Context: an optimization exercise on an open-source flow, tuned for small area, a short achievable clock period and few clock cycles per item. The choices shown serve that exercise and are no tape-out recipe. At most, simulation tests tie the RTL to the original design; equivalence was not proved. The series may have gaps, and a smaller design here may also do less where the tests do not look. Only the layout flow was run in runs 2 to 4; the RTL was not checked for function there. Power figures rest on the tool's default switching activity, not on a simulated workload.

==> flow/design.v <==
module sort_pipe #(
parameter DATA_WIDTH='d8
)(
input                         clk,
input                         rst_n,
input                         client_val,
input [(8*DATA_WIDTH)-1:0]    client_data,
output reg                    client_rdy,
input                         sort_rdy,
output reg                    sort_val,
output reg [8*DATA_WIDTH-1:0] sort_data
);
localparam W = DATA_WIDTH;
function gt8(input [7:0] a, input [7:0] b);
   reg [7:0] g1, l1;
   reg [3:0] g2, l2;
   reg [1:0] g3, l3;
   integer n;
   begin
      g1 = a & ~b;
      l1 = ~a & b;
      for (n = 0; n < 4; n = n + 1) begin
         g2[n] = g1[2*n+1] | (~l1[2*n+1] & g1[2*n]);
         l2[n] = l1[2*n+1] | (~g1[2*n+1] & l1[2*n]);
      end
      for (n = 0; n < 2; n = n + 1) begin
         g3[n] = g2[2*n+1] | (~l2[2*n+1] & g2[2*n]);
         l3[n] = l2[2*n+1] | (~g2[2*n+1] & l2[2*n]);
      end
      gt8 = g3[1] | (~l3[1] & g3[0]);
   end
endfunction
function [2:0] cnt7(input [6:0] v);
   reg s1, c1, s2, c2, c3;
   begin
      s1 = v[0] ^ v[1] ^ v[2];
      c1 = (v[0] & v[1]) | (v[2] & (v[0] ^ v[1]));
      s2 = v[3] ^ v[4] ^ v[5];
      c2 = (v[3] & v[4]) | (v[5] & (v[3] ^ v[4]));
      cnt7[0] = s1 ^ s2 ^ v[6];
      c3 = (s1 & s2) | (v[6] & (s1 ^ s2));
      cnt7[1] = c1 ^ c2 ^ c3;
      cnt7[2] = (c1 & c2) | (c3 & (c1 ^ c2));
   end
endfunction
integer i, j, k, n;
reg [2:0] vld;
wire adv = ~vld[2] | sort_rdy;
always @(posedge clk or negedge rst_n) begin
   if (~rst_n) vld <= 3'b0;
   else if (adv) vld <= {vld[1:0], client_val};
end
always @(*) begin
   sort_val   = vld[2];
   client_rdy = adv;
end
reg [63:0] gi;
always @(*) begin
   gi = 64'd0;
   for (i = 0; i < 8; i = i + 1)
      for (j = i + 1; j < 8; j = j + 1)
         gi[8*i+j] = gt8(client_data[W*i +: W], client_data[W*j +: W]);
end
reg [8*W-1:0] x1, x2;
reg [63:0]    g;
reg [23:0]    r;
reg [6:0]  brank1;
reg [23:0] rank1;
always @(*)
   for (i = 0; i < 8; i = i + 1) begin
      n = 0;
      brank1 = 7'd0;
      for (j = 0; j < 8; j = j + 1)
         if (j != i) begin
            brank1[n] = (j > i) ? g[8*i+j] : ~g[8*j+i];
            n = n + 1;
         end
      rank1[3*i +: 3] = cnt7(brank1);
   end
reg [8*W-1:0] srt;
reg [W-1:0]   o;
always @(*)
   for (k = 0; k < 8; k = k + 1) begin
      o = {W{1'b0}};
      for (i = 0; i < 8; i = i + 1)
         o = o | (x2[W*i +: W] & {W{r[3*i +: 3] == k}});
      srt[W*(7-k) +: W] = o;
   end
always @(posedge clk)
   if (adv) begin
      x1        <= client_data;
      g         <= gi;
      x2        <= x1;
      r         <= rank1;
      sort_data <= srt;
   end
endmodule
==> flow/run.sh <==
#!/bin/bash
# synth_recipe.tcl (not shown) runs the flow's synth.tcl, then flattens the netlist and writes it again
# the make line also repeats each setting of config.mk as NAME=value (left out here)
make -C /OpenROAD-flow-scripts/flow DESIGN_CONFIG=/design/flow/config.mk WORK_HOME=/design/flow/orfs CLKGATE_MAP_FILE= SYNTH_SCRIPT=/design/flow/synth_recipe.tcl finish
==> flow/config.mk <==
export PLATFORM = sky130hd
export DESIGN_NAME = sort_pipe
export DESIGN_NICKNAME = sort_pipe
export VERILOG_FILES = /design/flow/design.v
export SDC_FILE = /design/flow/constraint.sdc
export NUM_CORES = 4
export LEC_CHECK = 0
export CAP_MARGIN = 20
export CORE_MARGIN = 2
export CORE_UTILIZATION = 40
export PLACE_DENSITY = 0.6
export SETUP_SLACK_MARGIN = 0.9
export SLEW_MARGIN = 20
==> flow/constraint.sdc <==
create_clock -name core_clock -period 3.0 [get_ports {clk}]
set_input_delay 0.6000 -clock core_clock [delete_from_list [all_inputs] [get_ports {clk}]]
set_output_delay 0.6000 -clock core_clock [all_outputs]
set_load 0.01 [all_outputs]
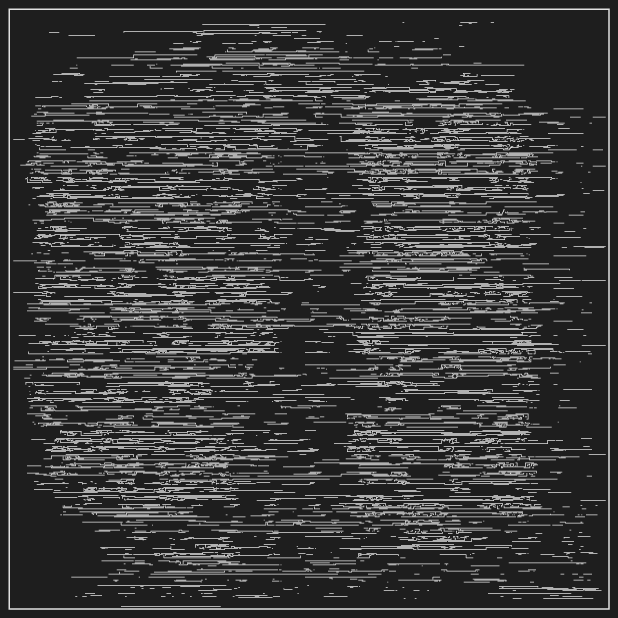
*Met1 routing, run 1*
Scale: 3 px per um.
wire length on this layer	22.2 mm
share of all routed wire	38%
longest straight run	62.3 um
met1 GRT Util: 36.5%
vias: 13.6k
final WL: 57.9 mm

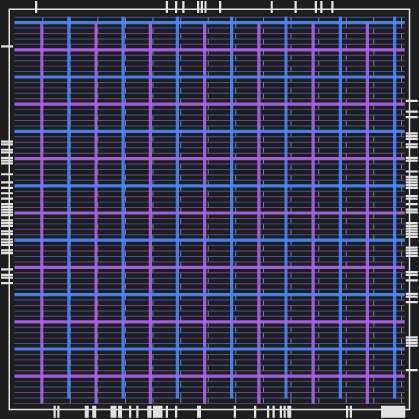
*Supply network, run 1*
Scale: 2 px per um. Pins as bars on the die edge. Tap cells in gray.
color	net
purple	VSS
blue	VDD
tap cells	511
signal pins	134
met5 straps	14
met4 straps	14

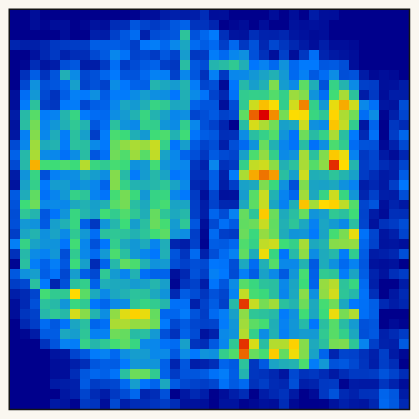
*Wiring heat map, run 1*
Scale: 2 px per um. 40 x 40 tiles, from dark blue (low) to red (high), scaled to the fullest tile. Values are wire area over tile area, all layers added.
mean over tiles	0.25
nearly empty tiles	9.1%
fullest tile	0.94
tiles over half the peak	13%
densest ninth of the die	left middle
GRT Total Usage: 29.3%
Avg WL per Cell: 27.5 um

==> reports/summary.txt, run 1 <==
Outcome: complete, no violations
Worst Hold Class: input port to asynchronous set/reset pin
Avg Cell Area, Syn: 10.6 um^2
Async set or reset register ratio after synthesis: 1.21%
DR iter-0 viols: 1,876
Worst Clk Skew: 15.7 ps
YS warnings: 1
CP max-delay cell: fa_1
Synth cell types: 53
Fin nets: 1,672
Die height: 199 um
Mapped cell area: 0.0153 mm^2
Max_cap viols: 0
Commonest non-fill, non-tap cell in the layout: edfxtp_1
Vias per inst: 6.46
Final Hold Vio Count: 0
M1 wire length: 22.2 mm
Startpoint type of the worst setup path: flop
Tmin final: 2180 ps
Drt first pass iters: 10
Mapped Nets: 1,539
H-tree levels: 1
Main flop type after synthesis: edfxtp_1
Setup bufs post-CTS: 10
R2R depth: 4
Die area: 0.0398 mm^2
Diodes inserted: 0
Number of global-route vias before repair: 13.2k
FF+latch count, synth: 247
CTS tree: built
Port Buffers: 133
Post-Syn Instances: 1,439
Worst skew pair latency: 560 ps
Core box area: 0.0377 mm^2
Placer Congestion: 0.976
CP Class: flop to flop
Leakage: 6.69 nW
Row Count: 71
Share of cells above drive strength 1: 13.8%
VDD IR-drop max: 0.424 mV
Final setup violation count: 0
CTS max path bufs: 3
DIE WIDTH: 199 um
CP Cell Sequence: fa_1, inv_2, fa_2, fa_2
Io pins: 134
Sink Count: 247
Hold-fix buffers, CTS: 0
Worst flop-to-flop path startpoint: g[13]
PwrDens: 899 mW/mm^2
RSZ-0062 raised after global routing: yes
Worst EP arrival: 2480 ps
Antenna violations before repair: 0
Reg2Reg Setup Slack: 820 ps
Drt drc: 0
Post-route setup TNS: 0 ps
Worst EP required: 3290 ps
Layout area overhead: 21.0%
Post-synth EDFFs: 244
CP max FO: 2
CTS buffer count: 27
Final clock period utilization by the worst path: 72.7%
Final slew viol count: 0
Clock transition at path regs: 60 ps
CP Capture Type: flop
PostCTS Resize Cnt: 23
CP top delay family: adder cells
Met2 Wirelength: 27.5 mm
Worst Path Buf+Inv: 1
Final Util: 49.1%
Initial Util: 40.6%
Post-synthesis sequential area ratio: 48.5%
Worst Hold Slack: 218 ps
Worst slew margin: 41.3%
Largest net degree at the start of global routing: 85
CP most frequent cell: fa_2
Residual overflow from global routing: 0
Routed length on met3: 4.74 mm
FF-to-FF End: r[16]
Post-Place Cell Area: 0.0174 mm^2
Crit path from: g[13]
Root Buffer: clkbuf_16
Commonest non-fill, non-tap cells in the layout: edfxtp_1 (244), clkdlybuf4s50_1 (118), buf_4 (111), nand2_1 (98)
Worst Tran Pin Value: 877 ps
First-pass GRT wire length: 85.6 mm
Fmax: 0.458 GHz
Peak per-stage delay on the critical path: 590 ps
Final antenna-violating net count: 0
Final Cell Area: 0.0185 mm^2
Post-detail-place hpwl: 43.4 mm
Top layer reached by signal wires: met4
Testbench counts for the RTL of run 1, summed over its fixed seeds: cycles 16,024, items 16,000.
run 1: cells by family after synthesis:
| kind of cell | after synthesis | share of synthesized area (%) |
|---|---|---|
| adders and majority gates | 61 | 6.09 |
| and+or+nand+nor | 438 | 15.6 |
| buffers and inverters | 219 | 6.32 |
| AOI/OAI and AO/OA | 472 | 23.4 |
| DFF | 247 | 48.5 |
| muxes | 2 | 0.147 |
run 1: power breakdown:
part           internal [mW]  leakage [nW]  switching, mW
logic                   2.83          3.75           3.93
clock network           1.89         0.427           1.42
registers               5.36          2.51           1.18
run 1: how the worst max path moves through the flow:
| stage | endpoint | slack [ps] | cells after the start |
|---|---|---|---|
| 2_1_floorplan | client_rdy | 50 | 1 |
| 3_3_place_gp | g[55] | 240 | 6 |
| 3_5_place_dp | g[11] | 170 | 7 |
| 4_1_cts | r[19] | 810 | 4 |
| 5_1_grt | r[16] | 790 | 4 |
| 6_report | r[16] | 820 | 4 |
run 1: synthesized netlist by cell type, types with 29 or more instances:
library cell	number	area, um^2
o21ai_0	80	400
nand3_1	62	310
nor3_1	33	165
nor2_1	52	195
a22oi_1	80	601
clkbuf_1	75	282
a21oi_1	44	220
inv_1	65	244
a221oi_1	80	701
a222oi_1	56	561
edfxtp_1	244	7330
o22ai_1	53	332
nand2_1	98	368
buf_2	30	150
nand2b_1	56	350
nor2b_1	46	288
fa_1	32	641
nor3b_1	34	255
maj3_1	29	290
run 1: registers in the layout, summed over array words and instances, names as in the netlist:
register	count
x1	64
vld	3
r	24
sort_data	64
x2	64
g	28
run 1: cell type report:
type / instances / area, um^2
multi-input combinational: 973 / 6990
sequential: 247 / 7400
clock buffer: 34 / 722
inverter: 70 / 270
timing repair inverter: 2 / 12.5
timing repair buffer: 251 / 2290
clock inverter: 16 / 155
tap: 511 / 639
fill: 3512 / 19200
run 1: through the flow:
stage | setup slack (ps) | instances | power, mW
floorplan | 46.9 | 1439 | 9.85
global placement | 239 | 2038 | 13.0
detailed placement | 166 | 2038 | 13.1
CTS | 806 | 2098 | 16.5
global route | 786 | 2104 | 17.4
finish | 818 | 2104 | 16.6
run 1: layer usage:
| metal | vias up | track usage, % |
|---|---|---|
| li1 | 5900 | - |
| met1 | 6588 | 36.5 |
| met3 | 207 | 4.30 |
| met5 | - | 0 |
| met4 | 0 | 16.6 |
| met2 | 889 | 48.7 |
## Run 2: what changed since run 1
--- a/flow/design.v
+++ b/flow/design.v
@@ -45,39 +45,43 @@
 endfunction
-integer i, j, k, n;
-reg [2:0] vld;
-wire adv = ~vld[2] | sort_rdy;
-always @(posedge clk or negedge rst_n) begin
-   if (~rst_n) vld <= 3'b0;
-   else if (adv) vld <= {vld[1:0], client_val};
-end
+reg       g [0:7][0:7];    
+reg [6:0] b;
+reg [2:0] rank_in [0:7];
+integer i, j, n;
 always @(*) begin
-   sort_val   = vld[2];
-   client_rdy = adv;
-end
-reg [63:0] gi;
-always @(*) begin
-   gi = 64'd0;
+   for (i = 0; i < 8; i = i + 1)
+      for (j = 0; j < 8; j = j + 1)
+         g[i][j] = 1'b0;
    for (i = 0; i < 8; i = i + 1)
       for (j = i + 1; j < 8; j = j + 1)
-         gi[8*i+j] = gt8(client_data[W*i +: W], client_data[W*j +: W]);
-end
-reg [8*W-1:0] x1, x2;
-reg [63:0]    g;
-reg [23:0]    r;
-reg [6:0]  brank1;
-reg [23:0] rank1;
-always @(*)
+         g[i][j] = gt8(client_data[W*i +: W], client_data[W*j +: W]);
    for (i = 0; i < 8; i = i + 1) begin
       n = 0;
-      brank1 = 7'd0;
+      b = 7'd0;
       for (j = 0; j < 8; j = j + 1)
          if (j != i) begin
-            brank1[n] = (j > i) ? g[8*i+j] : ~g[8*j+i];
+            b[n] = (j > i) ? g[i][j] : ~g[j][i];
             n = n + 1;
          end
-      rank1[3*i +: 3] = cnt7(brank1);
+      rank_in[i] = cnt7(b);
    end
-reg [8*W-1:0] srt;
-reg [W-1:0]   o;
-always @(*)
+end
+reg [8*W-1:0] x;
+reg [23:0]    r;
+reg           vld;
+wire adv = ~vld | sort_rdy;
+always @(posedge clk or negedge rst_n) begin
+   if (~rst_n) vld <= 1'b0;
+   else if (adv) vld <= client_val;
+end
+always @(posedge clk) begin
+   if (adv) begin
+      x <= client_data;
+      for (i = 0; i < 8; i = i + 1) r[3*i +: 3] <= rank_in[i];
+   end
+end
+reg [W-1:0] o;
+integer k;
+always @(*) begin
+   sort_val   = vld;
+   client_rdy = adv;
    for (k = 0; k < 8; k = k + 1) begin
@@ -85,13 +89,6 @@
       for (i = 0; i < 8; i = i + 1)
-         o = o | (x2[W*i +: W] & {W{r[3*i +: 3] == k}});
-      srt[W*(7-k) +: W] = o;
+         o = o | (x[W*i +: W] & {W{r[3*i +: 3] == k}});
+      sort_data[W*(7-k) +: W] = o;
    end
-always @(posedge clk)
-   if (adv) begin
-      x1        <= client_data;
-      g         <= gi;
-      x2        <= x1;
-      r         <= rank1;
-      sort_data <= srt;
-   end
+end
 endmodule
--- a/flow/config.mk
+++ b/flow/config.mk
@@ -11,3 +11,2 @@
 export PLACE_DENSITY = 0.6
-export SETUP_SLACK_MARGIN = 0.9
 export SLEW_MARGIN = 20
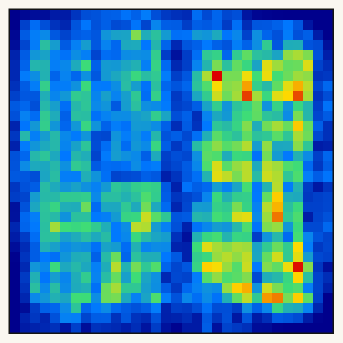
*Wiring heat map, run 2*
Scale: 2 px per um. 32 x 32 tiles, from dark blue (low) to red (high), scaled to the fullest tile. Values are wire area over tile area, all layers added.
final WL: 48.1 mm
Avg WL per Cell: 25.5 um
vias: 12.2k
GRT Total Usage: 36.3%

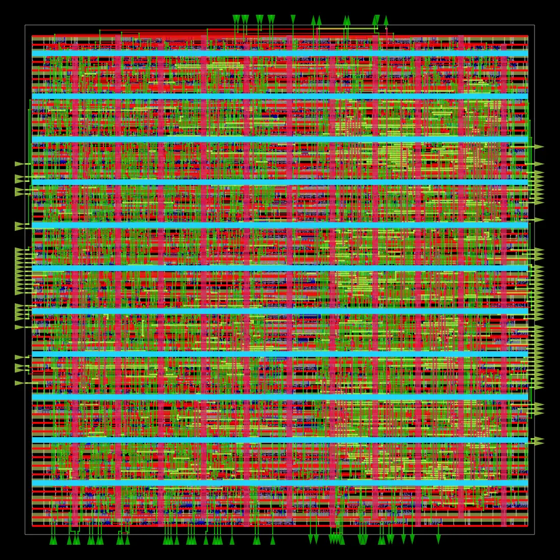
*The whole layout, all layers, run 2*
Row Count: 57
Final Util: 60.5%

==> reports/summary.txt, run 2 <==
Area of the multi-input gates: 0.00698 mm^2 (about the same)
Crit path from: client_data[18]
FF-to-FF End: r[0]
Diodes inserted: 0 (unchanged)
PwrDens: 722 mW/mm^2 (-20%)
Worst skew pair latency: 330 ps (-230 ps)
Max_cap viols: 0 (unchanged)
CP Cell Sequence: buf_12, a222oi_1, buf_4, o31ai_4, maj3_2, maj3_2, maj3_2, buf_6, fa_1, fa_2, inv_2, fa_2
FF+latch count, synth: 89 (-64%)
Layout area overhead: 48.7%
Main flop type after synthesis: edfxtp_1
Final worst slack: -739 ps (-1560 ps)
Leading area contributor after synthesis: edfxtp_1
Die area: 0.0260 mm^2 (-35%)
VDD IR-drop max: 0.452 mV (+6.7%)
Power Total: 10.6 mW (-36%)
Post-synthesis sequential area ratio: 27.0% (-22 points)
Share of cells above drive strength 1: 37.9% (+24 points)
Die height: 161 um (-19%)
Root Buffer: clkbuf_16
CP max-delay cell: fa_1
Worst flop-to-flop path startpoint: vld
Synth area leaders: edfxtp_1 (27%), a22oi_1 (9.9%), fa_1 (5.5%)
Initial Util: 40.7% (+0.14 points)
R2R depth: 2 (-2)
Placed cells: 1,805 (-11%)
Startpoint type of the worst setup path: input port
Fin nets: 1,659 (-0.78%)
Fmax: 0.267 GHz (-42%)
Commonest non-fill, non-tap cells in the layout: buf_4 (299), a22oi_1 (126), nand2_1 (88), edfxtp_1 (88), clkdlybuf4s50_1 (71)
Final clock period utilization by the worst path: 125% (+52 points)
Drt drc: 0 (unchanged)
Worst EP required: 3080 ps (-210 ps)
Number of global-route vias before repair: 11.9k (-10%)
CP most frequent cell: maj3_2
CTS tree: built
DIE WIDTH: 161 um (-19%)
CP endpoint: r[13]
Worst Tran Pin Value: 518 ps (-359 ps)
Final Non-Filler Cells: 1,888 (-10%)
Seq. cell area: 0.00267 mm^2 (-64%)
Clock transition at path regs: 70 ps (about the same)
Drt first pass iters: 9 (-1)
Avg Cell Area, Syn: 8.19 um^2 (-23%)
DR iter-0 viols: 1,474 (-21%)
Worst Hold Slack: 401 ps (+183 ps)
CP Capture Type: flop
Io pins: 134 (unchanged)
Worst Hold Class: input port to asynchronous set/reset pin
Port Buffers: 133 (unchanged)
Final slew viol count: 0 (unchanged)
Top-area cell type share of the netlist area: 26.7% (-21 points)
Worst Clk Skew: 7.41 ps (-8.32 ps)
CTS max path bufs: 2 (-1)
Worst EP arrival: 3820 ps (+1340 ps)
Largest reg by FF count: x
CP max FO: 4 (+2)
Placer Congestion: 0.942 (-3.5%)
H-tree levels: 3 (+2)
Mapped cell area: 0.00990 mm^2 (-35%)
Tmin final: 3740 ps (+1560 ps)
Core box area: 0.0243 mm^2 (-35%)
First-pass GRT wire length: 72.1 mm (-16%)
Mapped Nets: 1,308 (-15%)
Worst slew margin: 65.5% (+24 points)
Largest regs: x x64, r x24, vld x1
Max reg flops: 64
Final setup violation count: 24 (+24)
CP Class: input port to flop
Synth cell types: 66 (+25%)
Peak per-stage delay on the critical path: 460 ps (-130 ps)
Post-detail-place hpwl: 37.1 mm (-14%)
Sink Count: 89 (-64%)
Commonest non-fill, non-tap cell in the layout: buf_4
Leakage: 6.02 nW (-9.9%)
Residual overflow from global routing: 0 (unchanged)
Post-synth top cells: a22oi_1 (131), nand2_1 (92), edfxtp_1 (88), o21ai_0 (79), nor2_1 (75)
Async set or reset register ratio after synthesis: 1.12% (-0.091 points)
Final antenna-violating net count: 0 (unchanged)
Top-count cell post-synth: a22oi_1
Failed Checks: setup timing
Post-Syn Instances: 1,208 (-16%)
Largest net degree at the start of global routing: 90 (+5.9%)
Final Hold Vio Count: 0 (unchanged)
RSZ-0062 raised after global routing: yes
Outcome: finished with violations
Fill cells: 2,159 (-39%)
Reg2Reg Setup Slack: 1700 ps (+880 ps)
Post-synth EDFFs: 88 (-64%)
YS warnings: 3 (+2)
Hold-fix buffers, CTS: 0 (unchanged)
Antenna violations before repair: 0 (unchanged)
Vias per inst: 6.45 (-0.15%)
CTS buffer count: 9 (-67%)
==> run 2: critical path: cells and delay by family <==
kind / cells / cell delay (ps)
compound gates: 2 / 480
fa+ha+maj: 6 / 2230
buf+inv: 4 / 530
==> run 2: metal layers <==
| layer | part of all wire, % | global-route usage, % |
|---|---|---|
| met1 | 40 | 47.3 |
| met2 | 46 | 59.1 |
| met3 | 7.9 | 3.80 |
| met4 | 6.2 | 20.1 |
| met5 | 0 | 0 |
==> run 2: kinds of logic after synthesis <==
group	Yosys count	share of synthesized area, %
flops	89	27.0
fa+ha+maj	95	12.8
simple gates	332	16.1
compound gates	478	34.7
xor+xnor	5	0.443
buf+inv	209	8.94
==> run 2: where the power goes <==
group / switching (mW) / total, mW / internal (mW)
Sequential: 0.421 / 2.10 / 1.68
Combinational: 3.84 / 7.45 / 3.61
Clock: 0.497 / 1.07 / 0.576
Total: 4.76 / 10.6 / 5.86
==> run 2: final cells by class <==
| type | instances | area share [%] |
|---|---|---|
| flip-flops and latches | 89 | 18.1 |
| clock inverters | 7 | 0.417 |
| multi-input cells | 910 | 47.5 |
| repair buffers | 467 | 27.3 |
| inverters | 82 | 2.40 |
| clock buffers | 9 | 1.53 |
| well taps | 324 | 2.75 |
==> run 2: repair_timing <==
| item | 4_1_cts | 5_1_grt |
|---|---|---|
| resized for setup | 312 | 94 |
| endpoints found under the setup margin | 30 | 69 |
| setup buffers | 36 | 34 |
| gates cloned | 2 | 0 |
| pin swaps | 108 | 66 |
==> run 2: metrics by stage <==
step,cell area (um^2),setup TNS (ps),setup slack [ps]
6_report,14700,-11430,-739
5_1_grt,14700,-12760,-816
3_3_place_gp,13300,-32220,-1570
4_1_cts,14300,-10370,-714
3_5_place_dp,13300,-32700,-1580
2_1_floorplan,10100,-10510,-684
==> run 2: how the worst min path moves through the flow <==
stage	from	to	slack [ps]	cells after the start
final	rst_n	vld	400	1
after global routing	rst_n	vld	400	1
after CTS	rst_n	vld	390	1
after detailed placement	rst_n	vld	750	1
after global placement	rst_n	vld	750	1
after floorplan	rst_n	vld	300	0
## Run 3: what changed since run 2
--- a/flow/design.v
+++ b/flow/design.v
@@ -14,5 +14,5 @@
 function gt8(input [7:0] a, input [7:0] b);
-   reg [7:0] g1, l1;
-   reg [3:0] g2, l2;
-   reg [1:0] g3, l3;
+   reg [7:0] g1, e1;
+   reg [3:0] g2, e2;
+   reg [1:0] g3, e3;
    integer n;
@@ -20,12 +20,12 @@
       g1 = a & ~b;
-      l1 = ~a & b;
+      e1 = ~(a ^ b);
       for (n = 0; n < 4; n = n + 1) begin
-         g2[n] = g1[2*n+1] | (~l1[2*n+1] & g1[2*n]);
-         l2[n] = l1[2*n+1] | (~g1[2*n+1] & l1[2*n]);
+         g2[n] = g1[2*n+1] | (e1[2*n+1] & g1[2*n]);
+         e2[n] = e1[2*n+1] & e1[2*n];
       end
       for (n = 0; n < 2; n = n + 1) begin
-         g3[n] = g2[2*n+1] | (~l2[2*n+1] & g2[2*n]);
-         l3[n] = l2[2*n+1] | (~g2[2*n+1] & l2[2*n]);
+         g3[n] = g2[2*n+1] | (e2[2*n+1] & g2[2*n]);
+         e3[n] = e2[2*n+1] & e2[2*n];
       end
-      gt8 = g3[1] | (~l3[1] & g3[0]);
+      gt8 = g3[1] | (e3[1] & g3[0]);
    end
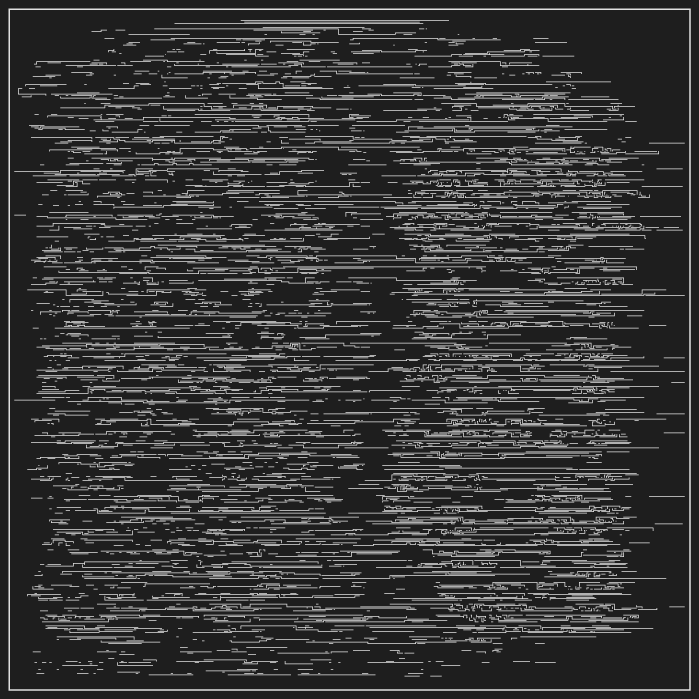
*Met1 routing, run 3*
Scale: 4 px per um.
met1 GRT Util: 39.8%
vias: 11.8k
final WL: 45.7 mm

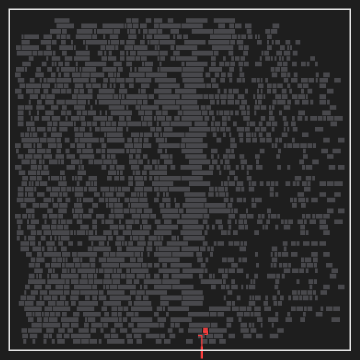
*Port wiring, run 3*
Scale: 2 px per um.
color	port	bits	direction	end cells	buffers	wire
red	client_val	1	input	1	1	13.7 um

==> reports/summary.txt, run 3 <==
Outcome: finished with violations
Failed Checks: setup timing
Residual overflow from global routing: 0 (unchanged)
Reg2Reg Setup Slack: 1700 ps (about the same)
PwrDens: 690 mW/mm^2 (-4.4%)
Worst Path Buf+Inv: 6 (+2)
Placer Congestion: 0.992 (+5.3%)
FF+latch count, synth: 89 (unchanged)
Final setup violation count: 18 (-25%)
Root Buffer: clkbuf_16
Fin nets: 1,820 (+9.7%)
First-pass GRT wire length: 68.8 mm (-4.6%)
Hold-fix buffers, CTS: 0 (unchanged)
Worst EP arrival: 3380 ps (-440 ps)
Main flop type after synthesis: edfxtp_1
Post-synthesis sequential area ratio: 24.3% (-2.7 points)
H-tree levels: 3 (unchanged)
Commonest non-fill, non-tap cells in the layout: buf_4 (217), ha_1 (160), a21oi_1 (95), edfxtp_1 (88), nand2_1 (85)
Final Hold Vio Count: 0 (unchanged)
Worst EP required: 3060 ps (-20 ps)
Worst Hold Class: input port to asynchronous set/reset pin
Worst skew pair latency: 330 ps (about the same)
CTS max path bufs: 2 (unchanged)
Max reg flops: 64 (unchanged)
Post-detail-place hpwl: 36.1 mm (-2.8%)
Async set or reset register ratio after synthesis: 1.12% (unchanged)
Placed cells: 1,805 (unchanged)
Worst Tran Pin Value: 586 ps (+68.4 ps)
Final slew viol count: 0 (unchanged)
CTS buffer count: 9 (unchanged)
Top-area cell type share of the netlist area: 24.0% (-2.7 points)
Worst Hold Slack: 402 ps (+1.13 ps)
Worst slew margin: 60.9% (-4.6 points)
Synth area leaders: edfxtp_1 (24%), ha_1 (23%), a21oi_1 (6.4%)
Vias per inst: 6.32 (-1.9%)
Fmax: 0.301 GHz (+13%)
Die height: 170 um (+5.3%)
YS warnings: 3 (unchanged)
Number of global-route vias before repair: 11.6k (-2.1%)
Tmin final: 3320 ps (-421 ps)
Startpoint type of the worst setup path: input port
Post-synth top cells: ha_1 (201), a21oi_1 (140), nand2_1 (94), edfxtp_1 (88), inv_1 (79)
Largest net degree at the start of global routing: 90 (unchanged)
GRT Total Usage: 31.3% (-4.9 points)
DR iter-0 viols: 1,490 (+1.1%)
Io pins: 134 (unchanged)
Synth cell types: 44 (-33%)
Final worst slack: -318 ps (+421 ps)
CP Capture Type: flop
Avg Cell Area, Syn: 9.00 um^2 (+9.9%)
Share of cells above drive strength 1: 33.2% (-4.8 points)
CTS tree: built
Layout area overhead: 44.5%
Largest reg by FF count: x
Antenna violations before repair: 0 (unchanged)
Worst flop-to-flop path startpoint: vld
Worst Clk Skew: 10.3 ps (+2.85 ps)
Leading area contributor after synthesis: edfxtp_1
Largest regs: x x64, r x24, vld x1
CP Class: input port to flop
[run 3: cell count changes in the layout (fill, tap and decap cells not counted), sizes merged, moves of 25 or more]
cell / previous run / this run
nand4b: 0 / 25
maj3: 63 / 0
a21oi: 48 / 140
a222oi: 26 / 56
buf: 364 / 269
a22oi: 131 / 60
o21ai: 89 / 29
ha: 5 / 201
nor2: 77 / 27
a221oi: 49 / 19
[run 3: area by class of cell]
cell class,count,area (um^2)
Fill cell,2349,11100
Inverter,79,333
Sequential cell,89,2670
Clock inverter,7,76.3
Clock buffer,9,225
Timing Repair Buffer,388,3390
Multi-Input combinational cell,957,8770
Tap cell,341,427
[run 3: kinds of logic after synthesis]
logic type | share of synthesized area, %
compound gates | 26.6
simple gates | 15.0
fa+ha+maj | 27.8
buf+inv | 5.97
flops | 24.3
xor+xnor | 0.319
[run 3: routing by layer]
metal	share of wire, %	global-route usage (%)	vias up	wire length, um
met2	48	53.6	638	21700
li1	-	-	5378	-
met4	5.2	15.5	0	2390
met1	41	39.8	5635	18600
met5	0	0	-	0
met3	6.5	2.73	169	2960
[run 3: timing repair]
item	in CTS	in global routing
pin swaps	129	75
gates resized for setup	302	88
hold endpoints to repair	0	0
endpoints found under the setup margin	33	65
buffers inserted	35	18
[run 3: how the worst max path moves through the flow]
stage / start / to / cells past startpoint
2_1_floorplan: client_data[42] / r[13] / 12
3_3_place_gp: client_data[10] / r[16] / 14
3_5_place_dp: client_data[10] / r[4] / 13
4_1_cts: client_data[34] / r[13] / 13
5_1_grt: client_data[10] / r[13] / 13
6_report: client_data[10] / r[13] / 13
[run 3: per-stage QoR]
step | util [%] | total power, mW | area (um^2)
CTS | 57.6 | 10.6 | 15500
global route | 59.0 | 11.6 | 15900
global placement | 52.9 | 9.16 | 14300
floorplan | - | 5.49 | 11300
detailed placement | 52.9 | 9.23 | 14300
finish | 59.0 | 11.0 | 15900
[run 3: power by group]
part | switching [mW] | internal, mW | total [mW] | leakage (nW)
Sequential | 0.418 | 1.68 | 2.10 | 0.896
Combinational | 4.07 | 3.67 | 7.74 | 5.85
Clock | 0.474 | 0.651 | 1.12 | 0.138
Total | 4.96 | 6.00 | 11.0 | 6.89
## Run 4: what changed since run 3
--- a/flow/design.v
+++ b/flow/design.v
@@ -14,5 +14,5 @@
 function gt8(input [7:0] a, input [7:0] b);
-   reg [7:0] g1, e1;
-   reg [3:0] g2, e2;
-   reg [1:0] g3, e3;
+   reg [7:0] g1, l1;
+   reg [3:0] g2, l2;
+   reg [1:0] g3, l3;
    integer n;
@@ -20,12 +20,12 @@
       g1 = a & ~b;
-      e1 = ~(a ^ b);
+      l1 = ~a & b;
       for (n = 0; n < 4; n = n + 1) begin
-         g2[n] = g1[2*n+1] | (e1[2*n+1] & g1[2*n]);
-         e2[n] = e1[2*n+1] & e1[2*n];
+         g2[n] = g1[2*n+1] | (~l1[2*n+1] & g1[2*n]);
+         l2[n] = l1[2*n+1] | (~g1[2*n+1] & l1[2*n]);
       end
       for (n = 0; n < 2; n = n + 1) begin
-         g3[n] = g2[2*n+1] | (e2[2*n+1] & g2[2*n]);
-         e3[n] = e2[2*n+1] & e2[2*n];
+         g3[n] = g2[2*n+1] | (~l2[2*n+1] & g2[2*n]);
+         l3[n] = l2[2*n+1] | (~g2[2*n+1] & l2[2*n]);
       end
-      gt8 = g3[1] | (e3[1] & g3[0]);
+      gt8 = g3[1] | (~l3[1] & g3[0]);
    end
@@ -45,13 +45,11 @@
 endfunction
-reg       g [0:7][0:7];    
+integer i, j, k, n;
 reg [6:0] b;
-reg [2:0] rank_in [0:7];
-integer i, j, n;
+reg [63:0] gi;    
+reg [2:0]  rank_in [0:7];
 always @(*) begin
-   for (i = 0; i < 8; i = i + 1)
-      for (j = 0; j < 8; j = j + 1)
-         g[i][j] = 1'b0;
+   gi = 64'd0;
    for (i = 0; i < 8; i = i + 1)
       for (j = i + 1; j < 8; j = j + 1)
-         g[i][j] = gt8(client_data[W*i +: W], client_data[W*j +: W]);
+         gi[8*i+j] = gt8(client_data[W*i +: W], client_data[W*j +: W]);
    for (i = 0; i < 8; i = i + 1) begin
@@ -61,3 +59,3 @@
          if (j != i) begin
-            b[n] = (j > i) ? g[i][j] : ~g[j][i];
+            b[n] = (j > i) ? gi[8*i+j] : ~gi[8*j+i];
             n = n + 1;
@@ -81,4 +79,8 @@
 end
+reg [7:0] sel [0:7];    
+always @(*)
+   for (i = 0; i < 8; i = i + 1)
+      for (k = 0; k < 8; k = k + 1)
+         sel[i][k] = r[3*i +: 3] == k;
 reg [W-1:0] o;
-integer k;
 always @(*) begin
@@ -89,3 +91,3 @@
       for (i = 0; i < 8; i = i + 1)
-         o = o | (x[W*i +: W] & {W{r[3*i +: 3] == k}});
+         o = o | (x[W*i +: W] & {W{sel[i][k]}});
       sort_data[W*(7-k) +: W] = o;
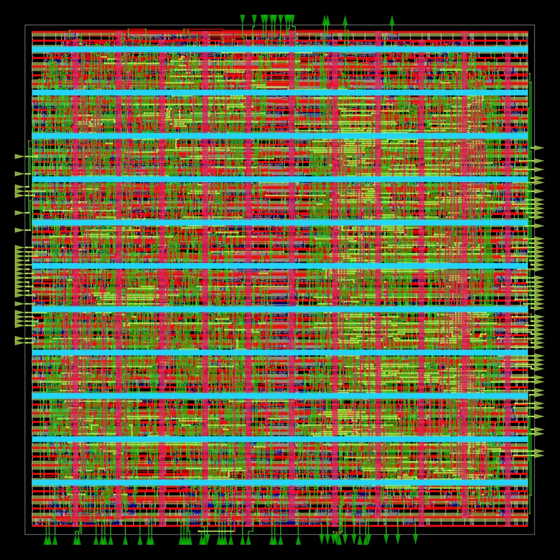
*The whole layout, all layers, run 4*
die height: 160 um
io pins: 134
Final Cell Area: 0.0146 mm^2
Final Non-Filler Cells: 1,868

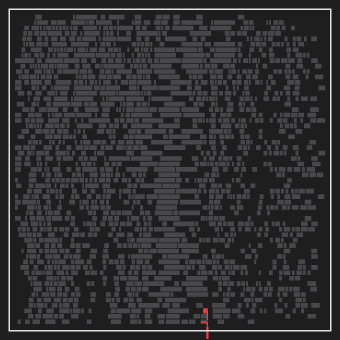
*Port wiring, run 4*
Scale: 2 px per um.
Port Buffers: 133

==> reports/summary.txt, run 4 <==
Commonest non-fill, non-tap cells in the layout: buf_4 (286), a21oi_1 (93), edfxtp_1 (88), a22oi_1 (85), nand2_1 (84)
Leading area contributor after synthesis: edfxtp_1
Outcome: finished with violations
Leakage: 5.97 nW
Core box area: 0.0241 mm^2
CTS buffer count: 9 (unchanged)
GRT Total Usage: 37.1% (+5.8 points)
Post-synth top cells: a21oi_1 (104), a22oi_1 (90), edfxtp_1 (88), nand2_1 (87), inv_1 (73)
Post-synth EDFFs: 88
Avg WL per Cell: 26.1 um
Tmin final: 3750 ps (+430 ps)
Worst Path Buf+Inv: 4 (-2)
CP endpoint: r[22]
Final setup violation count: 24 (+6)
Post-detail-place hpwl: 37.8 mm (+4.9%)
Post-Syn Instances: 1,190
Main flop type after synthesis: edfxtp_1
Worst EP arrival: 3830 ps (+450 ps)
Dpl ws: -1720 ps
Worst EP required: 3080 ps (+20 ps)
WP depth: 13 (unchanged)
Share of cells above drive strength 1: 36.4% (+3.2 points)
Vias: 12.3k (+3.7%)
H-tree levels: 3 (unchanged)
DR iter-0 viols: 1,844 (+24%)
Max reg flops: 64 (unchanged)
Fin nets: 1,639 (-9.9%)
Post-synthesis sequential area ratio: 27.4% (+3.2 points)
Layout area overhead: 49.9%
P_int: 5.95 mW (-0.87%)
Placed cells: 1,785 (-1.1%)
Hold-fix buffers, CTS: 0 (unchanged)
Commonest non-fill, non-tap cell in the layout: buf_4
Startpoint type of the worst setup path: input port
Number of global-route vias before repair: 12.0k (+3.2%)
Top-count cell post-synth: a21oi_1
Final Hold Vio Count: 0 (unchanged)
Fill cells: 2,196 (-6.5%)
Net Sw Power: 5.06 mW (+1.9%)
Final clock period utilization by the worst path: 125%
Worst skew pair latency: 340 ps (about the same)
VDD IR-drop max: 0.338 mV
First-pass GRT wire length: 72.7 mm (+5.7%)
Worst Clk Skew: 6.46 ps (-3.80 ps)
Largest net degree at the start of global routing: 90 (unchanged)
Async set or reset register ratio after synthesis: 1.12% (unchanged)
Synth area leaders: edfxtp_1 (27%), a22oi_1 (6.9%), a222oi_1 (6.5%)
Worst slew margin: 48.8% (-12 points)
CP max-delay cell: fa_1
Top-area cell type share of the netlist area: 27.2% (+3.1 points)
DIE WIDTH: 160 um
Reg2Reg Setup Slack: 1680 ps (-20 ps)
Vias per inst: 6.56 (+3.8%)
Power Total: 11.0 mW (+0.38%)
Fmax: 0.267 GHz (-11%)
YS warnings: 3 (unchanged)
Antenna violations before repair: 0 (unchanged)
Row Count: 57
Final worst slack: -748 ps (-430 ps)
Synth cell types: 62 (+41%)
Sink Count: 89
CP Class: input port to flop
Avg Cell Area, Syn: 8.17 um^2 (-9.2%)
RSZ-0062 raised after global routing: yes
Sw frac: 46.0% (+0.68 points)
Peak per-stage delay on the critical path: 540 ps
Worst flop-to-flop path startpoint: vld
Comb pwr share: 70.7% (about the same)
Worst Hold Slack: 391 ps (-10.8 ps)
Largest regs: x x64, r x24, vld x1
CTS max path bufs: 2 (unchanged)
Root Buffer: clkbuf_16
Post-Place Cell Area: 0.0131 mm^2 (-7.8%)
CP Capture Type: flop
Placer Congestion: 0.992 (about the same)
Failed Checks: setup timing
Residual overflow from global routing: 0 (unchanged)
Diodes inserted: 0
FF+latch count, synth: 89 (unchanged)
Final WL: 48.7 mm (+6.6%)
CP top delay family: adder cells
Initial Util: 40.4%
Crit path from: client_data[32]
Worst Tran Pin Value: 759 ps (+173 ps)
PwrDens: 755 mW/mm^2 (+9.4%)
CTS tree: built
Worst Hold Class: input port to asynchronous set/reset pin
Final slew viol count: 0 (unchanged)
Largest reg by FF count: x
Die area: 0.0256 mm^2
Sequential share of power: 19.1% (about the same)
Clk pwr share: 10.1% (-0.2 points)
[run 4: changes by cell type after synthesis, sizes merged, moves of 30 or more]
| cell | delta |
|---|---|
| nor2 | +41 |
| a21oi | -36 |
| ha | -196 |
| maj3 | +66 |
| o22ai | +38 |
| a22oi | +30 |
[run 4: power groups by stage]
stage          registers [mW]  clock network (mW)  logic, mW
3_5_place_dp             2.20                   0       7.11
5_1_grt                  2.13                1.17       8.22
3_3_place_gp             2.20                   0       7.07
2_1_floorplan            1.77                   0       3.72
6_report                 2.11                1.11       7.78
4_1_cts                  2.13                1.13       7.36
[run 4: area by class of cell]
class | instances | area [um^2] | share of cell area, %
Clock buffer | 9 | 225 | 1.54
Clock inverter | 7 | 72.6 | 0.498
Inverter | 82 | 343 | 2.35
Multi-Input combinational cell | 898 | 6840 | 46.9
Sequential cell | 89 | 2670 | 18.3
Tap cell | 324 | 405 | 2.78
Timing Repair Buffer | 459 | 4020 | 27.6
[run 4: layer usage]
metal	wire (um)	global-route usage [%]
met1	18400	47.5
met2	22700	61.3
met3	4490	4.10
met4	3100	20.9
met5	0	0
[run 4: per-stage QoR]
step / setup TNS (ps) / utilization, %
final: -12540 / 60.5
after global routing: -14190 / 60.5
after CTS: -13020 / 58.4
after detailed placement: -34020 / 54.5
after global placement: -33410 / 54.5
after floorplan: -10640 / -
[run 4: worst min-delay path by stage]
stage,end,cells past startpoint,slack [ps]
global route,vld,1,380
detailed placement,vld,1,750
CTS,vld,1,380
floorplan,vld,0,300
global placement,vld,1,750
finish,vld,1,390
[run 4: cells by family after synthesis]
group / synth area share, %
buffers and inverters: 8.04
and+or+nand+nor: 15.7
DFF: 27.4
adders and majority gates: 13.1
AOI/OAI and AO/OA: 35.3
xor gates and xnor gates: 0.450
[run 4: what timing repair did]
action / 4_1_cts / 5_1_grt
gates resized for setup: 249 / 113
pin swaps: 89 / 78
gates cloned: 2 / 1
buffers inserted: 38 / 33
setup endpoints to repair: 71 / 70
## Run 5: what changed since run 4
==> flow/design.v (replaced) <==
module sort_pipe #(
parameter DATA_WIDTH='d8
)(
input                         clk,
input                         rst_n,
input                         client_val,
input [(8*DATA_WIDTH)-1:0]    client_data,
output reg                    client_rdy,
input                         sort_rdy,
output reg                    sort_val,
output reg [8*DATA_WIDTH-1:0] sort_data
);
localparam W = DATA_WIDTH;
function gt8(input [7:0] a, input [7:0] b);
   reg [7:0] g1, l1;
   reg [3:0] g2, l2;
   reg [1:0] g3, l3;
   integer n;
   begin
      g1 = a & ~b;
      l1 = ~a & b;
      for (n = 0; n < 4; n = n + 1) begin
         g2[n] = g1[2*n+1] | (~l1[2*n+1] & g1[2*n]);
         l2[n] = l1[2*n+1] | (~g1[2*n+1] & l1[2*n]);
      end
      for (n = 0; n < 2; n = n + 1) begin
         g3[n] = g2[2*n+1] | (~l2[2*n+1] & g2[2*n]);
         l3[n] = l2[2*n+1] | (~g2[2*n+1] & l2[2*n]);
      end
      gt8 = g3[1] | (~l3[1] & g3[0]);
   end
endfunction
function [7:1] therm7(input [6:0] v);
   reg [6:0] s;
   reg       lo;
   begin
      s = v;
      lo = s[0] & s[6]; s[6] = s[0] | s[6]; s[0] = lo;
      lo = s[2] & s[3]; s[3] = s[2] | s[3]; s[2] = lo;
      lo = s[4] & s[5]; s[5] = s[4] | s[5]; s[4] = lo;
      lo = s[0] & s[2]; s[2] = s[0] | s[2]; s[0] = lo;
      lo = s[1] & s[4]; s[4] = s[1] | s[4]; s[1] = lo;
      lo = s[3] & s[6]; s[6] = s[3] | s[6]; s[3] = lo;
      lo = s[0] & s[1]; s[1] = s[0] | s[1]; s[0] = lo;
      lo = s[2] & s[5]; s[5] = s[2] | s[5]; s[2] = lo;
      lo = s[3] & s[4]; s[4] = s[3] | s[4]; s[3] = lo;
      lo = s[1] & s[2]; s[2] = s[1] | s[2]; s[1] = lo;
      lo = s[4] & s[6]; s[6] = s[4] | s[6]; s[4] = lo;
      lo = s[2] & s[3]; s[3] = s[2] | s[3]; s[2] = lo;
      lo = s[4] & s[5]; s[5] = s[4] | s[5]; s[4] = lo;
      lo = s[1] & s[2]; s[2] = s[1] | s[2]; s[1] = lo;
      lo = s[3] & s[4]; s[4] = s[3] | s[4]; s[3] = lo;
      lo = s[5] & s[6]; s[6] = s[5] | s[6]; s[5] = lo;
      therm7 = {s[0], s[1], s[2], s[3], s[4], s[5], s[6]};
   end
endfunction
function [2:0] cnt7(input [6:0] v);
   reg [7:1] t;
   begin
      t = therm7(v);
      cnt7[2] = t[4];
      cnt7[1] = (t[2] & ~t[4]) | t[6];
      cnt7[0] = ((v[0] ^ v[1]) ^ (v[2] ^ v[4])) ^ ((v[3] ^ v[5]) ^ v[6]);
   end
endfunction
integer i, j, k, n;
reg [2:0] vld;
wire adv = ~vld[2] | sort_rdy;
always @(posedge clk or negedge rst_n) begin
   if (~rst_n) vld <= 3'b0;
   else if (adv) vld <= {vld[1:0], client_val};
end
always @(*) begin
   sort_val   = vld[2];
   client_rdy = adv;
end
reg [63:0] gi;
always @(*) begin
   gi = 64'd0;
   for (i = 0; i < 8; i = i + 1)
      for (j = i + 1; j < 8; j = j + 1)
         gi[8*i+j] = gt8(client_data[W*i +: W], client_data[W*j +: W]);
end
reg [8*W-1:0] x1, x2;
reg [63:0]    g;
reg [23:0]    r;
reg [6:0]  brank1;
reg [23:0] rank1;
always @(*)
   for (i = 0; i < 8; i = i + 1) begin
      n = 0;
      brank1 = 7'd0;
      for (j = 0; j < 8; j = j + 1)
         if (j != i) begin
            brank1[n] = (j > i) ? g[8*i+j] : ~g[8*j+i];
            n = n + 1;
         end
      rank1[3*i +: 3] = cnt7(brank1);
   end
reg [8*W-1:0] srt;
reg [W-1:0]   o;
always @(*)
   for (k = 0; k < 8; k = k + 1) begin
      o = {W{1'b0}};
      for (i = 0; i < 8; i = i + 1)
         o = o | (x2[W*i +: W] & {W{r[3*i +: 3] == k}});
      srt[W*(7-k) +: W] = o;
   end
always @(posedge clk)
   if (adv) begin
      x1        <= client_data;
      g         <= gi;
      x2        <= x1;
      r         <= rank1;
      sort_data <= srt;
   end
endmodule
--- a/flow/config.mk
+++ b/flow/config.mk
@@ -7,6 +7,8 @@
 export LEC_CHECK = 0
+export ABC_AREA = 1
 export CAP_MARGIN = 20
 export CORE_MARGIN = 2
-export CORE_UTILIZATION = 40
-export PLACE_DENSITY = 0.6
+export CORE_UTILIZATION = 60
+export PLACE_DENSITY = 0.75
+export SETUP_SLACK_MARGIN = 1.3
 export SLEW_MARGIN = 20
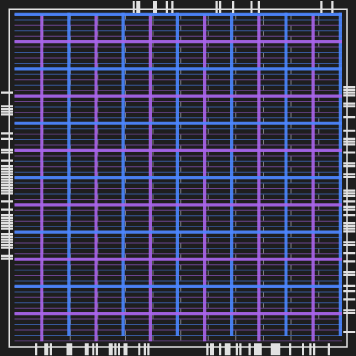
*Supply network, run 5*
Scale: 2 px per um. Pins as bars on the die edge. Tap cells in gray.
color	net
blue	VDD
purple	VSS
rows	60
met1 rails	61
signal pins	134
met4 straps	12
tap cells	341
VDD IR-drop max: 0.447 mV
DIE WIDTH: 168 um

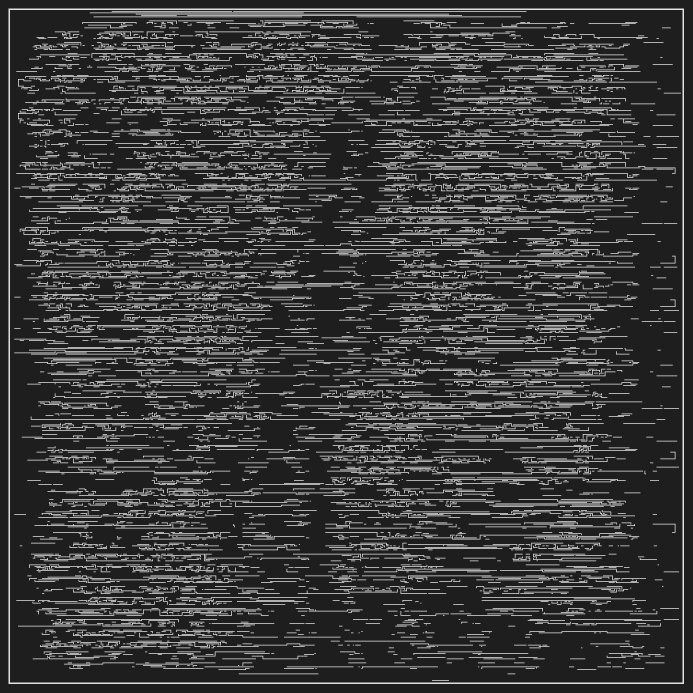
*Met1 routing, run 5*
Scale: 4 px per um.
wire length on this layer	21.4 mm
main direction	horizontal
share of all routed wire	31%
nets with wire on the layer	2,342

==> reports/summary.txt, run 5 <==
Leading area contributor after synthesis: edfxtp_1
Main flop type after synthesis: edfxtp_1
Avg Cell Area, Syn: 7.27 um^2 (-11%)
Final WL: 69.6 mm (+43%)
Worst slew margin: 50.6% (+1.8 points)
PwrDens: 902 mW/mm^2 (+19%)
Die area: 0.0283 mm^2 (+11%)
Largest regs: sort_data x64, x1 x64, x2 x64
Post-synth EDFFs: 244 (+180%)
Final slew viol count: 0 (unchanged)
Simple-gate area share of the yosys netlist: 31.0% (+15 points)
Root Buffer: clkbuf_16
Top-count cell post-synth: nand2_1
Post-detail-place hpwl: 45.9 mm (+21%)
Hold-fix buffers, CTS: 0 (unchanged)
Power Total: 17.7 mW (+61%)
Worst EP required: 3230 ps (+150 ps)
Final clock period utilization by the worst path: 65.0% (-60 points)
Synth area leaders: edfxtp_1 (45%), nand2_1 (17%), nor2_1 (6.8%)
Post-Syn Instances: 2,223 (+87%)
Post-Synth Adder-Cell Area: 0% (-13 points)
Post-synthesis mux area share: 0.0697% (+0.070 points)
CTS max path bufs: 3 (+1)
Worst skew pair latency: 550 ps (+210 ps)
Share of cells above drive strength 1: 13.7% (-23 points)
Port Buffers: 133 (unchanged)
Largest family of logic cells by synthesized area: simple AND/OR/NAND/NOR gates
Number of global-route vias before repair: 16.5k (+38%)
Core box area: 0.0267 mm^2 (+11%)
Antenna violations before repair: 0 (unchanged)
Layout area overhead: 21.4%
Final worst slack: 1050 ps (+1800 ps)
CP max-delay cell: edfxtp_1
Commonest non-fill, non-tap cell in the layout: nand2_1
Leakage: 9.00 nW (+51%)
CP Class: flop to flop
Initial Util: 60.5% (+20 points)
Worst Clk Skew: 27.0 ps (+20.5 ps)
H-tree levels: 1 (-2)
Synth Area in Compound Gates: 13.5% (-22 points)
Final Util: 73.4% (+13 points)
Post-Synth XOR/XNOR Area: 2.33% (+1.9 points)
Fin nets: 2,496 (+52%)
Async set or reset register ratio after synthesis: 1.21% (+0.091 points)
Worst Hold Class: input port to asynchronous set/reset pin
GRT Total Usage: 45.4% (+8.3 points)
Tmin final: 1950 ps (-1800 ps)
Placer Congestion: 1.02 (+3.3%)
RSZ-0062 raised after global routing: yes
FF+latch count, synth: 247 (+180%)
Largest net degree at the start of global routing: 68 (-24%)
Final Cell Area: 0.0196 mm^2 (+35%)
Sink Count: 247 (+180%)
Avg WL per Cell: 25.0 um (-4.2%)
CTS buffer count: 25 (+16)
Outcome: complete, no violations
Final setup violation count: 0 (-100%)
Residual overflow from global routing: 0 (unchanged)
Final Non-Filler Cells: 2,789 (+49%)
DR iter-0 viols: 4,567 (+150%)
First-pass GRT wire length: 97.3 mm (+34%)
Post-Place Cell Area: 0.0179 mm^2 (+36%)
Synth cell types: 25 (-60%)
Peak per-stage delay on the critical path: 560 ps (+20 ps)
Dpl ws: 459 ps (+2180 ps)
Row Count: 60 (+5.3%)
Fmax: 0.513 GHz (+92%)
Final Hold Vio Count: 0 (unchanged)
Startpoint type of the worst setup path: flop
Post-route setup TNS: 0 ps (+12,540 ps)
CP Capture Type: flop
Post-synth top cells: nand2_1 (741), nor2_1 (291), edfxtp_1 (244), inv_1 (217), o22ai_1 (160)
Vias per inst: 6.75 (+3.0%)
Post-synthesis sequential area ratio: 45.8% (+18 points)
Vias: 18.8k (+54%)
Testbench counts for the RTL of run 5, summed over its fixed seeds: cycles 16,024, items 16,000.
[run 5: path summary, 6_finish.rpt]
path                            start       endpoint  slack, ps  cells after the start
max in group asynchronous       rst_n         vld[2]       2590                      1
worst max-delay path             r[2]  sort_data[62]       1050                      5
worst min register to register  x1[5]          x2[5]        410                      0
min in group core_clock         x1[5]          x2[5]        410                      0
worst min-delay path            rst_n         vld[2]        250                      1
worst max register to register   r[2]  sort_data[62]       1050                      5
[run 5: cell type report]
| type | instances | area [um^2] |
|---|---|---|
| clock inverter | 19 | 151 |
| fill | 1880 | 7100 |
| multi-input combinational | 1668 | 7920 |
| tap | 341 | 427 |
| clock buffer | 26 | 629 |
| timing repair buffer | 252 | 2160 |
| timing repair inverter | 2 | 10.0 |
| inverter | 232 | 922 |
| sequential | 247 | 7400 |
| antenna | 2 | 5.00 |
[run 5: what timing repair did]
| action | in CTS | in global routing |
|---|---|---|
| endpoints found under the hold margin | 0 | 0 |
| buffers inserted | 10 | 79 |
| gates resized for setup | 328 | 94 |
| setup endpoints to repair | 274 | 97 |
| cloned | 2 | 1 |
| pin swaps | 0 | 19 |
[run 5: layer usage]
| metal | up-vias | global-route usage, % | part of all wire, % | wire length, um |
|---|---|---|---|---|
| met1 | 8161 | 55.3 | 31 | 21400 |
| met5 | - | 0 | 0 | 0 |
| li1 | 7879 | - | - | - |
| met4 | 0 | 32.1 | 11 | 7980 |
| met2 | 2047 | 71.7 | 42 | 29500 |
| met3 | 752 | 10.6 | 15 | 10700 |
[run 5: critical path: cells and delay by family (launching register included)]
kind	cells	cell delay (ps)
flops	1	560
simple gates	2	410
buf+inv	2	380
compound gates	1	270
[run 5: power by group]
part | internal (mW) | leakage [nW] | switching (mW)
Clock | 1.70 | 0.379 | 1.37
Combinational | 2.72 | 6.11 | 5.60
Sequential | 5.29 | 2.51 | 1.01
Total | 9.71 | 9.00 | 7.98
[run 5: cell families after synthesis]
family          Yosys count
mux                       1
flops                   247
compound gates          389
simple gates           1235
xor+xnor                 43
buf+inv                 308
## Run 6: what changed since run 5
==> flow/flow/run.sh (new file) <==
#!/bin/bash
# The standard layout, with two changes: the ports get plain buf_1 buffers
# (not the default delay buffers), and timing repair may resize a cell to any
# footprint (so those port buffers can grow where a path needs it).
set -euo pipefail
bash standard.sh MATCH_CELL_FOOTPRINT=0 "BUFFER_PORTS_ARGS=-buffer_cell sky130_fd_sc_hd__buf_1" finish > standard_flow.log 2>&1
==> flow/standard.sh (new file) <==
#!/bin/bash
# synth_recipe.tcl (not shown) runs the flow's synth.tcl, then flattens the netlist and writes it again
# the make line also repeats each setting of config.mk as NAME=value (left out here)
make -C /OpenROAD-flow-scripts/flow DESIGN_CONFIG=/design/flow/config.mk WORK_HOME=/design/flow/orfs CLKGATE_MAP_FILE= SYNTH_SCRIPT=/design/flow/synth_recipe.tcl "${@:-finish}"
removed: flow/run.sh
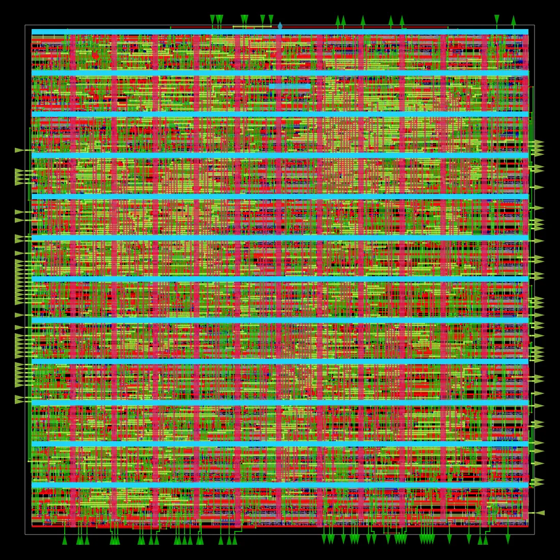
*The whole layout, all layers, run 6*
Final Cell Area: 0.0191 mm^2
final WL: 66.2 mm

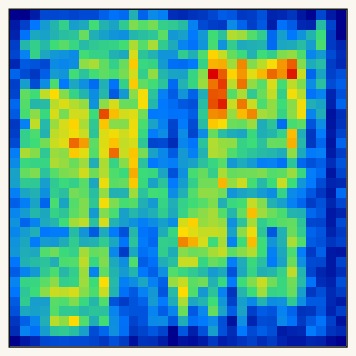
*Wiring heat map, run 6*
Scale: 2 px per um. 34 x 34 tiles, from dark blue (low) to red (high), scaled to the fullest tile. Values are wire area over tile area, all layers added.
mean over tiles	0.43
nearly empty tiles	0.90%
fullest tile	1.1
GRT Total Usage: 44.4%
vias: 18.2k

==> reports/summary.txt, run 6 <==
Outcome: complete, no violations
Final setup violation count: 0 (unchanged)
Main flop type after synthesis: edfxtp_1
Worst skew pair latency: 560 ps (about the same)
Antenna violations before repair: 1 (+1)
Top-count cell post-synth: nand2_1
Post-route setup TNS: 0 ps (unchanged)
P_int: 9.59 mW (-1.3%)
Clk pwr share: 18.4% (+1.1 points)
Avg Cell Area, Syn: 7.27 um^2 (unchanged)
Port Buffers: 133 (unchanged)
DIE WIDTH: 168 um (unchanged)
Largest regs: sort_data x64, x1 x64, x2 x64
Row Count: 60 (unchanged)
RSZ-0062 raised after global routing: yes
DR iter-0 viols: 3,108 (-32%)
Number of global-route vias before repair: 15.9k (-3.4%)
Leakage: 8.52 nW (-5.3%)
Sink Count: 247 (unchanged)
Synth area leaders: edfxtp_1 (45%), nand2_1 (17%), nor2_1 (6.8%)
Worst EP required: 3390 ps (+160 ps)
Root Buffer: clkbuf_16
CP Class: flop to flop
Leading area contributor after synthesis: edfxtp_1
Diodes inserted: 0 (-2)
Comb pwr share: 45.4% (-1.6 points)
Startpoint type of the worst setup path: flop
Die area: 0.0283 mm^2 (unchanged)
Post-Syn Instances: 2,223 (unchanged)
Layout area overhead: 17.9%
Worst slew margin: 49.1% (-1.5 points)
CTS max path bufs: 3 (unchanged)
Post-detail-place hpwl: 45.7 mm (-0.43%)
VDD IR-drop max: 0.498 mV (+11%)
Share of cells above drive strength 1: 10.2% (-3.4 points)
Worst Hold Class: input port to flop
CTS tree: built
Tmin final: 1820 ps (-134 ps)
Vias per inst: 6.51 (-3.6%)
PwrDens: 905 mW/mm^2 (+0.37%)
Worst Clk Skew: 18.9 ps (-8.01 ps)
Final Hold Vio Count: 0 (unchanged)
Net Sw Power: 7.66 mW (-4.0%)
CTS buffer count: 26 (+4.0%)
Core box area: 0.0267 mm^2 (unchanged)
Final clock period utilization by the worst path: 60.5% (-4.5 points)
Synth cell types: 25 (unchanged)
Placer Congestion: 1.03 (+0.41%)
Post-synthesis sequential area ratio: 45.8% (unchanged)
H-tree levels: 1 (unchanged)
Initial Util: 60.5% (unchanged)
Sw frac: 44.4% (-0.69 points)
First-pass GRT wire length: 94.4 mm (-3.0%)
Fin nets: 2,501 (+0.20%)
Commonest non-fill, non-tap cell in the layout: nand2_1
FF+latch count, synth: 247 (unchanged)
Sequential share of power: 36.2% (+0.6 points)
CP Capture Type: flop
Post-synth top cells: nand2_1 (741), nor2_1 (291), edfxtp_1 (244), inv_1 (217), o22ai_1 (160)
Final slew viol count: 0 (unchanged)
Largest net degree at the start of global routing: 64 (-5.9%)
Fmax: 0.551 GHz (+7.4%)
Final worst slack: 1180 ps (+134 ps)
Async set or reset register ratio after synthesis: 1.21% (unchanged)
Dpl ws: 845 ps (+386 ps)
[run 6: stage by stage]
step / area (um^2) / utilization, % / instances / hold WS, ps
5_1_grt: 19100 / 71.3 / 2789 / 289
6_report: 19100 / 71.3 / 2789 / 285
3_3_place_gp: 17100 / 64.0 / 2660 / 401
4_1_cts: 18200 / 67.9 / 2714 / 273
3_5_place_dp: 17100 / 64.0 / 2660 / 405
2_1_floorplan: 16200 / - / 2223 / 304
[run 6: layout make-up]
cell class | count | area (um^2)
inverters | 232 | 901
clock buffers | 29 | 683
multi-input cells | 1670 | 7900
flip-flops and latches | 247 | 7400
well taps | 341 | 427
repair buffers | 256 | 1610
fillers | 1986 | 7660
clock inverters | 14 | 138
[run 6: cell families (layout without fill, tap and decap cells)]
kind of cell,after synthesis,after routing,share of synthesized area (%)
DFF,247,247,45.8
AOI/OAI and AO/OA,389,389,13.5
and+or+nand+nor,1235,1237,31.0
buffers and inverters,308,531,7.31
xor gates and xnor gates,43,43,2.33
muxes,1,1,0.0696
[run 6: power by group through the flow]
| stage | Clock, mW | Combinational (mW) | Sequential (mW) |
|---|---|---|---|
| finish | 3.17 | 7.83 | 6.25 |
| global route | 3.27 | 8.23 | 6.30 |
| CTS | 3.16 | 6.47 | 6.26 |
| detailed placement | 0 | 6.27 | 6.26 |
| global placement | 0 | 6.17 | 6.20 |
| floorplan | 0 | 3.83 | 6.12 |
[run 6: path summary, 6_finish.rpt]
kind,from,to,slack [ps],depth (start not counted)
worst max-delay path,r[4],sort_data[61],1180,6
worst max register to register,r[4],sort_data[61],1180,6
min in group asynchronous,rst_n,vld[0],410,2
worst min-delay path,client_data[1],x1[1],280,1
worst min register to register,x1[56],x2[56],420,0
max in group asynchronous,rst_n,vld[2],2420,2
[run 6: routing by layer]
metal / vias up / track usage [%] / wire length (um)
met1: 8082 / 56.3 / 22300
li1: 7863 / - / -
met2: 1764 / 71.2 / 29300
met5: - / 0 / 11
met3: 445 / 6.51 / 8700
met4: 2 / 29.6 / 5850
[run 6: worst max-delay path, cell delays in order (launching register included)]
cell      delay [ps]
edfxtp_1         460
buf_4            170
nor2_1           230
nand2_1          300
o22ai_1          270
nor2_1            90
nand2_1          130
[run 6: timing repair]
action,in CTS,in global routing
setup buffers,8,75
setup endpoints to repair,72,109
resized for setup,26,60
cloned,2,0
endpoints found under the hold margin,3,0
pin swaps,1,16
hold buffers,1,0
## Run 7: what changed since run 6
--- a/flow/config.mk
+++ b/flow/config.mk
@@ -14 +14,2 @@
 export SLEW_MARGIN = 20
+export TNS_END_PERCENT = 5
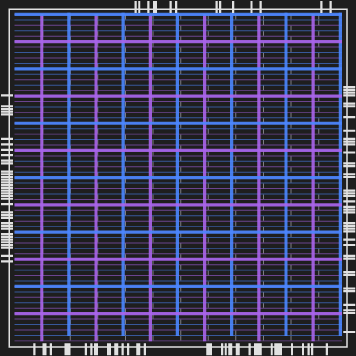
*Supply network, run 7*
Scale: 2 px per um. Pins as bars on the die edge. Tap cells in gray.
VDD IR-drop max: 0.503 mV
die height: 168 um

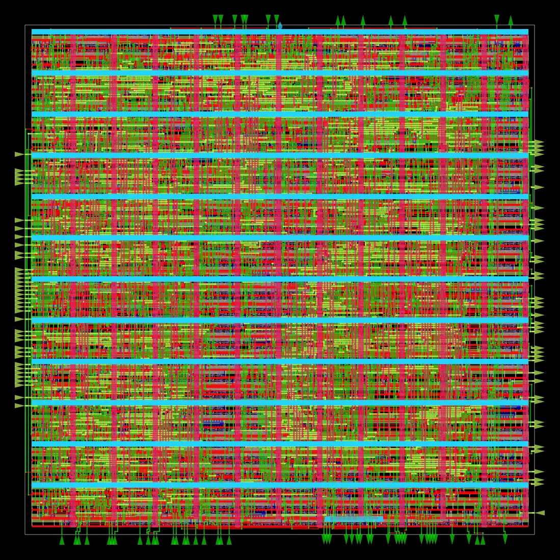
*The whole layout, all layers, run 7*
Final Cell Area: 0.0182 mm^2
Final Non-Filler Cells: 2,725
Final Util: 68.2%
die area: 0.0283 mm^2
Row Count: 60

==> reports/summary.txt, run 7 <==
CP Class: flop to flop
Worst skew pair latency: 550 ps (about the same)
Worst EP required: 3300 ps (-90 ps)
Post-Place Cell Area: 0.0171 mm^2 (-0.21%)
CTS buffer count: 25 (-3.8%)
Final worst slack: 1180 ps (-1.10 ps)
Fmax: 0.550 GHz (about the same)
Layout area overhead: 12.7%
Drt first pass iters: 9
Reg2Reg Setup Slack: 1180 ps (about the same)
Initial Util: 60.5% (unchanged)
Post-route setup TNS: 0 ps (unchanged)
Max_cap viols: 0
Number of global-route vias before repair: 16.1k (+1.4%)
GRT Total Usage: 43.7% (-0.64 points)
Worst Clk Skew: 16.4 ps (-2.55 ps)
Avg Cell Area, Syn: 7.27 um^2 (unchanged)
Commonest non-fill, non-tap cell in the layout: nand2_1
Avg WL per Cell: 23.0 um
DIE WIDTH: 168 um (unchanged)
Fin nets: 2,432 (-2.8%)
FF-to-FF End: sort_data[19]
Final setup violation count: 0 (unchanged)
Post-synthesis sequential area ratio: 45.8% (unchanged)
R2R depth: 6 (unchanged)
Share of cells above drive strength 1: 5.50% (-4.7 points)
Mapped Nets: 2,291
First-pass GRT wire length: 93.7 mm (-0.75%)
Post-synth top cells: nand2_1 (741), nor2_1 (291), edfxtp_1 (244), inv_1 (217), o22ai_1 (160)
Startpoint type of the worst setup path: flop
Synth area leaders: edfxtp_1 (45%), nand2_1 (17%), nor2_1 (6.8%)
Clock transition at path regs: 60 ps
FF+latch count, synth: 247 (unchanged)
Post-synth EDFFs: 244
Leakage: 8.11 nW (-4.8%)
Largest regs: sort_data x64, x1 x64, x2 x64
CP Capture Type: flop
Top-count cell post-synth: nand2_1
Tmin final: 1820 ps (+1.10 ps)
Leading area contributor after synthesis: edfxtp_1
Post-detail-place hpwl: 45.4 mm (-0.66%)
Port Buffers: 133 (unchanged)
Dpl ws: 808 ps (-36.7 ps)
Mapped cell area: 0.0162 mm^2
RSZ-0062 raised after global routing: yes
Worst Tran Pin Value: 775 ps
Post-Syn Instances: 2,223 (unchanged)
Worst Hold Class: input port to flop
Worst EP arrival: 2110 ps
Drt drc: 0
Synth cell types: 25 (unchanged)
Final Hold Vio Count: 0 (unchanged)
Sink Count: 247 (unchanged)
PwrDens: 887 mW/mm^2 (-2.0%)
Vias: 17.4k (-4.3%)
Final antenna-violating net count: 0
Worst slew margin: 48.4% (-0.71 points)
CTS max path bufs: 3 (unchanged)
Io pins: 134
Worst flop-to-flop path startpoint: r[20]
Outcome: complete, no violations
Worst Hold Slack: 255 ps (-29.9 ps)
Residual overflow from global routing: 0
Async set or reset register ratio after synthesis: 1.21% (unchanged)
Final clock period utilization by the worst path: 60.6% (about the same)
Vias per inst: 6.38 (-2.0%)
Main flop type after synthesis: edfxtp_1
Core box area: 0.0267 mm^2 (unchanged)
Placer Congestion: 1.02 (-0.89%)
YS warnings: 1
Final WL: 62.7 mm (-5.2%)
Root Buffer: clkbuf_16
Top-area cell type share of the netlist area: 45.3%
Crit path from: r[20]
DR iter-0 viols: 2,792 (-10%)
Commonest non-fill, non-tap cells in the layout: nand2_1 (740), nor2_1 (291), edfxtp_1 (244), inv_1 (216), o22ai_1 (160)
CP endpoint: sort_data[19]
CTS tree: built
H-tree levels: 1 (unchanged)
Antenna violations before repair: 1 (unchanged)
CP max FO: 8
Final slew viol count: 0 (unchanged)
Largest net degree at the start of global routing: 65 (+1.6%)
==> run 7: cell counts after synthesis <==
Identical to the previous run, type by type.
==> run 7: per-stage QoR <==
stage | total power, mW | std cells
after floorplan | 9.95 | 2223
after global placement | 12.3 | 2657
after detailed placement | 12.4 | 2657
after CTS | 15.5 | 2710
after global routing | 16.8 | 2724
final | 16.2 | 2725
==> run 7: cell type report <==
cell class                      count  area (um^2)
Antenna cell                        1         2.50
Clock buffer                       30          644
Clock inverter                     16          130
Fill cell                        2214         8500
Inverter                          232          875
Multi-Input combinational cell   1670         7740
Sequential cell                   247         7400
Tap cell                          341          427
Timing Repair Buffer              188          998
==> run 7: worst min path at each step <==
stage,from,to,slack (ps),depth (start not counted)
floorplan,rst_n,vld[0],300,0
global placement,rst_n,vld[0],400,1
detailed placement,x1[36],x2[36],400,0
CTS,client_data[0],x1[0],240,1
global route,client_data[0],x1[0],250,1
finish,client_data[0],x1[0],250,1
==> run 7: logic make-up after synthesis <==
logic type	Yosys count	share of synthesized area, %
muxes	1	0.0696
AOI/OAI and AO/OA	389	13.5
and+or+nand+nor	1235	31.0
DFF	247	45.8
buffers and inverters	308	7.31
xor gates and xnor gates	43	2.33
==> run 7: repair_timing <==
item,CTS,global route
hold buffers,1,0
setup endpoints to repair,174,146
resized for setup,5,26
buffers inserted,3,14
gates cloned,3,0
pin swaps,1,3
hold endpoints to repair,3,0
==> run 7: power by group <==
group / leakage, nW / internal (mW) / total, mW / switching (mW)
Clock: 0.384 / 1.70 / 3.06 / 1.36
Sequential: 2.51 / 5.30 / 6.32 / 1.02
Combinational: 5.22 / 2.01 / 6.78 / 4.77
Total: 8.11 / 9.01 / 16.2 / 7.16
==> run 7: per-layer routing <==
metal	vias up	wire, um	global-route usage, %
li1	7735	-	-
met1	7695	21200	54.2
met2	1535	27900	69.7
met3	411	7610	6.79
met4	2	5960	32.8
met5	-	17	0
==> run 7: critical path, cell delays in order, from the launching register on <==
cell	delay, ps
edfxtp_1	550
nand3_1	530
inv_1	120
nand2_1	90
o21ai_0	90
nor2_1	130
nand2_1	70

re-timing with driven ports:
In the flow no input, the clock included, has a driving cell. The finished layouts below were timed again as built, in two steps.
Step 1 assumes that a clkbuf_16 drives the clock port and a buf_2 every other input.
Step 2 adds t to the input delays and takes it off the output delays; t is the mean of the earliest and latest rising clock arrival at the registers after step 1. Input paths then give back, and output paths get back, about the clock's delay inside the block.
Three values: ideal, step 1, step 2; two values: the first two.
run | t (ns) | slack for setup (ns) | worst hold slack (ns)
run 1 | 0.611 | 0.818 / 0.818 / 0.340 | 0.218 / 0.191 / 0.414
run 2 | 0.375 | -0.739 / -0.744 / -1.119 | 0.401 / 0.385 / 0.760
run 3 | 0.365 | -0.318 / -0.328 / -0.694 | 0.402 / 0.389 / 0.754
run 4 | 0.381 | -0.747 / -0.754 / -1.135 | 0.391 / 0.373 / 0.753
run 5 | 0.584 | 1.050 / 1.050 / 0.706 | 0.254 / 0.225 / 0.414
run 6 | 0.604 | 1.184 / 1.155 / 0.722 | 0.285 / 0.255 / 0.417
run 7 | 0.595 | 1.183 / 1.151 / 0.696 | 0.255 / 0.234 / 0.417
The setup slack of run 7, which loses most, moves by -0.032 ns with the drivers and by -0.487 ns with both steps.
